From an optimization exercise on the open Yosys and OpenROAD flow, aimed at small area and a short achievable clock period; shortcuts taken in it are not production practice.
At most, simulation tests tie the RTL to the original design; equivalence was not proved.
The series may have gaps, and a smaller design here may also do less where the tests do not look.
Only the layout flow was run in runs 4 to 7; the RTL was not checked for function there.
No activity file was given, so power comes from the tool's default toggle rates.

==> design.v <==
module FE_STAGE(
  input clk,
  input reset,
  input [1-1:0] from_DE_to_FE,
  input [(1 + 1 + 1 + 32 + 32 )-1:0] from_AGEX_to_FE,   
  input [4-1:0] from_MEM_to_FE,   
  input [4-1:0] from_WB_to_FE, 
  output [16-2-1:0] imem_addr,
  input  [32-1:0] imem_data,
  output[(32+32+32+4)-1:0] FE_latch_out
);
  reg [(32+32+32+4)-1:0] FE_latch;   
  reg [32-1:0] PC_FE_latch;  
  wire [32-1:0] inst_FE;   
  wire [32-1:0] pcplus_FE;   
  wire stall_pipe;  
  wire [(32+32+32+4)-1:0] FE_latch_contents; 
  wire from_AGEX_is_br;
  wire from_AGEX_is_jmp;
  wire from_AGEX_br_cond;
  wire [32-1:0] from_AGEX_br_target;
  wire [32-1:0] from_AGEX_jmp_target;
  reg after_branch;  
  wire busy_stall;
  assign imem_addr = PC_FE_latch[16-1:2];
  assign inst_FE = imem_data;
  assign FE_latch_out = FE_latch;
  assign pcplus_FE = PC_FE_latch + 32'd4;
  assign FE_latch_contents = { 
                                inst_FE,
                                PC_FE_latch, 
                                pcplus_FE,
                                4'b1111  
                                };
   assign  {
                              from_AGEX_is_br,
                              from_AGEX_is_jmp,
                              from_AGEX_br_cond,
                              from_AGEX_br_target,
                              from_AGEX_jmp_target
                              } = from_AGEX_to_FE; 
   assign {
            busy_stall
            } = from_DE_to_FE;
  assign stall_pipe = after_branch;
  always @ (posedge clk or posedge reset) begin
    if(reset) begin
      PC_FE_latch <= 32'h100;
      after_branch <= 0;
      end
    else if(!stall_pipe) begin
            if (((inst_FE[31:28] == 4'b0010) || (inst_FE[31:28] == 4'b0011)) && !busy_stall)  
                after_branch <= 1;
            if (!busy_stall)
                PC_FE_latch <= pcplus_FE;  
            else
                PC_FE_latch <= PC_FE_latch;  
         end
    else if ((from_AGEX_is_br || from_AGEX_is_jmp)) begin
        if (from_AGEX_is_jmp) begin
            PC_FE_latch <= from_AGEX_jmp_target;
            after_branch <= 0; 
        end   
        else if (from_AGEX_br_cond) begin
            PC_FE_latch <= from_AGEX_br_target;
            after_branch <= 0;  
            end
        else
            PC_FE_latch <= PC_FE_latch;
            if (inst_FE[31:28] == 4'b0010)
                after_branch <= 1;
            else
                after_branch <= 0;  
        end
      else
        PC_FE_latch <= PC_FE_latch;
  end
  always @ (posedge clk or posedge reset) begin
    if(reset) 
        begin 
        FE_latch <= {(32+32+32+4){1'b0}}; 
        end 
     else    
        begin
            if (stall_pipe && !busy_stall && !(inst_FE[31:28] == 4'b0010))
                FE_latch <= {(32+32+32+4){1'b0}};  
            else if (!busy_stall)
                FE_latch <= FE_latch_contents; 
        end  
  end
endmodule
module DE_STAGE(
  input clk,
  input reset,
  input [(32+32+32+4)-1:0] from_FE_latch,
  input [(1 + 1 + 1 + 32 + 32 )-1:0] from_AGEX_to_DE,  
  input [4-1:0] from_MEM_to_DE,     
  input [(1 + 1 + 4 + 32 + 32)-1:0] from_WB_to_DE,  
  output [1-1:0] from_DE_to_FE,   
  output[(32+32+32+6+8+32+32+32 + 1 + 1 + 1 + 1 + 1+ 4 + 8 + 4)-1:0] DE_latch_out
);
  reg [(32+32+32+6+8+32+32+32 + 1 + 1 + 1 + 1 + 1+ 4 + 8 + 4)-1:0] DE_latch;
  reg [32-1:0] regs [(1 << 4)-1:0];
  reg [32-1:0] bb_table;  
  wire [32-1:0] inst_DE; 
  wire [32-1:0] inst_logic;
  wire clear_bubble_reg;
  wire [32-1:0] PC_DE;
  wire [32-1:0] pcplus_DE; 
  wire [6-1:0] op1_DE;
  wire [8-1:0] op2_DE;
  wire [16-1:0] imm_DE;
  wire [4-1:0] rd_DE;
  wire [4-1:0] rs_DE;
  wire [4-1:0] rt_DE;
  wire signed [32-1:0] regval1_DE;
  wire signed [32-1:0] regval2_DE;
  wire signed [32-1:0] sxt_imm_DE;
  wire is_br_DE;
  wire is_jmp_DE;
  wire writes_rt;
  wire rd_mem_DE;
  wire wr_mem_DE;
  wire wr_reg_DE;
  wire [4-1:0] wregno_DE;
  reg [32-1:0] prev_inst;
  reg should_bubble;
  wire busy_stall;
  reg [4-1:0] prev_write;
  reg prev_wr_reg_DE;
  wire[(32+32+32+6+8+32+32+32 + 1 + 1 + 1 + 1 + 1+ 4 + 8 + 4)-1:0] DE_latch_contents; 
  wire[4-1:0] bus_canary_DE; 
  wire from_WB_write;
  wire from_WB_readmem;
  wire [4-1:0] from_WB_regno;
  wire [32-1:0] from_WB_memval;
  wire [32-1:0] from_WB_aluval;
  wire from_AGEX_is_br;
  wire from_AGEX_is_jmp;
  wire from_AGEX_br_cond;
  wire [32-1:0] from_AGEX_br_target;
  wire [32-1:0] from_AGEX_jmp_target;
  assign op1_DE = inst_DE[31:26];   
  assign op2_DE = inst_DE[25:18];
  assign imm_DE = inst_DE[23:8];
  assign rd_DE = inst_DE[11:8];
  assign rs_DE = inst_DE[7:4];
  assign rt_DE = inst_DE[3:0];
  assign regval1_DE = regs[rs_DE];
  assign regval2_DE = regs[rt_DE];
  assign writes_rt = ((op1_DE == 6'b010010) || (inst_DE[31] == 1'b1) || (is_jmp_DE));
  assign is_br_DE = (inst_DE[31:28] == 4'b0010);
  assign is_jmp_DE = (inst_DE[31:28] == 4'b0011);
  assign rd_mem_DE = (op1_DE == 6'b010010);  
  assign wr_reg_DE = (writes_rt || (op1_DE == 6'b000000));
  assign wr_mem_DE = (op1_DE == 6'b011010);  
  assign wregno_DE = (writes_rt) ? rt_DE : rd_DE;
  assign DE_latch_out = DE_latch; 
  SXT mysxt (.IN(imm_DE), .OUT(sxt_imm_DE));
  assign {
            inst_DE,
            PC_DE, 
            pcplus_DE,
            bus_canary_DE 
            }  = from_FE_latch;   
  assign {
    from_WB_write,  
    from_WB_readmem,  
    from_WB_regno,  
    from_WB_memval,  
    from_WB_aluval   
  } = from_WB_to_DE;
  assign {
    from_AGEX_is_br,
    from_AGEX_is_jmp,
    from_AGEX_br_cond,
    from_AGEX_br_target,
    from_AGEX_jmp_target
  } = from_AGEX_to_DE;
  assign from_DE_to_FE = {busy_stall};
  wire busy_rs;
  wire busy_rt;
  assign busy_rs = bb_table[rs_DE];
  assign busy_rt = bb_table[rt_DE];
  assign busy_stall = 0;  
    assign DE_latch_contents = {
                                  inst_DE,                         
                                  PC_DE,
                                  pcplus_DE,
                                  op1_DE,
                                  op2_DE,
                                  regval1_DE,
                                  regval2_DE,
                                  sxt_imm_DE,
                                  is_br_DE,
                                  is_jmp_DE,
                                  rd_mem_DE,
                                  wr_mem_DE,
                                  wr_reg_DE,
                                  wregno_DE,
                                  rs_DE,
                                  rt_DE,
                                   bus_canary_DE 
                                  }; 
  always @ (negedge clk or posedge reset) begin
    if(reset) begin
	  	regs[0] <= {32{1'b0}};
	  	regs[1] <= {32{1'b0}};
	   	regs[2] <= {32{1'b0}};
		  regs[3] <= {32{1'b0}};
	  	regs[4] <= {32{1'b0}};
		  regs[5] <= {32{1'b0}};
		  regs[6] <= {32{1'b0}};
		  regs[7] <= {32{1'b0}};
		  regs[8] <= {32{1'b0}};
		  regs[9] <= {32{1'b0}};
		  regs[10] <= {32{1'b0}};
		  regs[11] <= {32{1'b0}};
		  regs[12] <= {32{1'b0}};
		  regs[13] <= {32{1'b0}};
		  regs[14] <= {32{1'b0}};
		  regs[15] <= {32{1'b0}}; 
		  bb_table <= 0;
     end else begin
        if (from_WB_write) begin
            regs[from_WB_regno] <= (from_WB_readmem) ? from_WB_memval : from_WB_aluval;
            bb_table[from_WB_regno] <= 0;  
        end
        if (prev_wr_reg_DE)
            bb_table[prev_write] <= 1;   
     end
  end
  always @ (posedge clk or posedge reset) begin
    if(reset) begin
      DE_latch <= {(32+32+32+6+8+32+32+32 + 1 + 1 + 1 + 1 + 1+ 4 + 8 + 4){1'b0}};
      should_bubble <= 0;
      prev_write <= 0;
      prev_wr_reg_DE <= 0;
      end
     else begin
     if (busy_stall || should_bubble)
        DE_latch <= {(32+32+32+6+8+32+32+32 + 1 + 1 + 1 + 1 + 1+ 4 + 8 + 4){1'b0}};
     else
        DE_latch <= DE_latch_contents;
      if (!busy_stall) begin
        prev_wr_reg_DE <= wr_reg_DE;
        if (wr_reg_DE)                                        
            prev_write <= wregno_DE;
        end
      else begin
        prev_wr_reg_DE <= 0;
        prev_write <= 0;
        end
      if ((!should_bubble) && (!busy_stall))       
        should_bubble <= (is_br_DE || is_jmp_DE);
      else if ((from_AGEX_is_br || from_AGEX_is_jmp))
        should_bubble <= 0;
     end
  end
endmodule
module SXT(IN, OUT);
  parameter IBITS = 16;
  parameter OBITS = 32;
  input  [IBITS-1:0] IN;
  output [OBITS-1:0] OUT;
  assign OUT = {{(OBITS-IBITS){IN[IBITS-1]}}, IN};
endmodule
module AGEX_STAGE(
  input clk,
  input reset,
  input [4 + 1 + 32-1:0] from_MEM_to_AGEX,    
  input [4 + 1 + 32-1:0] from_WB_to_AGEX,   
  input [(32+32+32+6+8+32+32+32 + 1 + 1 + 1 + 1 + 1+ 4 + 8 + 4)-1:0] from_DE_latch,
  output[(32+32+32 + 32 + 1 + 1 + 1 + 4 + 4)-1:0] AGEX_latch_out,
  output[(1 + 1 + 1 + 32 + 32 )-1:0] from_AGEX_to_FE,
  output[(1 + 1 + 1 + 32 + 32 )-1:0] from_AGEX_to_DE
);
  reg [(32+32+32 + 32 + 1 + 1 + 1 + 4 + 4)-1:0] AGEX_latch; 
  assign AGEX_latch_out = AGEX_latch;
  wire[(32+32+32 + 32 + 1 + 1 + 1 + 4 + 4)-1:0] AGEX_latch_contents; 
  wire [32-1:0]inst_AGEX; 
  wire [32-1:0]PC_AGEX;
  wire [32-1:0]pcplus_AGEX; 
  wire [6-1:0] op1_AGEX;
  wire [8-1:0] op2_AGEX;
  wire [16-1:0] imm_AGEX;
  wire signed [32-1:0] regval1_AGEX;
  wire signed [32-1:0] regval2_AGEX;
  wire signed [32-1:0] sxt_imm_AGEX;
  wire signed [32-1:0] raw1;
  wire signed [32-1:0] raw2;
  wire forward_check1EX;
  wire forward_check2EX;
  wire forward_check1MEM;
  wire forward_check2MEM;
  wire [3:0] ex_dest;
  wire ex_write;
  wire [32-1:0] alu_forward; 
  wire [3:0] memwb_dest;
  wire memwb_write;
  wire [32-1:0] wb_forward;
  wire is_br_AGEX;
  wire is_jmp_AGEX;
  wire rd_mem_AGEX;
  wire wr_mem_AGEX;
  wire wr_reg_AGEX;
  wire [4-1:0] wregno_AGEX;
  reg br_cond_AGEX;
  reg [32-1:0] aluout_AGEX; 
  wire[32-1:0] pctarget_AGEX;
  wire[32-1:0] pctarget_AGEX_JMP; 
  wire[3:0] incoming_reg1;
  wire[3:0] incoming_reg2;
  wire[4-1:0] bus_canary_AGEX; 
  always @ (op1_AGEX or regval1_AGEX or regval2_AGEX) begin
    case (op1_AGEX)
      6'b001000 : br_cond_AGEX = (regval1_AGEX == regval2_AGEX);
      6'b001001 : br_cond_AGEX = (regval1_AGEX < regval2_AGEX);
      6'b001010 : br_cond_AGEX = (regval1_AGEX <= regval2_AGEX);
      6'b001011 : br_cond_AGEX = (regval1_AGEX != regval2_AGEX);
      default : br_cond_AGEX = 1'b0;
    endcase
  end
  always @ (op1_AGEX or op2_AGEX or regval1_AGEX or regval2_AGEX or sxt_imm_AGEX) begin
    if(op1_AGEX == 6'b000000)
      case (op2_AGEX)
			8'b00001000	 : aluout_AGEX = {31'b0, regval1_AGEX == regval2_AGEX};
			8'b00001001	 : aluout_AGEX = {31'b0, regval1_AGEX < regval2_AGEX};
		    8'b00001010  : aluout_AGEX = {31'b0, regval1_AGEX <= regval2_AGEX};
		    8'b00001011  : aluout_AGEX = {31'b0, regval1_AGEX != regval2_AGEX};
		    8'b00100000  : aluout_AGEX = (regval1_AGEX + regval2_AGEX);
		    8'b00100100  : aluout_AGEX = (regval1_AGEX & regval2_AGEX);
		    8'b00100101  : aluout_AGEX = (regval1_AGEX | regval2_AGEX);
		    8'b00100110  : aluout_AGEX = (regval1_AGEX ^ regval2_AGEX);
		    8'b00101000  : aluout_AGEX = (regval1_AGEX - regval2_AGEX);
		    8'b00101100  : aluout_AGEX = (~(regval1_AGEX & regval2_AGEX));
		    8'b00101101  : aluout_AGEX = (~(regval1_AGEX | regval2_AGEX));
		    8'b00101110  : aluout_AGEX = (~(regval1_AGEX ^ regval2_AGEX));
		    8'b00110000  : aluout_AGEX = (regval1_AGEX >> regval2_AGEX);
		    8'b00110001  : aluout_AGEX = (regval1_AGEX << regval2_AGEX);
			default	 : aluout_AGEX = {32{1'b0}};
		endcase
	 else if(op1_AGEX == 6'b010010 || op1_AGEX == 6'b011010 || op1_AGEX == 6'b100000)
		aluout_AGEX = regval1_AGEX + sxt_imm_AGEX;
	 else if(op1_AGEX == 6'b100100)
		aluout_AGEX = regval1_AGEX & sxt_imm_AGEX;
	 else if(op1_AGEX == 6'b100101)
		aluout_AGEX = regval1_AGEX | sxt_imm_AGEX;
	 else if(op1_AGEX == 6'b100110)
		aluout_AGEX = regval1_AGEX ^ sxt_imm_AGEX;
     else if(op1_AGEX == 6'b001100)
        aluout_AGEX = PC_AGEX + 4;  
	 else
		aluout_AGEX = {32{1'b0}};
	 end
    assign pctarget_AGEX = PC_AGEX + 4 + 4 * sxt_imm_AGEX;
    assign pctarget_AGEX_JMP = regval1_AGEX + 4 * sxt_imm_AGEX;
    assign {
      ex_dest,
      ex_write,
      alu_forward
    } = from_MEM_to_AGEX;
    assign {
      memwb_dest,
      memwb_write,
      wb_forward
    } = from_WB_to_AGEX;
    wire[4-1:0] in_destex;
    wire[4-1:0] raw_destex;
    assign in_destex = raw_destex;
    wire forward_checkDESTEX;
    assign forward_check1EX = ((incoming_reg1 == ex_dest) & ex_write);
    assign forward_check2EX = ((incoming_reg2 == ex_dest) & ex_write);
    assign forward_checkDESTEX = (((in_destex == ex_dest) & ex_write) & (op1_AGEX == 6'b010010 || op1_AGEX == 6'b011010 || op1_AGEX == 6'b100000));
    assign forward_check1MEM = (memwb_write & (memwb_dest == incoming_reg1) & (~(ex_dest == incoming_reg1) || (ex_write == 0)));
    assign forward_check2MEM = (memwb_write & (memwb_dest == incoming_reg2) & (~(ex_dest == incoming_reg2) || (ex_write == 0)));
    assign forward_checkDESTMEM = ((memwb_write & (memwb_dest == in_destex) & (~(ex_dest == in_destex) || (ex_write == 0))) & (op1_AGEX == 6'b010010 || op1_AGEX == 6'b011010 || op1_AGEX == 6'b100000));
    assign regval1_AGEX = forward_check1EX ? alu_forward : (forward_check1MEM ? wb_forward : raw1);
    assign regval2_AGEX = forward_check2EX ? alu_forward : (forward_check2MEM ? wb_forward : raw2);
    assign wregno_AGEX = in_destex;
    assign  {
                                  inst_AGEX,
                                  PC_AGEX,
                                  pcplus_AGEX,
                                  op1_AGEX,
                                  op2_AGEX,
                                  raw1,
                                  raw2,
                                  sxt_imm_AGEX,                                
                                  is_br_AGEX,
                                  is_jmp_AGEX,
                                  rd_mem_AGEX,
                                  wr_mem_AGEX,
                                  wr_reg_AGEX,
                                  raw_destex,
                                  incoming_reg1,
                                  incoming_reg2,
                                  bus_canary_AGEX
                                  } = from_DE_latch; 
  assign AGEX_latch_contents = {
                                inst_AGEX,
                                PC_AGEX,
                                aluout_AGEX,
                                regval2_AGEX,
                                rd_mem_AGEX,
                                wr_mem_AGEX,
                                wr_reg_AGEX,
                                wregno_AGEX,
                                bus_canary_AGEX     
                                 }; 
  assign from_AGEX_to_FE = {
                                is_br_AGEX,  
                                is_jmp_AGEX,  
                                br_cond_AGEX,  
                                pctarget_AGEX,  
                                pctarget_AGEX_JMP  
                                 }; 
  assign from_AGEX_to_DE = {
                                is_br_AGEX,  
                                is_jmp_AGEX,  
                                br_cond_AGEX,  
                                pctarget_AGEX,  
                                pctarget_AGEX_JMP  
                                 };
  always @ (posedge clk or posedge reset) begin
    if(reset) begin
      AGEX_latch <= {(32+32+32 + 32 + 1 + 1 + 1 + 4 + 4){1'b0}};
        end 
    else 
        begin
            AGEX_latch <= AGEX_latch_contents ;
        end 
  end
endmodule
module MEM_STAGE(
  input clk,
  input reset,
  input  [3:0] KEY,
  output [16-2-1:0] dmem_addr,
  output [32-1:0] dmem_wdata,
  output dmem_we,
  output dmem_re,
  input  [32-1:0] dmem_rdata,
  input [4-1:0] from_WB_to_MEM,  
  input [(32+32+32 + 32 + 1 + 1 + 1 + 4 + 4)-1:0] from_AGEX_latch, 
  output[(32+32+32 +32 + 32 + 1 + 1 + 4 + 1 + 32 + 32 + 4)-1:0] MEM_latch_out,
  output[4-1:0] from_MEM_to_FE,
  output[4-1:0] from_MEM_to_DE,
  output[4 + 1 + 32-1:0] from_MEM_to_AGEX
);
  reg [(32+32+32 +32 + 32 + 1 + 1 + 4 + 1 + 32 + 32 + 4)-1:0] MEM_latch; 
  wire[(32+32+32 +32 + 32 + 1 + 1 + 4 + 1 + 32 + 32 + 4)-1:0] MEM_latch_contents; 
  wire [32-1:0] rd_val_MEM; 
  wire [32-1:0] memaddr_MEM; 
  wire [32-1:0] inst_MEM; 
  wire [32-1:0] PC_MEM;
  wire [32-1:0] aluout_MEM; 
  wire [32-1:0] regval2_MEM;
  wire rd_mem_MEM;
  wire wr_mem_MEM;
  wire wr_reg_MEM;
  wire [4-1:0] wregno_MEM;
  wire [32-1:0 ] regval_MEM;  
   wire [4-1:0] bus_canary_MEM;
  assign rd_val_MEM = (memaddr_MEM == 32'hFFFFF080) ? {{(32-4){1'b0}}, ~KEY} :
  								dmem_rdata;
  assign dmem_addr = memaddr_MEM[16-1:2];
  assign dmem_wdata = regval2_MEM;
  assign dmem_we = wr_mem_MEM;
  assign dmem_re = rd_mem_MEM;
   assign MEM_latch_out = MEM_latch; 
   assign memaddr_MEM = aluout_MEM;
   assign regval_MEM = 0;
   assign {
                                inst_MEM,
                                PC_MEM,
                                aluout_MEM,
                                regval2_MEM,
                                rd_mem_MEM,
                                wr_mem_MEM,
                                wr_reg_MEM,
                                wregno_MEM,
                                 bus_canary_MEM
                                 } = from_AGEX_latch;  
   assign MEM_latch_contents = {
                                inst_MEM,
                                PC_MEM,
                                memaddr_MEM,
                                regval_MEM,
                                regval2_MEM, 
                                wr_mem_MEM,
                                wr_reg_MEM,
                                wregno_MEM,
                                rd_mem_MEM,  
                                rd_val_MEM,  
                                aluout_MEM,  
                              bus_canary_MEM                   
   };
   assign from_MEM_to_AGEX = {
                                wregno_MEM,
                                wr_reg_MEM,
                                aluout_MEM
   };
  always @ (posedge clk or posedge reset) begin
    if(reset) begin
        MEM_latch <= {(32+32+32 +32 + 32 + 1 + 1 + 4 + 1 + 32 + 32 + 4){1'b0}}; 
    end
    else 
     begin 
        MEM_latch <= MEM_latch_contents;
     end 
  end
endmodule
module WB_STAGE(
  input clk,
  input reset,  
  input [(32+32+32 +32 + 32 + 1 + 1 + 4 + 1 + 32 + 32 + 4)-1:0] from_MEM_latch,
  output[4-1:0] from_WB_to_FE,
  output[(1 + 1 + 4 + 32 + 32)-1:0] from_WB_to_DE,  
  output[4 + 1 + 32-1:0] from_WB_to_AGEX,
  output[4-1:0] from_WB_to_MEM,
  output [6:0] HEX0,
  output [6:0] HEX1, 
  output [9:0] LEDR 
);
  wire [32-1:0]inst_WB; 
  wire [32-1:0]PC_WB;
  wire [32-1:0] memaddr_WB; 
  wire [32-1:0] regval_WB; 
  wire [32-1:0] regval2_WB;
  wire wr_mem_WB;
  wire wr_reg_WB;
  wire [4-1:0] wregno_WB;
  wire [4-1:0] bus_canary_WB;
  reg [23:0] HEX_out; 
  reg [9:0] LEDR_out; 
  wire rd_mem_WB;
  wire [32-1:0] rd_val_WB;
  wire [32-1:0] aluout_WB;
 always @ (posedge clk or posedge reset) begin
    if(reset)
	   HEX_out <= 24'hFEDEAD;
	 else if(wr_mem_WB && (memaddr_WB == 32'hFFFFF000))
      HEX_out <= regval2_WB[24-1:0];
  end
  assign HEX0 = HEX_out[3:0];  
  assign HEX1 = HEX_out[7:4];
   assign {
                                inst_WB,                        
                                PC_WB,
                                memaddr_WB,
                                regval_WB,
                                regval2_WB,
                                wr_mem_WB,
                                wr_reg_WB,
                                wregno_WB,
                                rd_mem_WB,
                                rd_val_WB, 
                                aluout_WB, 
                                 bus_canary_WB 
                                 } = from_MEM_latch; 
   assign from_WB_to_DE = {
                                wr_reg_WB,  
                                rd_mem_WB,  
                                wregno_WB,  
                                rd_val_WB,  
                                aluout_WB   
   };
   assign from_WB_to_AGEX = {
                                wregno_WB,
                                wr_reg_WB,
                                aluout_WB
   };
   always @ (posedge clk or posedge reset) begin
    if(reset)
	   LEDR_out <= 0;
	 else if(wr_mem_WB && (memaddr_WB == 32'hFFFFF020))
      LEDR_out <= regval2_WB[10-1:0];
  end
  assign LEDR = LEDR_out;
endmodule 
module project3_frame(
  input        CLOCK_50,
  input        RESET_N,
  input  [3:0] KEY,
  output [6:0] HEX0,
  output [6:0] HEX1,
  output [9:0] LEDR,
  output [16-2-1:0] imem_addr,
  input  [32-1:0] imem_data,
  output [16-2-1:0] dmem_addr,
  output [32-1:0] dmem_wdata,
  output dmem_we,
  output dmem_re,
  input  [32-1:0] dmem_rdata
);
 wire clk;
 wire reset; 
  assign clk = CLOCK_50;
  assign reset = !RESET_N;
  wire [(32+32+32+4)-1:0] FE_latch_out; 
  wire [(32+32+32+6+8+32+32+32 + 1 + 1 + 1 + 1 + 1+ 4 + 8 + 4)-1:0] DE_latch_out; 
  wire [(32+32+32 + 32 + 1 + 1 + 1 + 4 + 4)-1:0] AGEX_latch_out; 
  wire [(32+32+32 +32 + 32 + 1 + 1 + 4 + 1 + 32 + 32 + 4)-1:0] MEM_latch_out;
  wire [1-1:0] from_DE_to_FE;
  wire [(1 + 1 + 1 + 32 + 32 )-1:0] from_AGEX_to_FE;
  wire [4-1:0] from_MEM_to_FE;
  wire [4-1:0] from_WB_to_FE;
  wire [(1 + 1 + 1 + 32 + 32 )-1:0] from_AGEX_to_DE;
  wire [4-1:0] from_MEM_to_DE;
  wire [(1 + 1 + 4 + 32 + 32)-1:0] from_WB_to_DE;
  wire [4 + 1 + 32-1:0] from_MEM_to_AGEX;
  wire [4 + 1 + 32-1:0] from_WB_to_AGEX;
  wire [4-1:0] from_WB_to_MEM;
FE_STAGE my_FE_stage(
    .clk(clk), 
    .reset(reset), 
    .from_DE_to_FE(from_DE_to_FE),
    .from_AGEX_to_FE(from_AGEX_to_FE),
    .from_MEM_to_FE(from_MEM_to_FE),
    .from_WB_to_FE(from_WB_to_FE),
    .imem_addr(imem_addr),
    .imem_data(imem_data),
    .FE_latch_out(FE_latch_out)); 
DE_STAGE my_DE_stage(
  .clk(clk),
  .reset(reset),
  .from_FE_latch(FE_latch_out),
  .from_AGEX_to_DE(from_AGEX_to_DE),  
  .from_MEM_to_DE(from_MEM_to_DE),     
  .from_WB_to_DE(from_WB_to_DE), 
  .from_DE_to_FE(from_DE_to_FE),   
  .DE_latch_out(DE_latch_out)
);
AGEX_STAGE my_AGEX_stage(
  .clk(clk),
  .reset(reset),
  .from_MEM_to_AGEX(from_MEM_to_AGEX),    
  .from_WB_to_AGEX(from_WB_to_AGEX),   
  .from_DE_latch(DE_latch_out),
  .AGEX_latch_out(AGEX_latch_out),
  .from_AGEX_to_FE(from_AGEX_to_FE),
  .from_AGEX_to_DE(from_AGEX_to_DE)
);
MEM_STAGE my_MEM_stage(
  .clk(clk),
  .reset(reset),
  .KEY(KEY),
  .dmem_addr(dmem_addr),
  .dmem_wdata(dmem_wdata),
  .dmem_we(dmem_we),
  .dmem_re(dmem_re),
  .dmem_rdata(dmem_rdata),
  .from_WB_to_MEM(from_WB_to_MEM),  
  .from_AGEX_latch(AGEX_latch_out), 
  .MEM_latch_out(MEM_latch_out),
  .from_MEM_to_FE(from_MEM_to_FE),
  .from_MEM_to_DE(from_MEM_to_DE),
  .from_MEM_to_AGEX(from_MEM_to_AGEX)
);     
WB_STAGE my_WB_stage(
  .clk(clk),
  .reset(reset),  
  .from_MEM_latch(MEM_latch_out),
  .from_WB_to_FE(from_WB_to_FE),
  .from_WB_to_DE(from_WB_to_DE),  
  .from_WB_to_AGEX(from_WB_to_AGEX),
  .from_WB_to_MEM(from_WB_to_MEM),
  .HEX0(HEX0),
  .HEX1(HEX1), 
  .LEDR(LEDR) 
);
endmodule
==> run.sh <==
#!/bin/bash
# synth_recipe.tcl (not shown) runs the flow's synth.tcl, then flattens the netlist and writes it again
# the make line also repeats each setting of config.mk as NAME=value (left out here)
make -C /OpenROAD-flow-scripts/flow DESIGN_CONFIG=/design/flow/config.mk WORK_HOME=/design/flow/orfs CLKGATE_MAP_FILE= SYNTH_SCRIPT=/design/flow/synth_recipe.tcl finish
==> config.mk <==
export PLATFORM = sky130hd
export DESIGN_NAME = project3_frame
export DESIGN_NICKNAME = project3_frame
export VERILOG_FILES = /design/flow/design.v
export SDC_FILE = /design/flow/constraint.sdc
export NUM_CORES = 4
export LEC_CHECK = 0
export CAP_MARGIN = 20
export CORE_MARGIN = 2
export CORE_UTILIZATION = 40
export SLEW_MARGIN = 20
==> constraint.sdc <==
create_clock -name core_clock -period 8.0 [get_ports {CLOCK_50}]
set_input_delay 1.6000 -clock core_clock [delete_from_list [all_inputs] [get_ports {CLOCK_50}]]
set_output_delay 1.6000 -clock core_clock [all_outputs]
set_load 0.01 [all_outputs]
Figure 1. Signal wires on met1 (run 1).
Bar = 100 um.
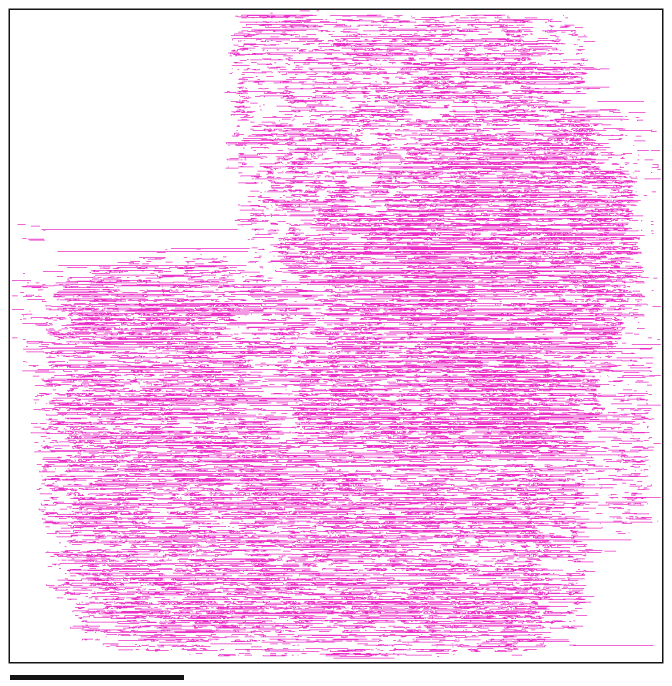
6,017 nets have wire on it. The longest straight run is 138 um. The wires run mostly horizontal. The layer carries 96.7 mm of wire.

Figure 2. Flops by top-level scope (run 1).
Other sequential cells in the stronger grey, the rest of the logic in the fainter grey.
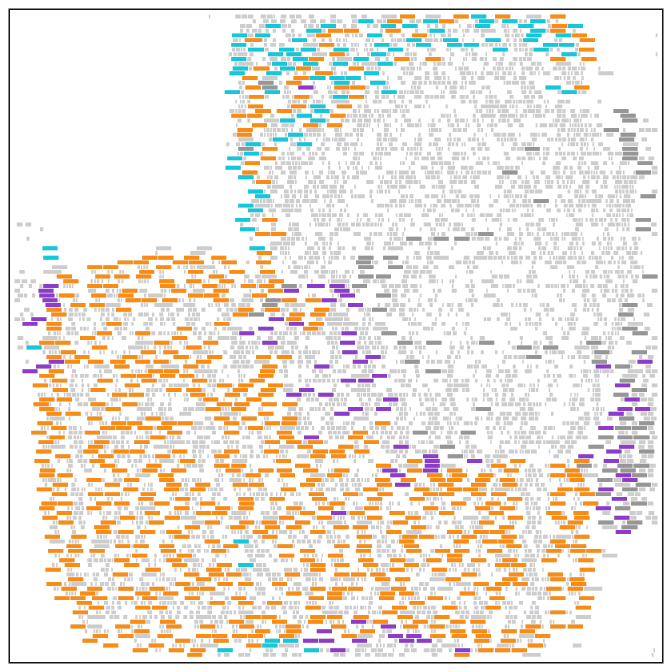
Cyan is `my_FE_stage`, sequential cells 97. Orange is `my_DE_stage`, sequential cells 650. Purple is `my_MEM_stage`, sequential cells 81.
Another 89 sequential cells are not coloured.

Figure 3. Congestion heat map (run 1).
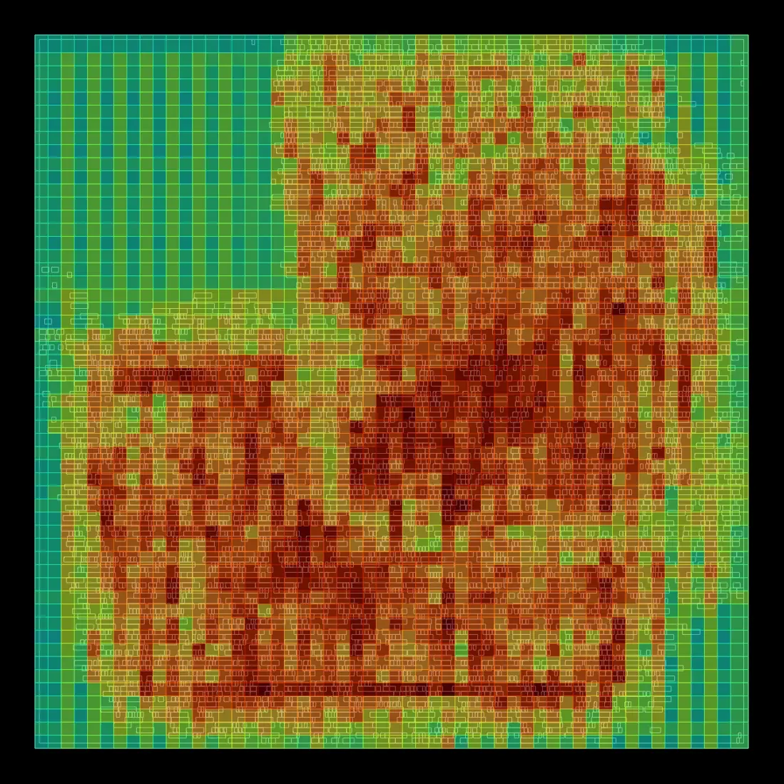
Total GRT Usage: 0.344
grt peak-use layer: met2

Figure 4. Supply network (run 1).
Bar = 100 um. Pins as bars on the die edge. Tap cells in grey.
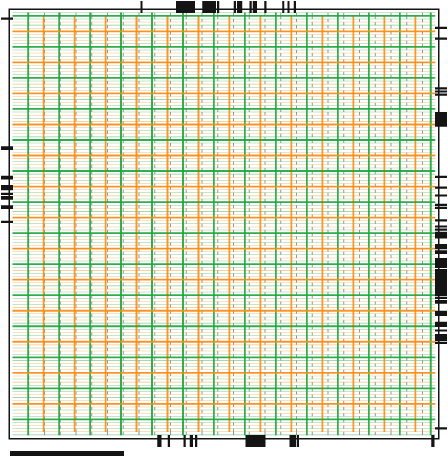
Orange is VDD. Green is VSS.
156 signal pins sit on the boundary. 27 straps on met4. 137 met1 rails follow the rows.

run 1: flip-flops by register name, summed over array words and instances (netlist names):
name                       flops
my_AGEX_stage.AGEX_latch      71
my_DE_stage.DE_latch         137
my_FE_stage.FE_latch          64
my_WB_stage.LEDR_out          10
my_WB_stage.HEX_out            8
my_FE_stage.after_branch       1
my_FE_stage.PC_FE_latch       32
my_DE_stage.regs             512
my_DE_stage.should_bubble      1
my_MEM_stage.MEM_latch        81
run 1: power by group through the flow:
stage / clock [uW] / sequential [uW] / combinational, uW
detailed placement: 0 / 7400 / 15000
finish: 5200 / 7390 / 15800
global placement: 0 / 7390 / 14900
floorplan: 0 / 6690 / 9930
CTS: 5240 / 7340 / 15100
global route: 5430 / 7510 / 16600
run 1: layout by cell type, fill, tap and decap left out, types with 45 or more instances in the layout:
cell type and n:
nor2_1 689, a21oi_1 620, dfrtn_1 512, nand2_1 448
dfrtp_1 393, o21ai_0 388, a22oi_1 365, mux2i_1 219
ha_1 206, buf_4 185, nand4_1 159, nor3_1 155
xnor2_1 148, clkdlybuf4s50_1 148, inv_1 141, nand3_1 116
and2_1 107, clkbuf_16 106, nor2b_1 79, a221oi_1 76
xor2_1 73, a22o_1 56, a31oi_1 54, a211oi_1 53
o31ai_1 48, a21o_1 47, o21a_1 45
run 1: cells by family (layout without fill, tap and decap cells):
group	after synthesis	in the layout
flip-flops	917	917
AO/OA/AOI/OAI	1996	1996
other	1	10
AND/OR/NAND/NOR	1972	1972
buffers and inverters	687	683
adder cells (fa/ha/maj)	211	211
multiplexers	270	270
XOR/XNOR	223	223
run 1: through the flow:
step | utilization | setup slack [ns]
floorplan | - | 1.98
global placement | 0.427 | 1.23
detailed placement | 0.428 | 1.19
CTS | 0.455 | 1.10
global route | 0.455 | 0.909
finish | 0.455 | 1.07
run 1: routing by layer:
metal  share of wire  up-vias
met5          0.0010        -
met3            0.14      943
met1            0.39    25512
met4           0.065       24
li1                -    22452
met2            0.41     3835
run 1: layout make-up:
class / instances / area (sq um) / share of cell area
Sequential cell: 917 / 23000 / 0.368
Multi-Input combinational cell: 4678 / 29800 / 0.478
Antenna cell: 4 / 10.0 / 0.000161
Clock buffer: 141 / 2980 / 0.0479
Clock inverter: 53 / 729 / 0.0117
Timing Repair Buffer: 344 / 3080 / 0.0494
Tap cell: 1794 / 2240 / 0.0360
Inverter: 145 / 546 / 0.00875
==> impl_results.md, run 1 <==
* CP Depth at 6
* Largest family of logic cells by synthesized area: compound AO/OA/AOI/OAI gates
* DRT antenna net count at 0
* Mean Syn Cell Area at 8.77 sq um
* Vias in the first global route at 49,724
* Global routing usage on met3 at 0.119
* Final Hold Fails at 0
* Drt drc at 0
* CP startpoint: my_MEM_stage.MEM_latch[72]$_DFF_PN0_
* Worst rel slew slack at 0.123
* Synth top area share at 0.233
* Multiplexer area fraction after synthesis at 0.0502
* I/O pins at 156
* Setup violators final at 0
* Area Overhead vs Synth at 13.2%
* Clock tree buffer depth at 3
* Post-synth cell types at 88
* Last element of the critical path: my_DE_stage.regs[8][13]$_DFFE_NN0P_
* CP Launch Type: flop
* Fraction of layout cells with a size suffix above 1 at 0.0841
* Pins Over Slew Limit at 0
* Detailed placement HPWL at 169,000 um
* Leak at 0.0272 uW
* Post-Layout Inst Area at 62,300 sq um
* Setup_tns at 0 ns
* Clk root buf: clkbuf_16
* Post-CTS Hold Fix Bufs at 0
* Congestion Overflow GR at 0
* CP Cell Sequence: inv_1, or3_1, or3_2, buf_4, nand2_1, o21ai_0
* Initial core utilization at 0.402
* IO buf count at 149
* Pwr Density at 456 nW/um^2
* Least-Margin Pin Slew at 1.31 ns
* Worst vdd ir at 0.301 mV
* Post-synth top cells: nor2_1, a21oi_1, dfrtn_1
* Placed cell area at 58,600 sq um
* Die area at 141,000 sq um
* Worst hold endpoint: my_AGEX_stage.AGEX_latch[8]$_DFF_PN0_
* Post-CTS setup buffer count at 0
* Router iterations before antenna repair at 7
* Clk_skew at 0.0892 ns
* Worst r2r path cells at 6
* Syn Std Cell Area at 55,100 sq um
* Number of placement rows at 136
* Slowest stage delay, CP at 0.81 ns
* CP Buf/Inv Count at 2
* Core Region at 137,000 sq um
* Sequential share of the synthesized area at 0.417
* CTS buffer count at 102
* Number of synthesis warnings at 7
* Initial antenna violation count at 16
* Area contributors post-synth: dfrtn_1, dfrtp_1, a21oi_1, a22oi_1, nor2_1
* # resized after CTS at 0
* Sw power at 14,300 uW
* Sequential power share at 0.260
* Slowest CP cell: or3_2
* Max-Cap Viols at 0
* Post-synth ARST share at 1.00
* Die Y at 375 um
* Via count at 52,766
* Syn Inst Count at 6,277
* Pint at 14,000 uW
* Critical Path AT at 3.43 ns
* CP delay by family, top: simple AND/OR/NAND/NOR gates
* Filler cells at 13,106
* # H-tree levels at 3
* Largest net degree at the start of global routing at 91
* Global-route wire length before repair at 356,000 um
* Hold path cells at 0
* EDFF count, synth at 0
* Synthesis-stage register bit count at 917
* Reg clk slew, reported paths at 0.06 ns
* Hold Crit Class: reg2reg
* Ys flop type: dfrtn_1
* RSZ-0062 raised after global routing: false
* Gp weighted congestion at 1.08
* Status: no timing/DRC/antenna violations
* R2R Setup Slk at 1.07 ns
* Sw Share at 0.505
* Leading area contributor after synthesis: dfrtn_1
* RR Endpoint: my_DE_stage.regs[8][13]$_DFFE_NN0P_
* Met1 GRT Util at 0.460
* Crit Path Class: reg2reg
* Logic pwr share at 0.557
* Overall power at 28,400 uW
* CTS tree: built
* Critical Path End Type: flop
* Dpl cells at 7,878
* Vias per std cell at 6.53
* Routing usage on met2 at 0.485
* Post-synthesis simple-gate area fraction at 0.166
* Adder-cell share of the synthesized area at 0.0486
* Final cell count without fillers at 8,076
* Hold_sp: my_DE_stage.DE_latch[16]$_DFF_PN0_
* Critical path fanouts, max at 34
* Hold_ws at 0.341 ns
* Routed wire per std cell at 30.6 um
* Clock power frac at 0.183
--- run 2 (changed files replaced; the others as in run 1) ---
==> design.v <==
module project3_frame(
  input        CLOCK_50,
  input        RESET_N,
  input  [3:0] KEY,
  output [6:0] HEX0,
  output [6:0] HEX1,
  output [9:0] LEDR,
  output [13:0] imem_addr,
  input  [31:0] imem_data,
  output [13:0] dmem_addr,
  output [31:0] dmem_wdata,
  output dmem_we,
  output dmem_re,
  input  [31:0] dmem_rdata
);
  wire clk = CLOCK_50;
  wire reset = !RESET_N;
  reg [31:0] pc;
  reg        ab;           
  reg        fl_v;         
  reg [31:0] fl_inst;
  reg [31:0] fl_pcp;       
  reg        sb;           
  reg        d_isbr, d_isjmp, d_rd, d_wr, d_wreg;
  reg [3:0]  d_wregno;
  reg [31:0] d_r1, d_r2, d_pcp;
  reg [15:0] d_imm;
  reg        d_fwd1, d_fwd2;
  reg        d_useimm, d_sub, d_jal;
  reg [1:0]  d_ct;         
  reg [3:0]  d_cls;
  reg        m_rd, m_wr, m_wreg;
  reg [3:0]  m_wregno;
  reg [31:0] m_alu, m_r2;
  reg        w_hexwe, w_ledwe;
  reg [9:0]  w_data;
  reg [7:0]  hex;
  reg [9:0]  ledr;
  reg [31:0] regs [0:15];
  reg [15:0] rvalid;
  localparam C_ZERO = 4'd0, C_ADD = 4'd1, C_CMP = 4'd2, C_AND = 4'd3,
             C_OR = 4'd4, C_XOR = 4'd5, C_NAND = 4'd6, C_NOR = 4'd7,
             C_NXOR = 4'd8, C_SHR = 4'd9, C_SHL = 4'd10, C_JAL = 4'd11;
  wire [31:0] inst_f = imem_data;
  wire f_isbj = (inst_f[31:29] == 3'b001);
  wire f_isbr = (inst_f[31:28] == 4'b0010);
  wire [31:0] pcplus = pc + 32'd4;
  assign imem_addr = pc[15:2];
  wire        br_cond;
  wire [31:0] jt, bt;
  always @(posedge clk or posedge reset) begin
    if (reset) begin
      pc <= 32'h100;
      ab <= 1'b0;
      fl_v <= 1'b0;
    end else begin
      if (!ab) begin
        pc <= pcplus;
        if (f_isbj) ab <= 1'b1;
      end else if (d_isbr || d_isjmp) begin
        if (d_isjmp) pc <= jt;
        else if (br_cond) pc <= bt;
        ab <= f_isbr;
      end
      fl_v <= !(ab && !f_isbr);
    end
  end
  always @(posedge clk) begin
    fl_inst <= inst_f;
    fl_pcp <= pcplus;
  end
  wire [31:0] inst = fl_inst;
  wire v = fl_v;
  wire [5:0] op1 = inst[31:26];
  wire [7:0] op2 = inst[25:18];
  wire [3:0] rd_f = inst[11:8];
  wire [3:0] rs = inst[7:4];
  wire [3:0] rt = inst[3:0];
  wire is_br_d  = v && (inst[31:28] == 4'b0010);
  wire is_jmp_d = v && (inst[31:28] == 4'b0011);
  wire is_lw_d  = v && (op1 == 6'b010010);
  wire is_sw_d  = v && (op1 == 6'b011010);
  wire alur_d   = !v || (op1 == 6'b000000);
  wire writes_rt = is_lw_d || (v && inst[31]) || is_jmp_d;
  wire wr_reg_d = writes_rt || alur_d;
  wire [3:0] wregno_d = writes_rt ? rt : (v ? rd_f : 4'd0);
  reg [3:0] cls_d;
  reg useimm_d, sub_d;
  always @* begin
    cls_d = C_ZERO;
    useimm_d = 1'b0;
    sub_d = 1'b0;
    if (!v) begin
      cls_d = C_ZERO;
    end else if (op1 == 6'b000000) begin
      case (op2)
        8'b00001000, 8'b00001001, 8'b00001010, 8'b00001011: begin cls_d = C_CMP; sub_d = 1'b1; end
        8'b00100000:  cls_d = C_ADD;
        8'b00101000:  begin cls_d = C_ADD; sub_d = 1'b1; end
        8'b00100100:  cls_d = C_AND;
        8'b00100101:   cls_d = C_OR;
        8'b00100110:  cls_d = C_XOR;
        8'b00101100: cls_d = C_NAND;
        8'b00101101:  cls_d = C_NOR;
        8'b00101110: cls_d = C_NXOR;
        8'b00110000: cls_d = C_SHR;
        8'b00110001: cls_d = C_SHL;
        default:   cls_d = C_ZERO;
      endcase
    end else begin
      case (op1)
        6'b010010, 6'b011010, 6'b100000: begin cls_d = C_ADD; useimm_d = 1'b1; end
        6'b100100: begin cls_d = C_AND; useimm_d = 1'b1; end
        6'b100101:  begin cls_d = C_OR;  useimm_d = 1'b1; end
        6'b100110: begin cls_d = C_XOR; useimm_d = 1'b1; end
        6'b001100:  cls_d = C_JAL;
        default:   cls_d = C_ZERO;
      endcase
      if (inst[31:28] == 4'b0010) sub_d = 1'b1;
    end
  end
  wire [31:0] rf1 = rvalid[rs] ? regs[rs] : 32'd0;
  wire [31:0] rf2 = rvalid[rt] ? regs[rt] : 32'd0;
  wire [31:0] rv1 = (m_wreg && m_wregno == rs) ? m_alu : rf1;
  wire [31:0] rv2 = (m_wreg && m_wregno == rt) ? m_alu : rf2;
  always @(posedge clk or posedge reset) begin
    if (reset) begin
      sb <= 1'b0;
      d_isbr <= 1'b0;
      d_isjmp <= 1'b0;
      d_rd <= 1'b0;
      d_wr <= 1'b0;
      d_wreg <= 1'b0;
    end else begin
      d_isbr <= !sb && is_br_d;
      d_isjmp <= !sb && is_jmp_d;
      d_rd <= !sb && is_lw_d;
      d_wr <= !sb && is_sw_d;
      d_wreg <= !sb && wr_reg_d;
      if (!sb) sb <= is_br_d || is_jmp_d;
      else if (d_isbr || d_isjmp) sb <= 1'b0;
    end
  end
  always @(posedge clk) begin
    d_wregno <= wregno_d;
    d_r1 <= rv1;
    d_r2 <= rv2;
    d_pcp <= fl_pcp;
    d_imm <= inst[23:8];
    d_fwd1 <= d_wreg && (d_wregno == rs);
    d_fwd2 <= d_wreg && (d_wregno == rt);
    d_cls <= cls_d;
    d_useimm <= useimm_d;
    d_sub <= sub_d;
    d_ct <= (inst[31:28] == 4'b0010) ? op1[1:0] : op2[1:0];
  end
  wire [31:0] r1 = d_fwd1 ? m_alu : d_r1;
  wire [31:0] r2 = d_fwd2 ? m_alu : d_r2;
  wire [31:0] simm = {{16{d_imm[15]}}, d_imm};
  wire [31:0] bl = d_useimm ? simm : r2;
  wire [31:0] bx = d_isjmp ? {simm[29:0], 2'b00} : bl;
  wire [31:0] sum = r1 + (d_sub ? ~bx : bx) + {31'd0, d_sub};
  wire [31:0] xr = r1 ^ bl;
  wire eq = (xr == 32'd0);
  wire lt = (r1[31] ^ r2[31]) ? r1[31] : sum[31];
  reg cmp;
  always @* begin
    case (d_ct)
      2'd0: cmp = eq;
      2'd1: cmp = lt;
      2'd2: cmp = lt | eq;
      default: cmp = !eq;
    endcase
  end
  wire big = |r2[31:5];
  wire [31:0] shr = big ? 32'd0 : (r1 >> r2[4:0]);
  wire [31:0] shl = big ? 32'd0 : (r1 << r2[4:0]);
  reg [31:0] aluout;
  always @* begin
    case (d_cls)
      C_ADD:  aluout = sum;
      C_CMP:  aluout = {31'd0, cmp};
      C_AND:  aluout = r1 & bl;
      C_OR:   aluout = r1 | bl;
      C_XOR:  aluout = xr;
      C_NAND: aluout = ~(r1 & bl);
      C_NOR:  aluout = ~(r1 | bl);
      C_NXOR: aluout = ~xr;
      C_SHR:  aluout = shr;
      C_SHL:  aluout = shl;
      C_JAL:  aluout = d_pcp;
      default: aluout = 32'd0;
    endcase
  end
  assign br_cond = cmp;
  assign jt = sum;
  assign bt = d_pcp + {simm[29:0], 2'b00};
  always @(posedge clk or posedge reset) begin
    if (reset) begin
      m_rd <= 1'b0;
      m_wr <= 1'b0;
      m_wreg <= 1'b0;
    end else begin
      m_rd <= d_rd;
      m_wr <= d_wr;
      m_wreg <= d_wreg;
    end
  end
  always @(posedge clk) begin
    m_wregno <= d_wregno;
    m_alu <= aluout;
    m_r2 <= r2;
  end
  assign dmem_addr = m_alu[15:2];
  assign dmem_wdata = m_r2;
  assign dmem_we = m_wr;
  assign dmem_re = m_rd;
  wire io_hi = (m_alu[31:8] == 24'hFFFFF0);
  wire [31:0] rdval = (io_hi && m_alu[7:0] == 8'h80) ? {28'd0, ~KEY} : dmem_rdata;
  wire [31:0] wbval = m_rd ? rdval : m_alu;
  integer k;
  always @(posedge clk) begin
    for (k = 0; k < 16; k = k + 1)
      if (m_wreg && m_wregno == k) regs[k] <= wbval;
  end
  always @(posedge clk or posedge reset) begin
    if (reset) begin
      rvalid <= 16'd0;
      w_hexwe <= 1'b0;
      w_ledwe <= 1'b0;
    end else begin
      if (m_wreg) rvalid[m_wregno] <= 1'b1;
      w_hexwe <= m_wr && io_hi && m_alu[7:0] == 8'h00;
      w_ledwe <= m_wr && io_hi && m_alu[7:0] == 8'h20;
    end
  end
  always @(posedge clk) begin
    w_data <= m_r2[9:0];
  end
  always @(posedge clk or posedge reset) begin
    if (reset) begin
      hex <= 8'hAD;
      ledr <= 10'd0;
    end else begin
      if (w_hexwe) hex <= w_data[7:0];
      if (w_ledwe) ledr <= w_data;
    end
  end
  assign HEX0 = {3'b000, hex[3:0]};
  assign HEX1 = {3'b000, hex[7:4]};
  assign LEDR = ledr;
endmodule
==> config.mk <==
export PLATFORM = sky130hd
export DESIGN_NAME = project3_frame
export DESIGN_NICKNAME = project3_frame
export VERILOG_FILES = /design/flow/design.v
export SDC_FILE = /design/flow/constraint.sdc
export NUM_CORES = 4
export LEC_CHECK = 0
export CAP_MARGIN = 20
export CORE_MARGIN = 2
export CORE_UTILIZATION = 40
export SETUP_SLACK_MARGIN = 4.5
export SLEW_MARGIN = 20
==> run 2 against run 1 <==
Compared with the run above:
- clock skew is 0.038 ns lower
- global-route usage is 0.20 points lower
- combinational power is 58% lower
- non-clock buffer count is 50 higher
- die area is 20% lower
- highest routed layer unchanged
==> impl_results.md, run 2 <==
* Most frequent cells in the layout: edfxtp_1, nand2_1, a22oi_1
* Finished Core Util at 0.489
* Syn Std Cell Area at 43,900 sq um
* Max reg flops at 512
* Clock tree buffer depth at 3
* Critical Path AT at 4.81 ns
* CTS tree: built
* DRT antenna net count at 0
* Post-CTS Hold Fix Bufs at 0
* # H-tree levels at 3
* Die area at 112,000 sq um
* Crit Path Class: reg2reg
* Placed cell area at 47,200 sq um
* Most common cell after layout, fill and taps aside: edfxtp_1
* Setup violators final at 0
* Post-Layout Inst Area at 53,200 sq um
* Leak at 0.0196 uW
* EDFF count, synth at 512
* Pins Over Slew Limit at 0
* Hold Crit Class: reg2reg
* Setup_tns at 0 ns
* CP delay by family, top: compound AO/OA/AOI/OAI gates
* DP Worst Slack at 2.34 ns
* Congestion Overflow GR at 0
* Die Y at 335 um
* Drt drc at 0
* Gp weighted congestion at 1.03
* RSZ-0062 raised after global routing: true
* Area Overhead vs Synth at 21.1%
* CP Cell Sequence: buf_12, mux2_4, mux2i_2, o21ai_1, xor2_1, ha_1, buf_4, a21oi_2, and3_1, a221oi_4, a211oi_2, nor3_2, o31a_1, buf_8, a2111oi_2, nand3_1, nor3b_1
* Syn Inst Count at 4,146
* Slowest CP cell: a21oi_2
* Vias per std cell at 6.66
* Sw Share at 0.387
* Post-synth cell types at 82
* Sequential power share at 0.354
* Worst vdd ir at 0.165 mV
* Setup slack after layout at 3.77 ns
* Slowest stage delay, CP at 0.48 ns
* Reg clk slew, reported paths at 0.06 ns
* Synth top area share at 0.350
* Pwr Density at 321 nW/um^2
* Ys flop type: edfxtp_1
* CTS buffer count at 93
* Overall power at 17,100 uW
* Initial antenna violation count at 3
* Status: no timing/DRC/antenna violations
* CP Launch Type: flop
* Synthesis-stage register bit count at 864
* Sequential share of the synthesized area at 0.520
* Post-synth ARST share at 0.0914
* Router iterations before antenna repair at 8
* Global-route wire length before repair at 274,000 um
* Clk root buf: clkbuf_16
* Max-Cap Viols at 0
* Vias in the first global route at 36,938
* Routed wire per std cell at 34.1 um
* Clock power frac at 0.261
* Number of placement rows at 121
-- run 2: power groups by stage --
stage | combinational, uW | sequential [uW] | clock (uW)
floorplan | 3600 | 5770 | 0
global placement | 5400 | 6120 | 0
detailed placement | 5380 | 6120 | 0
CTS | 6050 | 6030 | 4510
global route | 6900 | 6090 | 4680
finish | 6570 | 6060 | 4460
-- run 2: per-layer routing --
metal | routed length, um | global-route usage | up-vias
met5 | 15 | 0 | -
met3 | 22800 | 0.0859 | 768
met4 | 16600 | 0.237 | 2
li1 | - | - | 16352
met2 | 86300 | 0.522 | 2937
met1 | 72700 | 0.424 | 18771
-- run 2: logic make-up (layout without fill, tap and decap cells) --
family	count (synthesis)	in the layout	synth area share
fa+ha+maj	137	137	0.0394
compound gates	1385	1385	0.216
xor+xnor	128	128	0.0255
flops	864	864	0.520
simple gates	942	945	0.0994
mux	237	237	0.0582
buf+inv	452	709	0.0421
other cells	1	8	0.0000854
-- run 2: cell type report --
class / count / area, sq um
tap: 1414 / 1770
clock inverter: 53 / 639
timing repair inverter: 2 / 16.3
inverter: 137 / 542
fill: 9749 / 55700
sequential: 864 / 22900
multi-input combinational: 2838 / 21200
timing repair buffer: 394 / 3650
antenna: 2 / 5.00
clock buffer: 123 / 2530
-- run 2: final timing paths --
check | start | end | slack (ns) | cells past startpoint
max | d_fwd2$_DFF_P_ | pc[30]$_DFFE_PN0P_ | 3.77 | 17
min | fl_pcp[8]$_DFF_P_ | d_pcp[8]$_DFF_P_ | 0.33 | 0
max reg2reg | d_fwd2$_DFF_P_ | pc[30]$_DFFE_PN0P_ | 3.77 | 17
min reg2reg | fl_pcp[8]$_DFF_P_ | d_pcp[8]$_DFF_P_ | 0.33 | 0
max in group asynchronous | RESET_N | d_isjmp$_DFF_PN0_ | 5.89 | 2
min in group asynchronous | RESET_N | rvalid[7]$_DFFE_PN0P_ | 0.80 | 1
-- run 2: repair_timing --
item | CTS | global route
setup buffers | 96 | 31
cloned | 7 | 0
pin swaps | 42 | 48
hold endpoints to repair | 0 | 0
endpoints found under the setup margin | 594 | 142
resized for setup | 267 | 116
-- run 2: per-stage QoR --
step                      hold WS (ns)  cells
final                            0.325   5827
after global routing             0.331   5825
after CTS                        0.326   5791
after detailed placement         0.312   5512
after global placement           0.310   5509
after floorplan                  0.310   4151
Figure 5. Signal wires on met1 (run 2).
Bar = 100 um.
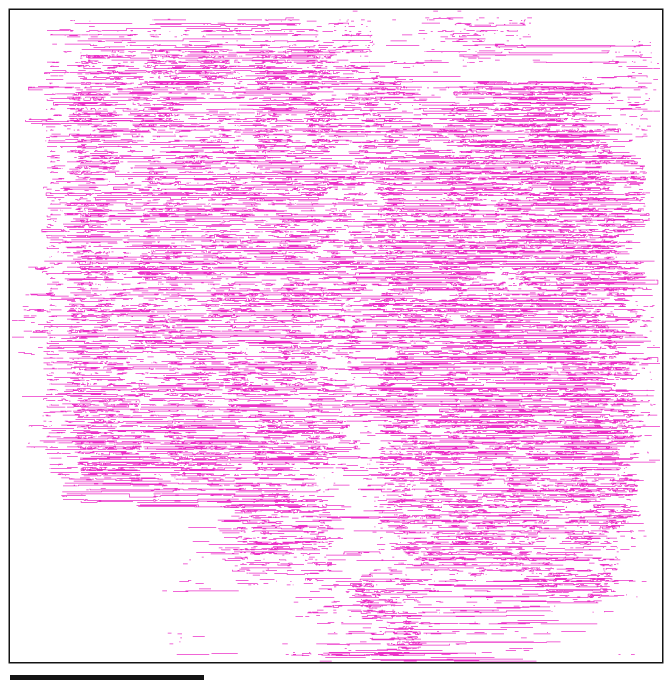
The longest straight run is 94.3 um. The layer carries 72.7 mm of wire. 4,246 nets have wire on it.

Figure 6. Supply network (run 2).
Bar = 100 um. Pins as bars on the die edge. Tap cells in grey.
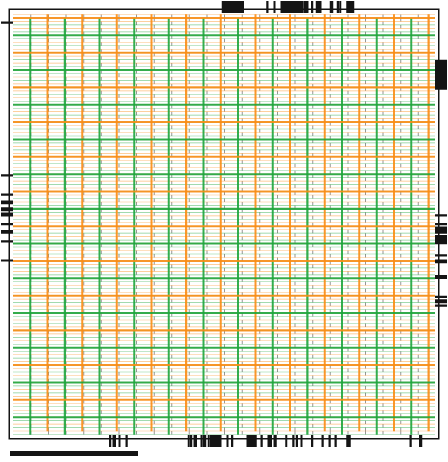
Orange is VDD. Green is VSS.
24 straps on met5. 156 signal pins sit on the boundary. The core has 121 rows. 1,414 tap cells. 24 straps on met4.

Figure 7. Layout detail (run 2).
Region (59, 227) to (109, 277) um. Cells in grey, sequential cells in the stronger grey; small squares are vias.
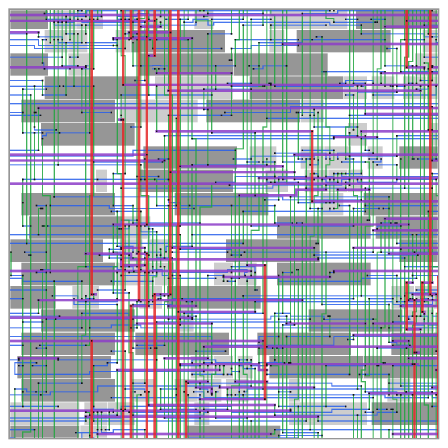
Blue is metal 1. Green is metal 2. Red is metal 4. Purple is metal 3.
Netlist names of flops here include `regs` (35). Sequential cells in the window: 35. 95 logic cells have their middle in the window. Most frequent: edfxtp_1 (35), a22oi_1 (27).

Figure 8. Routed metal per tile (run 2).
Bar = 100 um. The die is cut into 34 by 34 equal tiles; dark blue is low, red is high, scaled to the fullest tile. Values are wire area over tile area, all layers added.
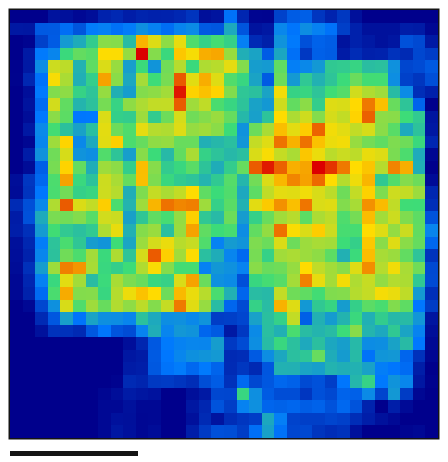
38% of the tiles are over half the peak. 12% of the tiles are nearly empty. The fullest tile reaches 0.82.

## Run 3: what changed since run 2
--- a/config.mk
+++ b/config.mk
@@ -9,4 +9,3 @@
 export CORE_MARGIN = 2
 export CORE_UTILIZATION = 40
-export SETUP_SLACK_MARGIN = 4.5
 export SLEW_MARGIN = 20
==> run 3 against run 2 <==
Compared with the run above:
- fmax down 29%
- global-route usage decreased by 0.59 points
- core utilization decreased by 2.6 points
- clock-buffer cell count decreased by 9
- via count is 2.4% lower
- flip-flop and latch count unchanged
- total power shrank 5.6%
- final cell count fell by 2.7%
- first-iteration DRC count up 9.5%
- clock skew is 0.051 ns higher
- synthesized area unchanged
- critical path type unchanged
==> impl_results.md, run 3 <==
* Status: no timing/DRC/antenna violations
* Antenna diodes at 0
* Nets at 4,391
* Biggest register: regs
* CP Launch Type: flop
* Vias in the first global route at 35,877
* Max Freq at 168 MHz
* CP delay by family, top: compound AO/OA/AOI/OAI gates
* Leak at 0.0185 uW
* Ys flop type: edfxtp_1
* # resized after CTS at 0
* CP Buf/Inv Count at 3
* Filler cells at 9,989
* Clock Latency Late Sink at 0.75 ns
* DRT iter0 DRCs at 6,422
* Hold Crit Class: reg2reg
* Syn Inst Count at 4,146
* Final WL at 194,000 um
* Critical Path End Type: flop
* Final Cycle Share at 0.746
* Syn Std Cell Area at 43,900 sq um
* Drt drc at 0
* Critical Path AT at 6.56 ns
* Congestion Overflow GR at 0
* Pwr Density at 320 nW/um^2
* Router iterations before antenna repair at 8
* DRT antenna net count at 0
* Gp weighted congestion at 1.02
* CP Cell Sequence: buf_4, inv_1, mux2i_1, o21ai_0, xor2_1, ha_1, o211ai_1, a21oi_1, o211ai_1, a221oi_1, a211oi_1, nor3_2, o31a_1, and2_1, buf_4, nor2_1, a22o_1
* EDFF count, synth at 512
* Least-Margin Pin Slew at 1.25 ns
* Post-synth ARST share at 0.0914
* Clock tree buffer depth at 3
* Area contributors post-synth: edfxtp_1, dfxtp_1, a22oi_1, dfrtp_1, mux2i_1
* IO buf count at 149
* Final cell count without fillers at 5,671
* Max-Cap Viols at 0
* Count leader, synth: edfxtp_1
* Mean Syn Cell Area at 10.6 sq um
* Area Overhead vs Synth at 14.7%
* Overall power at 16,100 uW
* Post-synth cell types at 82
* Slowest stage delay, CP at 0.71 ns
* Synthesis-stage register bit count at 864
* Slowest CP cell: inv_1
* Most frequent cells in the layout: edfxtp_1, nand2_1, a22oi_1
* Number of synthesis warnings at 2
* Largest net degree at the start of global routing at 65
* Worst path required time at 8.60 ns
* FF+latch area at 22,800 sq um
* Core Region at 109,000 sq um
* Routed wire per std cell at 34.3 um
* Leading area contributor after synthesis: edfxtp_1
* CTS buffer count at 94
* Final Hold Fails at 0
* Vias per std cell at 6.69
* Die Y at 335 um
* Setup_tns at 0 ns
* Minimum clock period at 5.97 ns
* # H-tree levels at 3
* Pins Over Slew Limit at 0
* Crit Path Class: reg2reg
* Post-CTS Hold Fix Bufs at 0
* Die extent in x at 335 um
* Multi-input logic area at 19,700 sq um
* Number of placement rows at 121
* Critical path fanouts, max at 42
* Post-synth top cells: edfxtp_1, nand2_1, a22oi_1
* Max reg flops at 512
* I/O pins at 156
* Fraction of layout cells with a size suffix above 1 at 0.100
* Most common cell after layout, fill and taps aside: edfxtp_1
* CTS tree: built
* Sequential share of the synthesized area at 0.520
* Reg clk slew, reported paths at 0.06 ns
* CTS sink cnt at 864
* Synth top area share at 0.350
* RSZ-0062 raised after global routing: false
* Detailed placement HPWL at 123,000 um
* Setup violators final at 0
* Clk root buf: clkbuf_16
* Worst vdd ir at 0.187 mV
* Worst rel slew slack at 0.169
* Initial antenna violation count at 5
* Initial core utilization at 0.403
* Post-CTS setup buffer count at 0
* Global-route wire length before repair at 269,000 um
* Dpl cells at 5,501
* Die area at 112,000 sq um
* Clk_skew at 0.102 ns
run 3: path summary, 6_finish.rpt:
kind / startpoint / endpoint / slack [ns] / cells after the start
max: d_useimm$_SDFF_PP0_ / pc[12]$_DFFE_PN0P_ / 2.03 / 17
min: fl_inst[8]$_DFF_P_ / d_imm[0]$_DFF_P_ / 0.29 / 0
max in group asynchronous: RESET_N / rvalid[6]$_DFFE_PN0P_ / 5.94 / 2
min in group asynchronous: RESET_N / pc[6]$_DFFE_PN0P_ / 0.92 / 1
max reg2reg: d_useimm$_SDFF_PP0_ / pc[12]$_DFFE_PN0P_ / 2.03 / 17
min reg2reg: fl_inst[8]$_DFF_P_ / d_imm[0]$_DFF_P_ / 0.29 / 0
run 3: cell families (layout without fill, tap and decap cells):
family | Yosys count | after routing | share of synthesized area
multiplexers | 237 | 237 | 0.0582
flip-flops | 864 | 864 | 0.520
adder cells (fa/ha/maj) | 137 | 137 | 0.0394
AND/OR/NAND/NOR | 942 | 942 | 0.0994
buffers and inverters | 452 | 558 | 0.0421
other | 1 | 6 | 0.0000854
XOR/XNOR | 128 | 128 | 0.0255
AO/OA/AOI/OAI | 1385 | 1385 | 0.216
run 3: per-layer routing:
metal,vias up,share of wire,global-route usage
met3,732,0.12,0.0781
met5,-,0,0
met1,18198,0.37,0.425
met4,0,0.082,0.230
met2,2978,0.43,0.510
li1,16008,-,-
run 3: area by class of cell:
class	instances	share of cell area
Multi-Input combinational cell	2835	0.392
Inverter	137	0.0103
Clock inverter	55	0.0149
Timing Repair Buffer	252	0.0449
Clock buffer	114	0.0500
Tap cell	1414	0.0351
Sequential cell	864	0.453
run 3: metrics by stage:
stage | worst slack, ns | cell area [sq um] | hold WS [ns] | util
after global routing | 1.82 | 50400 | 0.295 | 0.463
after global placement | 2.25 | 47000 | 0.311 | 0.432
after floorplan | 3.13 | 43900 | 0.310 | -
after detailed placement | 2.17 | 47000 | 0.312 | 0.432
final | 2.03 | 50400 | 0.293 | 0.463
after CTS | 2.16 | 50300 | 0.296 | 0.462
run 3: power breakdown:
part	switching, uW	internal (uW)	leakage [uW]
logic	3570	1910	0.00899
registers	660	5400	0.00792
clock network	1970	2630	0.00157
Figure 9. Congestion heat map (run 3).
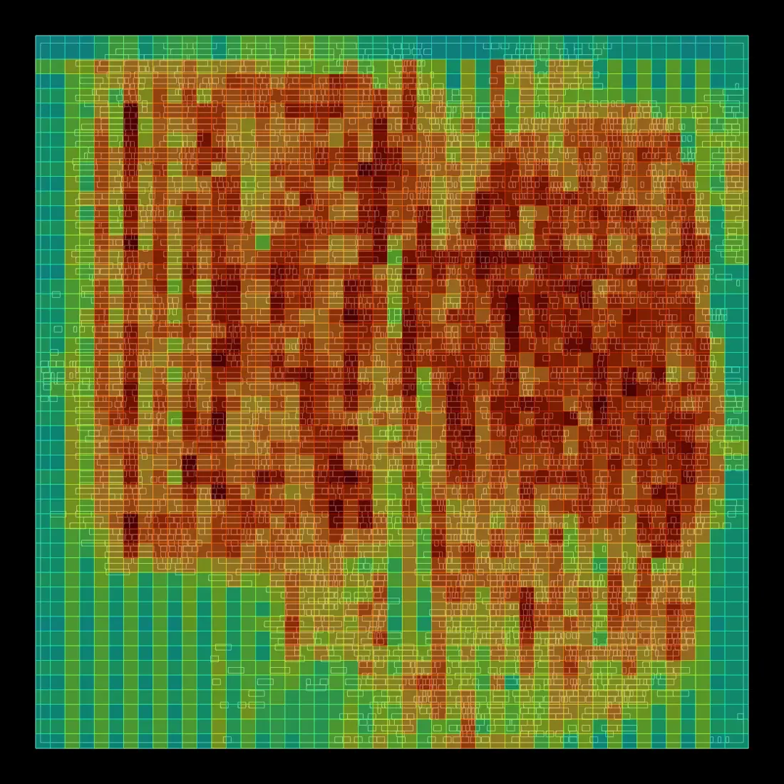
routing usage on met2: 0.510
Total GRT Usage: 0.336
Finished Core Util: 0.463
met1 GRT Util: 0.425

Figure 10. Signal wires on met1 (run 3).
Bar = 100 um.
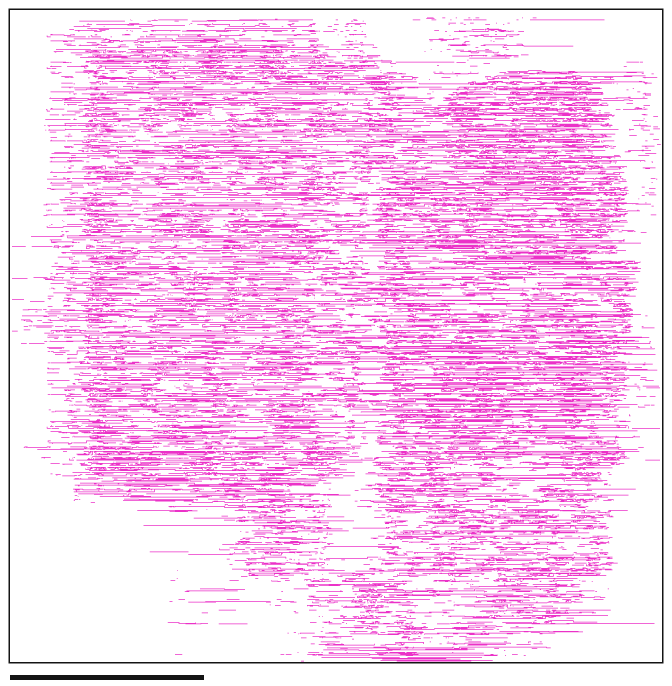
4,140 nets have wire on it. The wires run mostly horizontal. The longest straight run is 116 um. The layer holds 37% of the routed length.

Figure 11. Routing view (run 3).
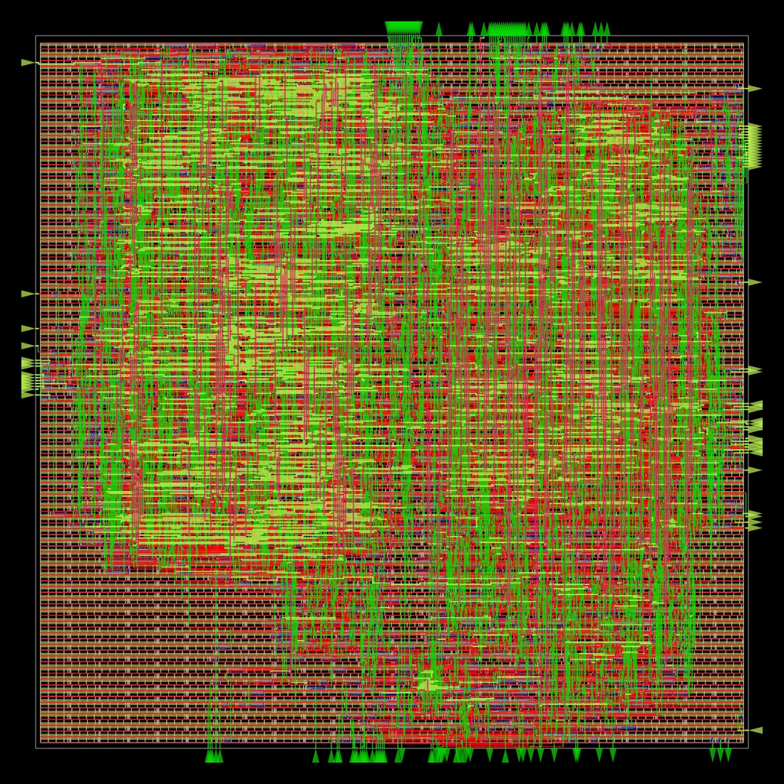
met3 wire length: 22,600 um
via count: 37,916
Post-Route M1 WL: 71,800 um

Figure 12. Supply network (run 3).
Bar = 100 um. Pins as bars on the die edge. Tap cells in grey.
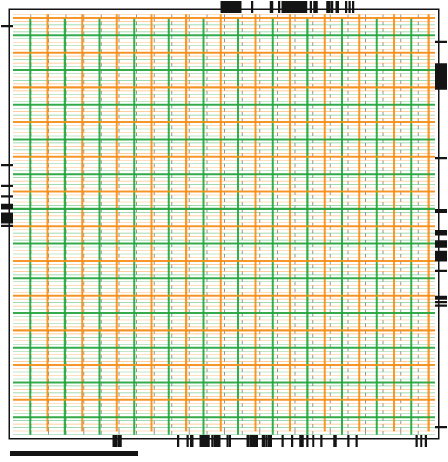
Orange is VDD. Green is VSS.
24 straps on met5. 24 straps on met4. 122 met1 rails follow the rows. The core has 121 rows.

## Run 4: what changed since run 3
--- a/design.v
+++ b/design.v
@@ -120,6 +120,16 @@
     end
   end
-  wire [31:0] rf1 = rvalid[rs] ? regs[rs] : 32'd0;
-  wire [31:0] rf2 = rvalid[rt] ? regs[rt] : 32'd0;
+  wire [15:0] sel1 = rvalid & (16'd1 << rs);
+  wire [15:0] sel2 = rvalid & (16'd1 << rt);
+  reg [31:0] rf1, rf2;
+  integer j;
+  always @* begin
+    rf1 = 32'd0;
+    rf2 = 32'd0;
+    for (j = 0; j < 16; j = j + 1) begin
+      rf1 = rf1 | ({32{sel1[j]}} & regs[j]);
+      rf2 = rf2 | ({32{sel2[j]}} & regs[j]);
+    end
+  end
   wire [31:0] rv1 = (m_wreg && m_wregno == rs) ? m_alu : rf1;
   wire [31:0] rv2 = (m_wreg && m_wregno == rt) ? m_alu : rf2;
--- a/config.mk
+++ b/config.mk
@@ -9,3 +9,4 @@
 export CORE_MARGIN = 2
 export CORE_UTILIZATION = 40
+export SETUP_SLACK_MARGIN = 4.5
 export SLEW_MARGIN = 20
==> run 4 against run 3 <==
Compared with the run above:
- still clean
- first-iteration DRC count decreased by 15%
- total power rose by 13%
- sequential power barely moved
- critical path type unchanged
==> impl_results.md, run 4 <==
* Critical Path End Type: flop
* Leading area contributor after synthesis: edfxtp_1
* CLK BUF at 130
* Slowest stage delay, CP at 0.45 ns
* Setup_tns at 0 ns
* Core Region at 109,000 sq um
* Pins Over Slew Limit at 0
* Via count at 38,141
* Minimum clock period at 4.08 ns
* Area Overhead vs Synth at 19.8%
* Gp weighted congestion at 1.03
* Worst rel slew slack at 0.228
* DRT iter0 DRCs at 5,488
* Post-synth top cells: edfxtp_1, nand2_1, nor2_1
* Clock Latency Late Sink at 0.73 ns
* Worst r2r path cells at 17
* Final Hold Fails at 0
* Initial antenna violation count at 5
* Synth top area share at 0.350
* Critical path fanouts, max at 9
* Final Cycle Share at 0.510
* I/O pins at 156
* Max Freq at 245 MHz
* Most common cell after layout, fill and taps aside: edfxtp_1
* Pwr Density at 346 nW/um^2
* #MultiIn Comb at 2,855
* CP Launch Type: flop
* Overall power at 18,200 uW
* # H-tree levels at 3
* Clk_skew at 0.0886 ns
* Status: no timing/DRC/antenna violations
* Max reg flops at 512
* Filler cells at 9,827
* Syn Inst Count at 4,185
* Crit Path Class: reg2reg
* FF+latch count at 864
* RSZ-0062 raised after global routing: true
* Worst path required time at 8.58 ns
* CTS tree: built
* CTS sink cnt at 864
* Global-route wire length before repair at 271,000 um
* Non-clk buf share at 0.0683
* Setup slack after layout at 3.92 ns
* Router iterations before antenna repair at 6
* Post-Layout Inst Area at 52,600 sq um
* Worst r2r src: d_fwd2$_DFF_P_
* Initial core utilization at 0.404
* Multi-input logic portion of the cell area at 0.393
* IO buf count at 149
* Clock tree buffer depth at 3
* Clock network area share at 0.0605
* Inverters excl. clock at 140
* R2R Setup Slk at 3.92 ns
* DP Worst Slack at 2.76 ns
* DRT antenna net count at 0
* Taps Inserted at 1,414
* Slowest CP cell: dfxtp_4
* Most frequent cells in the layout: edfxtp_1, nand2_1, a22oi_1
* Die extent in x at 335 um
* Critical Path AT at 4.66 ns
* Number of placement rows at 121
* Die Y at 335 um
* Final cell count without fillers at 5,807
* Hold Crit Class: reg2reg
* Dominant kind of cell: registers
* Hold_sp: d_wr$_DFF_PN0_
* Number of synthesis warnings at 2
* Mean Syn Cell Area at 10.5 sq um
* Drt drc at 0
* Hold path cells at 0
* Count leader, synth: edfxtp_1
* Nets at 4,517
* Synthesis-stage register bit count at 864
* Non-Clock Buffer Count at 355
* Dpl cells at 5,524
* Biggest register: regs
* Leak at 0.0199 uW
* Placed cell area at 46,900 sq um
* Die area at 113,000 sq um
* Least-Margin Pin Slew at 1.16 ns
* Antenna diodes at 3
* Max-Cap Viols at 0
* Detailed placement HPWL at 122,000 um
* CTS buffer count at 94
* Vias in the first global route at 36,903
* Vias per std cell at 6.57
* Post-synth ARST share at 0.0914
* Hold_ws at 0.307 ns
* RR Endpoint: pc[6]$_DFFE_PN0P_
* Post-synth cell types at 82
* Worst hold endpoint: m_wr$_DFF_PN0_
* Multi-input logic area at 20,700 sq um
* Clk root buf: clkbuf_16
run 4: cell count changes after synthesis, moves of 32 or more:
| cell | delta |
|---|---|
| xnor2_1 | +32 |
| nor2_1 | +103 |
| a221oi_1 | +58 |
| o31ai_1 | -59 |
| nand2_1 | -62 |
| a22o_1 | +80 |
| nand4_1 | -69 |
| o22ai_1 | -85 |
| nand3_1 | +66 |
| a22oi_1 | -79 |
run 4: power breakdown:
group	internal, uW	switching, uW	leakage (uW)
Clock	2550	1910	0.00153
Sequential	5430	635	0.00800
Combinational	2990	4710	0.0103
run 4: cells by family (layout without fill, tap and decap cells):
group / count (synthesis) / after routing / share of synthesized area
mux: 225 / 225 / 0.0537
other cells: 1 / 9 / 0.0000853
simple gates: 1021 / 1022 / 0.106
xor+xnor: 129 / 129 / 0.0257
fa+ha+maj: 138 / 138 / 0.0396
buf+inv: 472 / 671 / 0.0437
compound gates: 1335 / 1335 / 0.212
flops: 864 / 864 / 0.519
run 4: per-layer routing:
layer / wire [um] / up-vias / track usage
met3: 23200 / 737 / 0.0864
met4: 15000 / 4 / 0.222
met5: 28 / - / 0
li1: - / 16124 / -
met2: 86900 / 2800 / 0.527
met1: 70600 / 18476 / 0.414
run 4: worst max path at each step:
stage / from / endpoint / depth (start not counted)
finish: d_fwd2$_DFF_P_ / pc[6]$_DFFE_PN0P_ / 17
global route: d_fwd2$_DFF_P_ / pc[21]$_DFFE_PN0P_ / 17
CTS: d_fwd2$_DFF_P_ / pc[20]$_DFFE_PN0P_ / 17
detailed placement: d_fwd2$_DFF_P_ / pc[1]$_DFFE_PN0P_ / 18
global placement: d_fwd2$_DFF_P_ / pc[1]$_DFFE_PN0P_ / 18
floorplan: d_fwd2$_DFF_P_ / pc[22]$_DFFE_PN0P_ / 21
run 4: what timing repair did:
item,in CTS,in global routing
pin swaps,75,22
setup endpoints to repair,479,194
cloned,17,0
resized for setup,275,58
setup buffers,80,4
run 4: critical path, delay by kind of cell (launching register included):
family | cells | cell delay (ns)
buf+inv | 2 | 0.34
fa+ha+maj | 1 | 0.40
flops | 1 | 0.45
simple gates | 3 | 0.74
xor+xnor | 1 | 0.16
mux | 2 | 0.55
compound gates | 8 | 1.31
Figure 13. Congestion heat map (run 4).
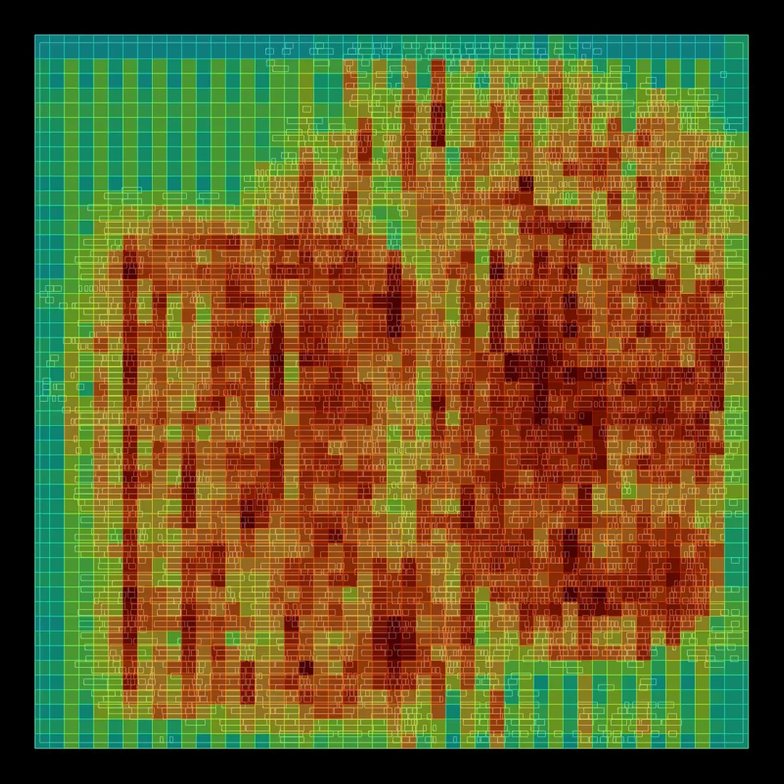
Total GRT Usage: 0.338
Finished Core Util: 0.484
met1 GRT Util: 0.414
Routed wire per std cell: 33.7 um
global routing usage on met3: 0.0864

Figure 14. Routing view (run 4).
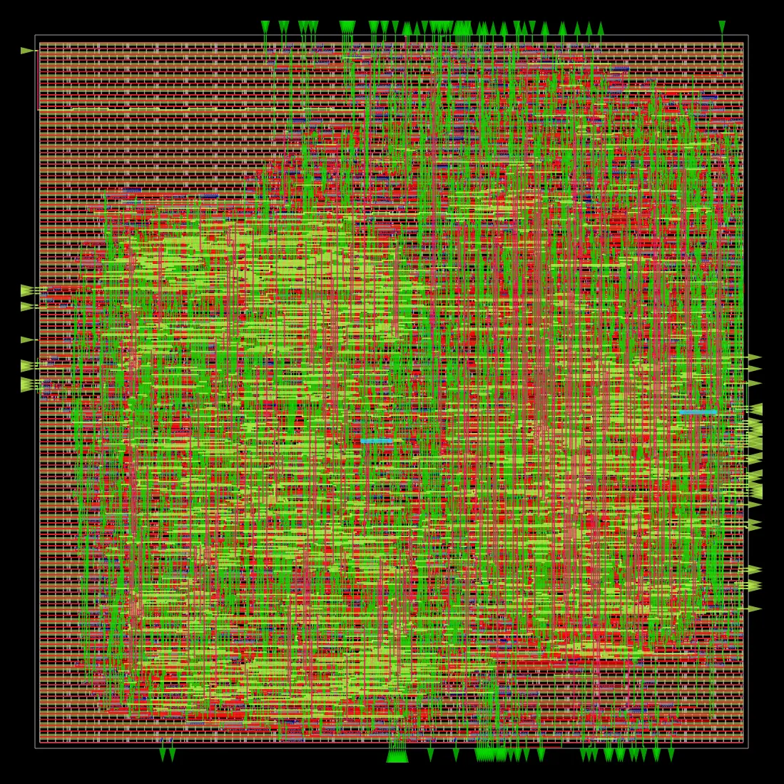
final WL: 196,000 um
met3 wire length: 23,200 um
Post-Route M1 WL: 70,600 um
DR WL met2: 86,900 um

Figure 15. Routed metal per tile (run 4).
Bar = 100 um. The die is cut into 34 by 34 equal tiles; dark blue is low, red is high, scaled to the fullest tile. Values are wire area over tile area, all layers added.
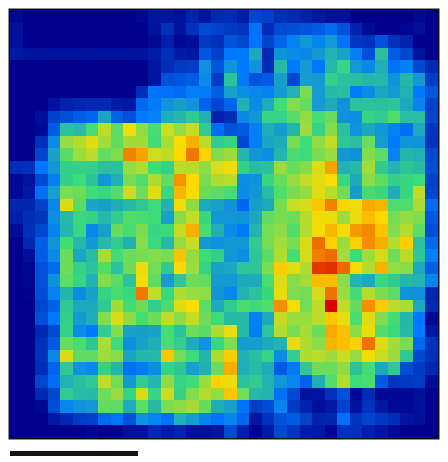
32% of the tiles are over half the peak. The emptiest ninth of the die: top left. 13% of the tiles are nearly empty. The mean over all tiles is 0.31. The densest ninth of the die: right middle. The fullest tile reaches 0.87.

Figure 16. Layout detail (run 4).
Region (59, 227) to (109, 277) um. Cells in grey, sequential cells in the stronger grey; small squares are vias.
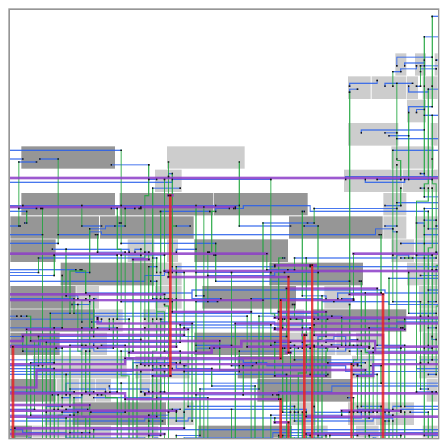
Blue is metal 1. Purple is metal 3. Red is metal 4. Green is metal 2.
79 logic cells have their middle in the window. Most frequent: edfxtp_1 (20), a22oi_1 (11). Sequential cells in the window: 20. Netlist names of flops here include `regs` (20).

## Run 5: what changed since run 4
--- a/config.mk
+++ b/config.mk
@@ -6,4 +6,5 @@
 export NUM_CORES = 4
 export LEC_CHECK = 0
+export ABC_AREA = 1
 export CAP_MARGIN = 20
 export CORE_MARGIN = 2
==> run 5 against run 4 <==
Compared with the run above:
- via count up 13%
- fmax rose by 9.6%
- global-route usage up 2.5 points
- clock skew decreased by 0.012 ns
- critical path depth fell by 9
- flip-flop and latch count unchanged
- hold slack improved by 0.018 ns
- non-clock buffer count increased by 120
- cell area grew 4.7%
- largest power group unchanged
- highest routed layer unchanged
==> impl_results.md, run 5 <==
* Critical Path AT at 4.22 ns
* Setup slack after layout at 4.28 ns
* Largest net degree at the start of global routing at 64
* Setup violators final at 0
* CP Buf/Inv Count at 2
* Ys flop type: edfxtp_1
* Die Y at 338 um
* Count leader, synth: nand2_1
* CP Depth at 8
* Minimum clock period at 3.72 ns
* Status: no timing/DRC/antenna violations
* Setup_tns at 0 ns
* Dpl cells at 6,513
* Synth top area share at 0.345
* Global-route wire length before repair at 294,000 um
* Post-Layout Inst Area at 55,100 sq um
* Vias per std cell at 6.26
* R2R Setup Slk at 4.28 ns
* Number of synthesis warnings at 2
* Die area at 114,000 sq um
* Most common cell after layout, fill and taps aside: nand2_1
* Final cell count without fillers at 6,889
* Fraction of layout cells with a size suffix above 1 at 0.173
* Initial core utilization at 0.403
* CP startpoint: fl_inst[0]$_DFF_P_
* Mean Syn Cell Area at 8.94 sq um
* Leak at 0.0223 uW
* Hold_ws at 0.325 ns
* Final Hold Fails at 0
* CP Launch Type: flop
* Pins Over Slew Limit at 0
* Overall power at 19,000 uW
* Slowest stage delay, CP at 0.76 ns
* DRT iter0 DRCs at 6,683
* Via count at 43,142
* Final WL at 213,000 um
* Placed cell area at 48,100 sq um
* Biggest register: regs
* Vias in the first global route at 40,106
* Reg clk slew, reported paths at 0.07 ns
* Worst r2r path cells at 8
* RSZ-0062 raised after global routing: true
* CTS buffer count at 94
* Sw Share at 0.419
* Least-Margin Pin Slew at 1.16 ns
* Sw power at 7970 uW
* Met3 wire length at 27,600 um
* Nets at 5,519
* Last element of the critical path: d_r2[17]$_DFF_P_
* Synthesis-stage register bit count at 864
* Clk root buf: clkbuf_16
* Total GRT Usage at 0.363
* EDFF count, synth at 512
* Top Metal Used: met5
* Worst path required time at 8.50 ns
* Post-synth cell types at 68
* Gp weighted congestion at 1.03
* Max Freq at 269 MHz
* Grt peak-use layer: met2
* Pint at 11,100 uW
* Area contributors post-synth: edfxtp_1, dfxtp_1, nand2_1, inv_1, o21ai_0
* Area Overhead vs Synth at 23.6%
* Syn Inst Count at 4,988
[run 5: changes by cell type in the layout (fill, tap and decap cells not counted), moves of 54 or more]
| cell | change |
|---|---|
| nor2_1 | -73 |
| o21ai_0 | +155 |
| a22oi_1 | -220 |
| nand3_1 | +73 |
| nand2_1 | +618 |
| mux2i_1 | -110 |
| xnor2_1 | -54 |
| o22ai_1 | +93 |
| inv_1 | +415 |
| a22o_1 | -134 |
| buf_4 | +122 |
[run 5: cell type report]
cell class,instances,area [sq um],share of cell area
flip-flops and latches,864,22900,0.415
multi-input cells,3262,20200,0.367
repair buffers,475,4530,0.0821
clock buffers,127,2600,0.0471
inverters,615,2430,0.0440
well taps,1488,1860,0.0338
clock inverters,50,614,0.0111
diodes,8,20.0,0.000363
[run 5: what timing repair did]
item                                    CTS  global route
pin swaps                                76            67
buffers inserted                        107            64
gates resized for setup                 338           192
cloned                                   18             2
endpoints found under the setup margin  125           117
[run 5: worst min path at each step]
stage | end | slack (ns) | from | depth (start not counted)
finish | d_pcp[9]$_DFF_P_ | 0.33 | fl_pcp[9]$_DFF_P_ | 0
global placement | d_pcp[13]$_DFF_P_ | 0.31 | fl_pcp[13]$_DFF_P_ | 0
global route | d_imm[5]$_DFF_P_ | 0.33 | fl_inst[13]$_DFF_P_ | 0
floorplan | d_imm[12]$_DFF_P_ | 0.31 | fl_inst[20]$_DFF_P_ | 0
CTS | d_pcp[24]$_DFF_P_ | 0.33 | fl_pcp[24]$_DFF_P_ | 0
detailed placement | d_imm[13]$_DFF_P_ | 0.31 | fl_inst[21]$_DFF_P_ | 0
[run 5: cell families after synthesis]
logic type               count (synthesis)  share of synthesized area
buffers and inverters                  874                     0.0785
XOR/XNOR                                92                     0.0181
AND/OR/NAND/NOR                       1711                      0.165
flip-flops                             864                      0.512
AO/OA/AOI/OAI                         1277                      0.180
multiplexers                            32                    0.00771
other                                    1                  0.0000841
adder cells (fa/ha/maj)                137                     0.0388
[run 5: power by group through the flow]
stage / combinational [uW] / sequential [uW] / clock [uW]
after floorplan: 4100 / 5810 / 0
after global placement: 6510 / 6070 / 0
after detailed placement: 6500 / 6070 / 0
after CTS: 7620 / 5990 / 4570
after global routing: 8900 / 6070 / 4750
final: 8450 / 6020 / 4550
Figure 17. Layout detail (run 5).
Region (59, 228) to (109, 278) um. Cells in grey, sequential cells in the stronger grey; small squares are vias.
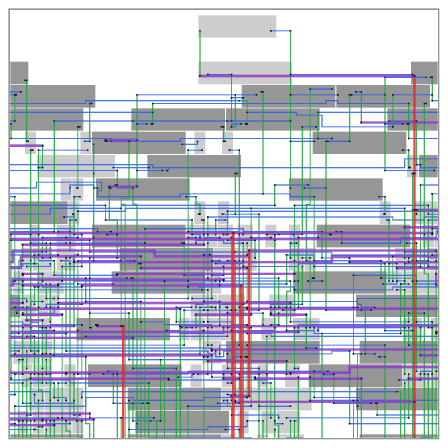
Red is metal 4. Purple is metal 3. Blue is metal 1. Green is metal 2.
Sequential cells in the window: 27. Most frequent: edfxtp_1 (27), nand2_1 (19), inv_1 (14). 103 logic cells have their middle in the window. Netlist names of flops here include `regs` (27).

Figure 18. Signal wires on met1 (run 5).
Bar = 100 um.
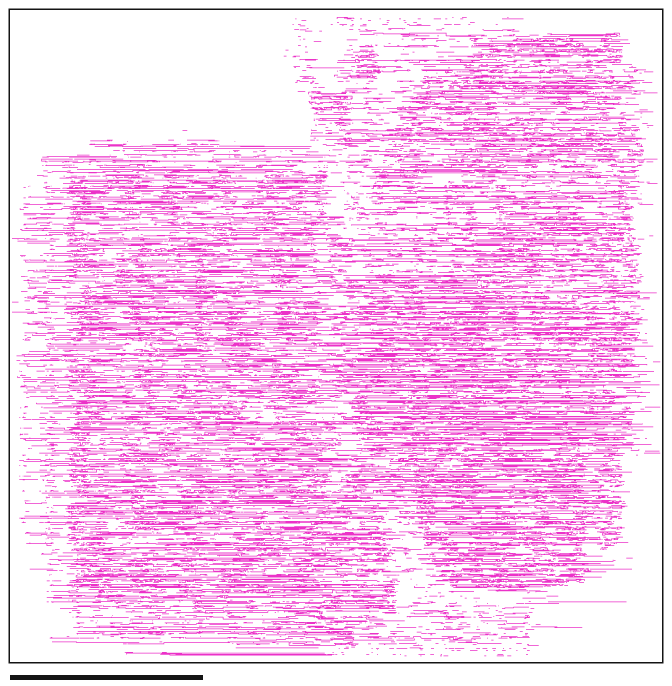
The wires run mostly horizontal. The longest straight run is 119 um. The layer carries 77.2 mm of wire. The layer holds 36% of the routed length. 5,204 nets have wire on it.

Figure 19. Routed metal per tile (run 5).
Bar = 100 um. The die is cut into 34 by 34 equal tiles; dark blue is low, red is high, scaled to the fullest tile. Values are wire area over tile area, all layers added.
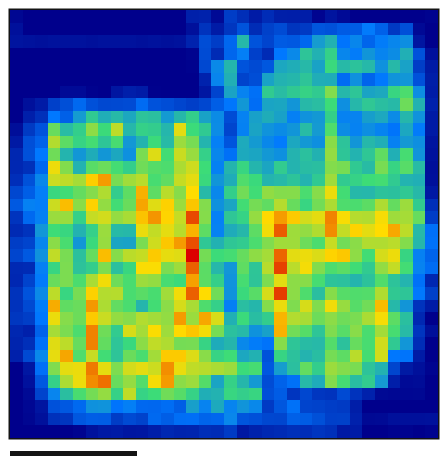
The mean over all tiles is 0.34. 34% of the tiles are over half the peak. 12% of the tiles are nearly empty. The emptiest ninth of the die: top left.

Figure 20. Congestion heat map (run 5).
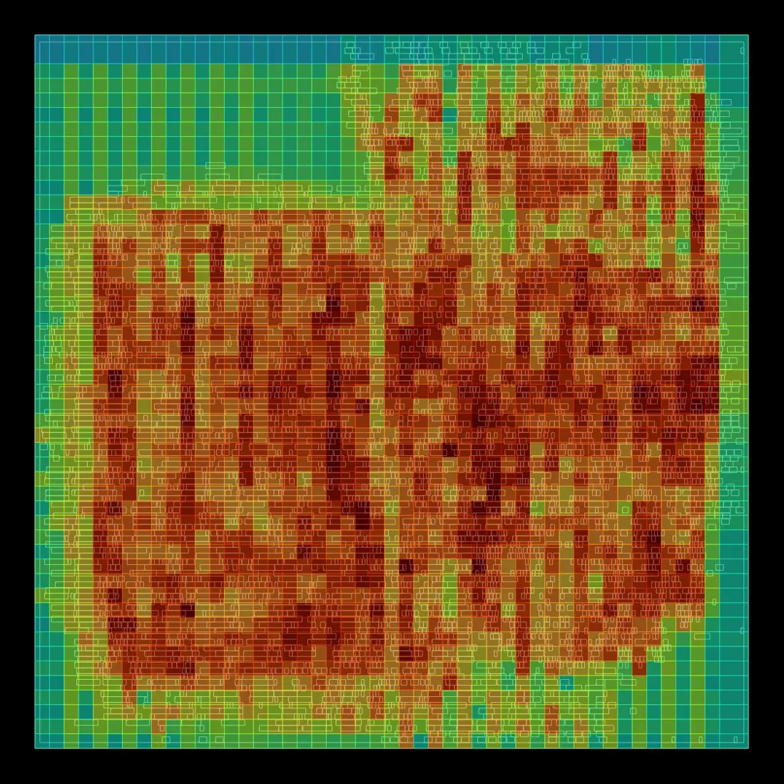
Finished Core Util: 0.498
routing usage on met2: 0.547
global routing usage on met3: 0.0990
Routed wire per std cell: 30.9 um
met1 GRT Util: 0.459

## Run 6: what changed since run 5
--- a/design.v
+++ b/design.v
@@ -24,8 +24,7 @@
   reg        d_isbr, d_isjmp, d_rd, d_wr, d_wreg;
   reg [3:0]  d_wregno;
-  reg [31:0] d_r1, d_r2, d_pcp;
-  reg [15:0] d_imm;
-  reg        d_fwd1, d_fwd2;
-  reg        d_useimm, d_sub, d_jal;
+  reg [31:0] d_r1, d_r2, d_b, d_y;
+  reg        d_fwd1, d_fwd2, d_fwdb;
+  reg        d_sub;
   reg [1:0]  d_ct;         
   reg [3:0]  d_cls;
@@ -152,26 +151,31 @@
     end
   end
+  wire [31:0] simm_d = {{16{inst[23]}}, inst[23:8]};
+  wire useb_imm = useimm_d || is_jmp_d;
+  wire [31:0] immx_d = is_jmp_d ? {simm_d[29:0], 2'b00} : simm_d;
+  wire [31:0] b_d = useb_imm ? immx_d : (sub_d ? ~rv2 : rv2);
+  wire [31:0] y_d = fl_pcp + ((inst[31:28] == 4'b0010) ? {simm_d[29:0], 2'b00} : 32'd0);
+  wire hit2 = d_wreg && (d_wregno == rt);
   always @(posedge clk) begin
     d_wregno <= wregno_d;
     d_r1 <= rv1;
     d_r2 <= rv2;
-    d_pcp <= fl_pcp;
-    d_imm <= inst[23:8];
+    d_b <= b_d;
+    d_y <= y_d;
     d_fwd1 <= d_wreg && (d_wregno == rs);
-    d_fwd2 <= d_wreg && (d_wregno == rt);
+    d_fwd2 <= hit2;
+    d_fwdb <= hit2 && !useb_imm;
     d_cls <= cls_d;
-    d_useimm <= useimm_d;
     d_sub <= sub_d;
     d_ct <= (inst[31:28] == 4'b0010) ? op1[1:0] : op2[1:0];
   end
   wire [31:0] r1 = d_fwd1 ? m_alu : d_r1;
-  wire [31:0] r2 = d_fwd2 ? m_alu : d_r2;
-  wire [31:0] simm = {{16{d_imm[15]}}, d_imm};
-  wire [31:0] bl = d_useimm ? simm : r2;
-  wire [31:0] bx = d_isjmp ? {simm[29:0], 2'b00} : bl;
-  wire [31:0] sum = r1 + (d_sub ? ~bx : bx) + {31'd0, d_sub};
-  wire [31:0] xr = r1 ^ bl;
-  wire eq = (xr == 32'd0);
-  wire lt = (r1[31] ^ r2[31]) ? r1[31] : sum[31];
+  wire [31:0] r2 = d_fwd2 ? m_alu : d_r2;               
+  wire [31:0] b  = d_fwdb ? (m_alu ^ {32{d_sub}}) : d_b;  
+  wire [32:0] sum_c = {r1, 1'b1} + {b, d_sub};
+  wire [31:0] sum = sum_c[32:1];
+  wire [31:0] xr = r1 ^ b;
+  wire eq = &xr;                                        
+  wire lt = (r1[31] ^ ~b[31]) ? r1[31] : sum[31];
   reg cmp;
   always @* begin
@@ -183,7 +187,7 @@
     endcase
   end
-  wire big = |r2[31:5];
-  wire [31:0] shr = big ? 32'd0 : (r1 >> r2[4:0]);
-  wire [31:0] shl = big ? 32'd0 : (r1 << r2[4:0]);
+  wire big = |b[31:5];
+  wire [31:0] shr = big ? 32'd0 : (r1 >> b[4:0]);
+  wire [31:0] shl = big ? 32'd0 : (r1 << b[4:0]);
   reg [31:0] aluout;
   always @* begin
@@ -191,13 +195,13 @@
       C_ADD:  aluout = sum;
       C_CMP:  aluout = {31'd0, cmp};
-      C_AND:  aluout = r1 & bl;
-      C_OR:   aluout = r1 | bl;
+      C_AND:  aluout = r1 & b;
+      C_OR:   aluout = r1 | b;
       C_XOR:  aluout = xr;
-      C_NAND: aluout = ~(r1 & bl);
-      C_NOR:  aluout = ~(r1 | bl);
+      C_NAND: aluout = ~(r1 & b);
+      C_NOR:  aluout = ~(r1 | b);
       C_NXOR: aluout = ~xr;
       C_SHR:  aluout = shr;
       C_SHL:  aluout = shl;
-      C_JAL:  aluout = d_pcp;
+      C_JAL:  aluout = d_y;
       default: aluout = 32'd0;
     endcase
@@ -205,5 +209,5 @@
   assign br_cond = cmp;
   assign jt = sum;
-  assign bt = d_pcp + {simm[29:0], 2'b00};
+  assign bt = d_y;
   always @(posedge clk or posedge reset) begin
     if (reset) begin
--- a/config.mk
+++ b/config.mk
@@ -6,5 +6,4 @@
 export NUM_CORES = 4
 export LEC_CHECK = 0
-export ABC_AREA = 1
 export CAP_MARGIN = 20
 export CORE_MARGIN = 2
==> run 6 against run 5 <==
Compared with the run above:
- worst setup slack worse by 1.6 ns
- flip-flop and latch count is 16 higher
- first-iteration DRC count down 0.13%
- die area increased by 1.7%
- final cell count is 12% lower
- critical path type unchanged
- core utilization down 1.3 points
- clock-buffer cell count decreased by 2
- total power down 6.1%
- critical path depth up 14
- combinational power is 14% lower
- synthesized area is 1.7% higher
- still clean
- non-clock buffer count fell by 80
==> impl_results.md, run 6 <==
* Post-synth ARST share at 0.0898
* Max-Cap Viols at 0
* Status: no timing/DRC/antenna violations
* Max Freq at 189 MHz
* Synth top area share at 0.339
* Hold path cells at 0
* Hold_sp: fl_pcp[0]$_DFF_P_
* Drt drc at 0
* Hold_ws at 0.321 ns
* Nets at 4,648
* CP Buf/Inv Count at 3
* RSZ-0062 raised after global routing: true
* Syn Inst Count at 4,358
* Top Metal Used: met5
* Area Overhead vs Synth at 20.4%
* Detailed placement HPWL at 125,000 um
* Met3 wire length at 24,900 um
* Worst hold endpoint: d_y[0]$_DFF_P_
* Die Y at 341 um
* CTS buffer count at 93
* # H-tree levels at 3
* Hold Crit Class: reg2reg
* Worst path required time at 8.56 ns
* Critical Path End Type: flop
* Clock tree buffer depth at 3
* Gp weighted congestion at 1.10
* Clk root buf: clkbuf_16
* I/O pins at 156
* Post-synth cell types at 88
* Logic pwr share at 0.405
* Overall power at 17,900 uW
* CTS sink cnt at 880
* Mean Syn Cell Area at 10.4 sq um
* Critical path fanouts, max at 7
* Worst r2r path cells at 22
* Met1 GRT Util at 0.407
* Initial antenna violation count at 11
* Leading area contributor after synthesis: edfxtp_1
* Router iterations before antenna repair at 7
* CP delay by family, top: compound AO/OA/AOI/OAI gates
* Pint at 10,800 uW
* Crit Path Class: reg2reg
* Most common cell after layout, fill and taps aside: edfxtp_1
* IO buf count at 149
* Post-synth top cells: edfxtp_1, nor2_1, a22oi_1
* Biggest register: regs
* Ys flop type: edfxtp_1
* Pwr Density at 327 nW/um^2
* Worst vdd ir at 0.192 mV
* Global-route wire length before repair at 276,000 um
* Leak at 0.0199 uW
* Syn Std Cell Area at 45,400 sq um
* Core Region at 112,000 sq um
* Worst rel slew slack at 0.163
* Post-Route M1 WL at 71,800 um
* Pins Over Slew Limit at 0
* Largest net degree at the start of global routing at 66
* Post-CTS Hold Fix Bufs at 0
* Initial core utilization at 0.403
[run 6: cell types whose count changed after synthesis, moves of 54 or more]
cell,previous run,this run
mux2i_1,13,155
mux2_2,19,73
and3_1,4,68
o21ai_0,414,184
inv_1,598,128
o22ai_1,142,31
xnor2_1,23,100
nand3_1,261,174
a22o_1,12,134
a22oi_1,52,306
clkbuf_1,171,238
nand2_1,995,268
nor2_1,229,374
[run 6: cells by family after synthesis]
logic type | synth area share
compound gates | 0.210
xor+xnor | 0.0311
fa+ha+maj | 0.0306
buf+inv | 0.0488
flops | 0.510
mux | 0.0578
other cells | 0.0000827
simple gates | 0.112
[run 6: power by group through the flow]
stage	Clock (uW)	Combinational (uW)	Sequential, uW
6_report	4510	7240	6110
5_1_grt	4740	7450	6160
4_1_cts	4550	6490	6080
3_5_place_dp	0	5790	6160
3_3_place_gp	0	5810	6160
2_1_floorplan	0	3810	5890
[run 6: cell type report]
cell class,instances,area (sq um)
inverter,134,533
fill,10087,57900
clock inverter,50,562
tap,1500,1880
sequential,880,23200
clock buffer,125,2600
timing repair buffer,395,3760
multi-input combinational,2965,22100
antenna,3,7.51
[run 6: timing repair]
| action | in CTS | in global routing |
|---|---|---|
| setup buffers | 76 | 42 |
| setup endpoints to repair | 609 | 100 |
| gates cloned | 7 | 4 |
| gates resized for setup | 295 | 168 |
| pin swaps | 45 | 57 |
[run 6: stage by stage]
stage	utilization	instances
CTS	0.475	6002
global route	0.485	6050
finish	0.485	6052
floorplan	-	4363
detailed placement	0.429	5744
global placement	0.429	5744
[run 6: how the worst max path moves through the flow]
stage | cells past startpoint | startpoint | end | slack (ns)
after global routing | 24 | d_sub$_DFF_P_ | pc[16]$_DFFE_PN0P_ | 2.65
final | 22 | d_fwd1$_DFF_P_ | pc[28]$_DFFE_PN0P_ | 2.71
after global placement | 23 | d_fwd1$_DFF_P_ | pc[16]$_DFFE_PN0P_ | 1.82
after floorplan | 28 | d_sub$_DFF_P_ | pc[30]$_DFFE_PN0P_ | 2.70
after detailed placement | 23 | d_fwd1$_DFF_P_ | pc[7]$_DFFE_PN0P_ | 1.66
after CTS | 24 | d_fwd1$_DFF_P_ | pc[28]$_DFFE_PN0P_ | 2.80
Figure 21. Congestion heat map (run 6).
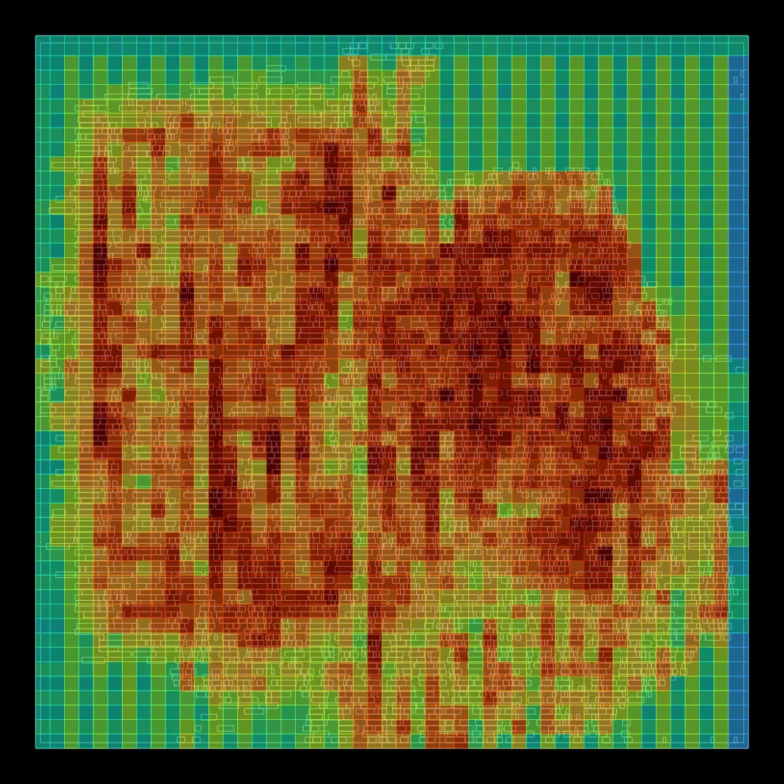
Finished Core Util: 0.485
routing usage on met2: 0.508
Routed wire per std cell: 32.8 um

Figure 22. Routing view (run 6).
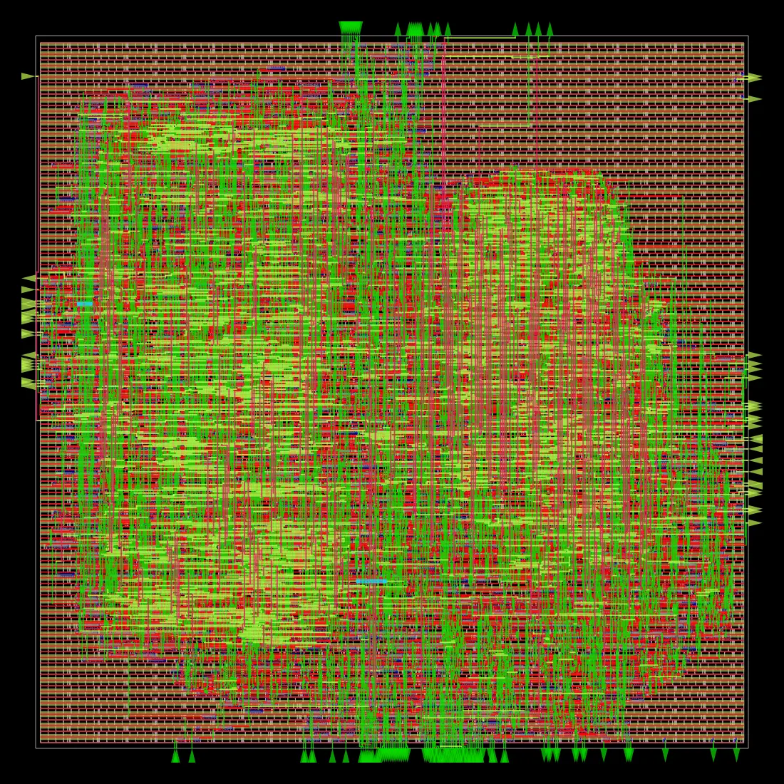
via count: 40,048
final WL: 198,000 um

Figure 23. Routed metal per tile (run 6).
Bar = 100 um. The die is cut into 34 by 34 equal tiles; dark blue is low, red is high, scaled to the fullest tile. Values are wire area over tile area, all layers added.
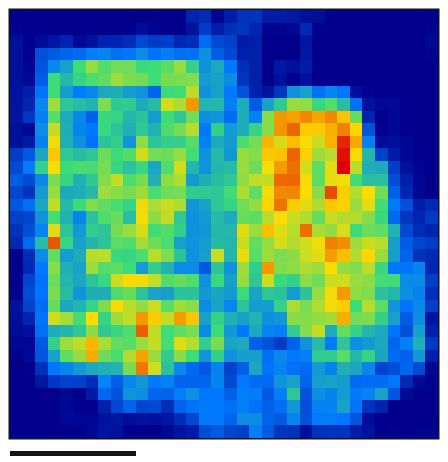
The densest ninth of the die: middle. 29% of the tiles are over half the peak. The fullest tile reaches 0.91. The emptiest ninth of the die: top right.

Figure 24. Signal wires on met1 (run 6).
Bar = 100 um.
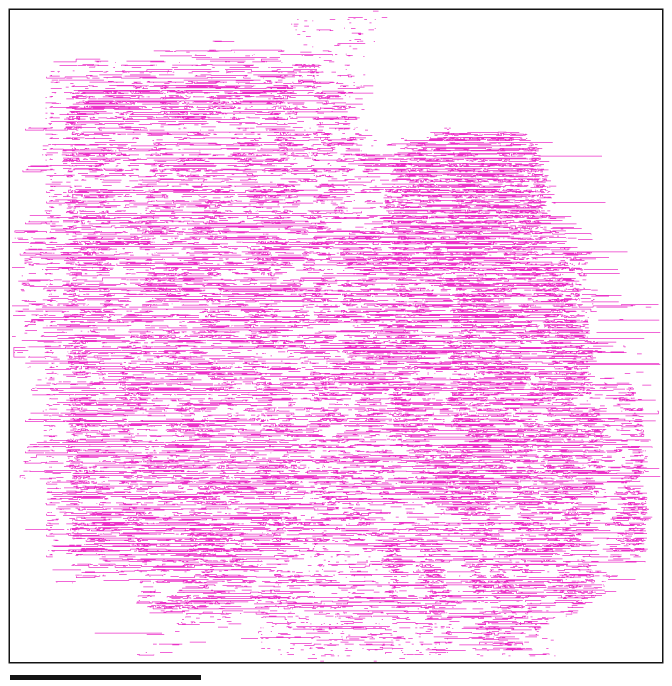
The layer carries 71.8 mm of wire. The wires run mostly horizontal. 4,351 nets have wire on it.

## Run 7: what changed since run 6
--- a/config.mk
+++ b/config.mk
@@ -6,4 +6,5 @@
 export NUM_CORES = 4
 export LEC_CHECK = 0
+export ABC_AREA = 1
 export CAP_MARGIN = 20
 export CORE_MARGIN = 2
==> run 7 against run 6 <==
Compared with the run above:
- sequential power fell by 1%
- sequential share of layout area fell by 1.7 points
- critical path type unchanged
- hold slack improved by 0.010 ns
- still clean
==> impl_results.md, run 7 <==
* Status: no timing/DRC/antenna violations
* Met1 GRT Util at 0.461
* Clock power frac at 0.254
* Syn Std Cell Area at 46,700 sq um
* Largest net degree at the start of global routing at 69
* Congestion Overflow GR at 0
* Total GRT Usage at 0.368
* Clock tree buffer depth at 3
* CTS sink cnt at 880
* Final WL at 229,000 um
* Worst rel slew slack at 0.180
* Pint at 10,200 uW
* Combinational group power at 6870 uW
* Fraction of layout cells with a size suffix above 1 at 0.148
* Setup violators final at 0
* CP Buf/Inv Count at 8
* Number of placement rows at 125
* CTS buffer count at 97
* Global-route wire length before repair at 315,000 um
* Initial antenna violation count at 12
* Most frequent cells in the layout: nand2_1, inv_1, nand3_1
* Detailed placement HPWL at 151,000 um
* Syn Inst Count at 5,539
* # H-tree levels at 3
* Max Freq at 266 MHz
* Most frequent CP cell: buf_12
* RSZ-0062 raised after global routing: true
* Sw power at 7100 uW
* Final cell count without fillers at 7,429
* Synth top area share at 0.329
* Gp weighted congestion at 1.01
* Crit Path Class: reg2reg
* Pwr Density at 305 nW/um^2
* Hold Crit Class: reg2reg
* Logic pwr share at 0.397
* Area contributors post-synth: edfxtp_1, dfxtp_1, nand2_1, nand3_1, inv_1
* Global routing usage on met3 at 0.101
* Biggest register: regs
* Pins Over Slew Limit at 0
* Least-Margin Pin Slew at 1.22 ns
* Clock Latency Late Sink at 0.74 ns
* CP Launch Type: flop
* Critical path fanouts, max at 8
* Most common cell after layout, fill and taps aside: nand2_1
* DRT antenna net count at 0
* Ys flop type: edfxtp_1
* DRT iter0 DRCs at 7,683
* Die area at 120,000 sq um
* Router iterations before antenna repair at 7
* Worst vdd ir at 0.189 mV
* Max-Cap Viols at 0
* Vias per std cell at 6.18
* Number of synthesis warnings at 2
* Max reg flops at 512
* Post-synth top cells: nand2_1, inv_1, nand3_1
* Critical Path End Type: flop
* CP delay by family, top: buffers and inverters
* Routing usage on met2 at 0.550
* Routed wire per std cell at 30.9 um
* Final Cycle Share at 0.470
* Area Overhead vs Synth at 21.6%
* Setup_tns at 0 ns
* I/O pins at 156
* P_seq at 6040 uW
* Leak at 0.0237 uW
* Count leader, synth: nand2_1
* Post-synth ARST share at 0.0898
* Initial core utilization at 0.403
* EDFF count, synth at 512
* Leading area contributor after synthesis: edfxtp_1
* Slowest CP cell: dfxtp_4
* Sw Share at 0.410
* Minimum clock period at 3.76 ns
* Core Region at 116,000 sq um
* Clk_skew at 0.0696 ns
* Biggest consumer: combinational cells
* Power Clock at 4400 uW
* Dpl cells at 7,067
* CTS tree: built
* Nets at 5,997
* IO buf count at 149
* Synthesis-stage register bit count at 880
* Final Hold Fails at 0
* Finished Core Util at 0.489
* Post-synth cell types at 77
* Clk root buf: clkbuf_16
* Die extent in x at 346 um
* Die Y at 346 um
* Sequential share of the synthesized area at 0.495
* Critical Path AT at 4.35 ns
* Via count at 45,894
* Grt peak-use layer: met2
* Reg clk slew, reported paths at 0.06 ns
* Slowest stage delay, CP at 0.44 ns
[run 7: changes by cell type after synthesis, moves of 56 or more]
cell and change:
inv_1 +603, a221oi_1 -62, o21ai_0 +85, a22o_1 -130, nand3_1 +402, and3_1 -67
clkbuf_1 -133, mux2i_1 -155, nand2_1 +829, nand4_1 +56, o22ai_1 +172, a22oi_1 -258
[run 7: per-stage QoR]
step	instance area (sq um)	hold WS, ns	power (uW)	setup slack (ns)
floorplan	46900	0.310	9310	4.52
global placement	49900	0.310	11600	2.34
detailed placement	49900	0.322	11600	2.28
CTS	55400	0.331	16600	4.29
global route	56800	0.350	17900	4.15
finish	56800	0.331	17300	4.24
[run 7: worst paths after layout]
path	slack [ns]	end	cells after the start	from
min in group asynchronous	0.92	ledr[7]$_DFFE_PN0P_	1	RESET_N
worst min register to register	0.33	d_y[1]$_DFF_P_	0	fl_pcp[1]$_DFF_P_
max in group asynchronous	5.92	m_rd$_DFF_PN0_	2	RESET_N
worst max register to register	4.24	pc[7]$_DFFE_PN0P_	21	d_sub$_DFF_P_
worst min-delay path	0.33	d_y[1]$_DFF_P_	0	fl_pcp[1]$_DFF_P_
worst max-delay path	4.24	pc[7]$_DFFE_PN0P_	21	d_sub$_DFF_P_
[run 7: kinds of logic after synthesis]
family                   share of synthesized area
AO/OA/AOI/OAI                                0.146
XOR/XNOR                                    0.0187
adder cells (fa/ha/maj)                     0.0297
buffers and inverters                       0.0927
flip-flops                                   0.495
multiplexers                               0.00434
other                                    0.0000803
AND/OR/NAND/NOR                              0.213
[run 7: routing by layer]
metal,vias to the layer above,routed length [um]
met3,910,28900
met4,10,19700
met5,-,110
met1,21725,83900
met2,3655,96700
li1,19594,-
[run 7: timing repair]
| item | 4_1_cts | 5_1_grt |
|---|---|---|
| gates resized for setup | 281 | 200 |
| setup buffers | 85 | 69 |
| pin swaps | 55 | 73 |
| setup endpoints to repair | 114 | 103 |
| cloned | 17 | 5 |
[run 7: layout make-up]
class	instances	area (sq um)
Timing Repair Buffer	452	4550
Clock buffer	120	2580
Multi-Input combinational cell	3631	21100
Tap cell	1524	1910
Fill cell	11061	59300
Sequential cell	880	23200
Clock inverter	59	536
Antenna cell	7	17.5
Timing Repair inverter	2	36.3
Inverter	754	2900
Figure 25. Routed metal per tile (run 7).
Bar = 100 um. The die is cut into 35 by 35 equal tiles; dark blue is low, red is high, scaled to the fullest tile. Values are wire area over tile area, all layers added.
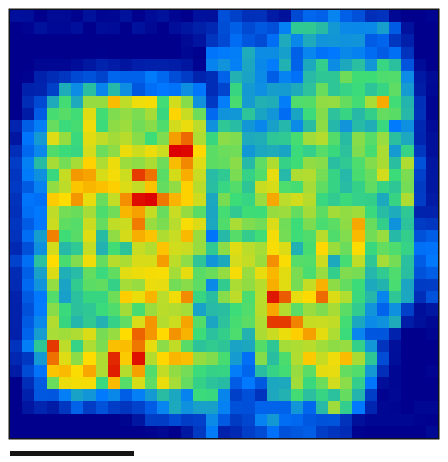
41% of the tiles are over half the peak. The fullest tile reaches 0.87. 11% of the tiles are nearly empty.

Figure 26. Supply network (run 7).
Bar = 100 um. Pins as bars on the die edge. Tap cells in grey.
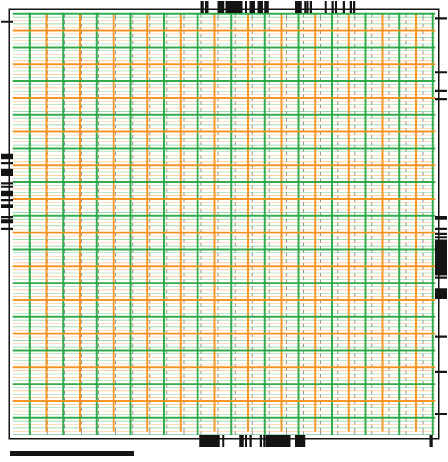
Orange is VDD. Green is VSS.
25 straps on met4. 25 straps on met5. 156 signal pins sit on the boundary.

Figure 27. Signal wires on met1 (run 7).
Bar = 100 um.
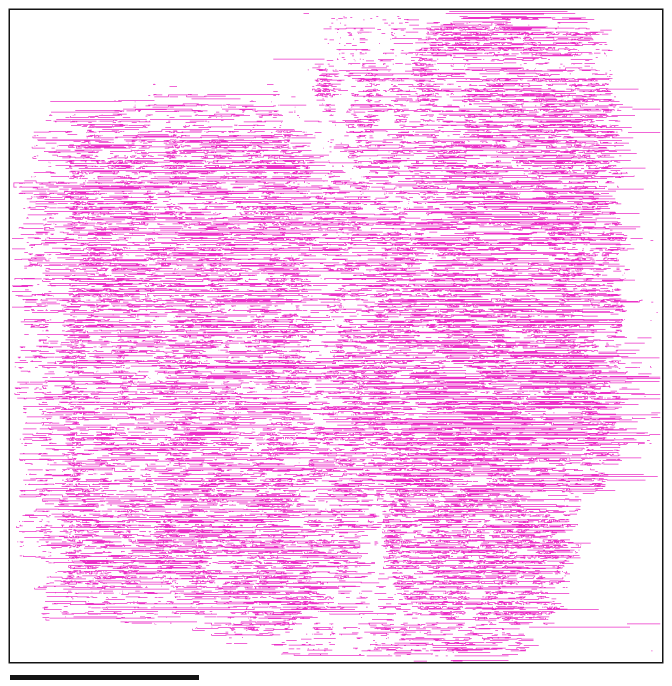
The longest straight run is 179 um. The layer carries 83.9 mm of wire. The wires run mostly horizontal. 5,671 nets have wire on it. The layer holds 37% of the routed length.

Figure 28. Layout detail (run 7).
Region (61, 234) to (111, 284) um. Cells in grey, sequential cells in the stronger grey; small squares are vias.
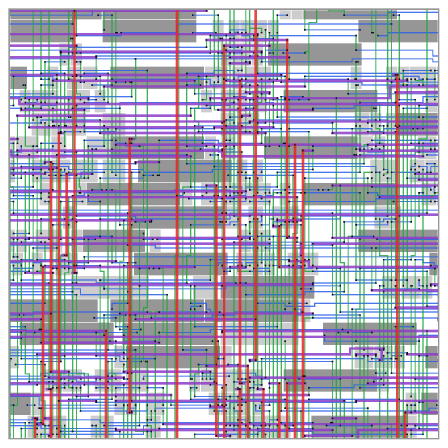
Red is metal 4. Green is metal 2. Blue is metal 1. Purple is metal 3.
144 logic cells have their middle in the window. Netlist names of flops here include `regs` (24), `d_r1` (1). Sequential cells in the window: 25. Most frequent: nand2_1 (28), edfxtp_1 (24), inv_1 (15).


==> notes/layouts.md <==
Pictures saved along the way, in no particular order.

Routing view.
panel A
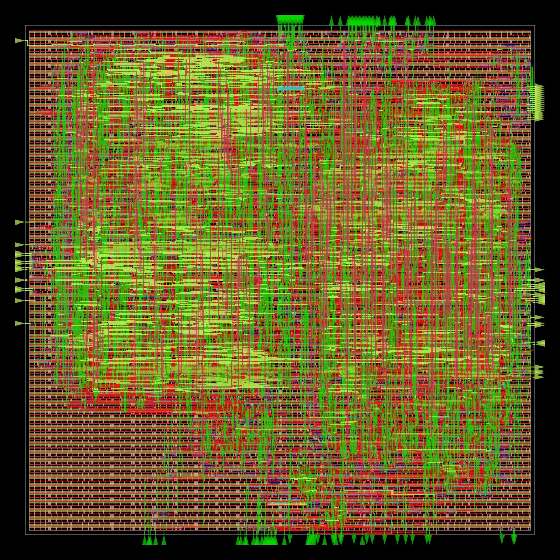
panel B
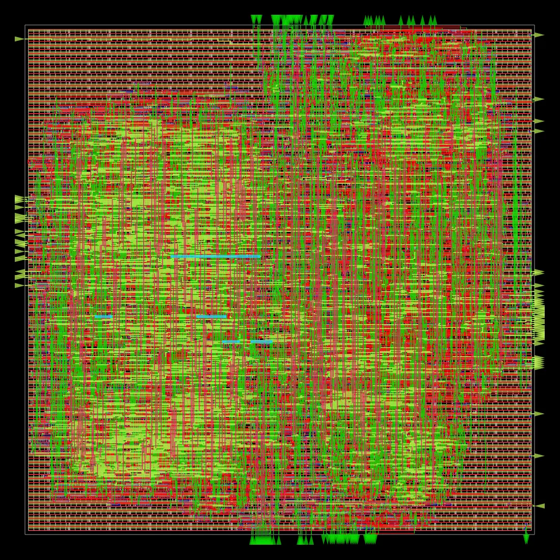
panel C
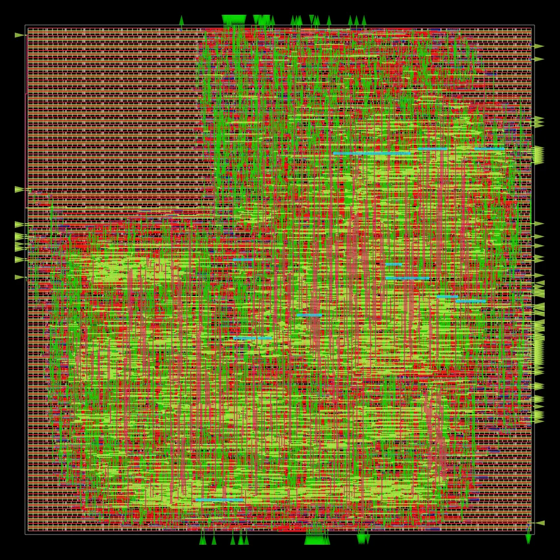
run 1 -> panel C
run 2 -> panel A
run 7 -> panel B
- least wire: panel A

==> port drivers added, routing unchanged <==
The flow's constraints put no driver on any port. The routed layouts listed below were extracted and timed again, unchanged, in two steps. Step 1: set_driving_cell puts a clkbuf_16 on CLOCK_50 and a buf_2 on each other input, an assumption about the parent block. Step 2 moves the port delays by t, midway between the first and last clock arrival at a register: inputs arrive t later, outputs are due t later. That takes back most of the time a late clock gives input paths. Three values: ideal ports, drivers, drivers and shift; two values: the first two.
run | t, ns | setup WS [ns] | hold WS [ns] | pins driven straight from the clock port
run 2 | 0.776 | 3.770 / 3.770 / 3.770 | 0.325 / 0.325 / 0.325 | 1
run 3 | 0.776 | 2.033 / 2.033 / 2.033 | 0.293 / 0.293 / 0.293 | 1
run 4 | 0.758 | 3.919 / 3.919 / 3.919 | 0.307 / 0.307 / 0.307 | 1
run 5 | 0.774 | 4.276 / 4.276 / 4.276 | 0.325 / 0.325 / 0.325 | 1
run 6 | 0.770 | 2.705 / 2.705 / 2.705 | 0.321 / 0.321 / 0.321 | 1
run 7 | 0.773 | 4.236 / 4.236 / 4.236 | 0.331 / 0.331 / 0.331 | 1
After both steps setup and hold are still met in every run listed.
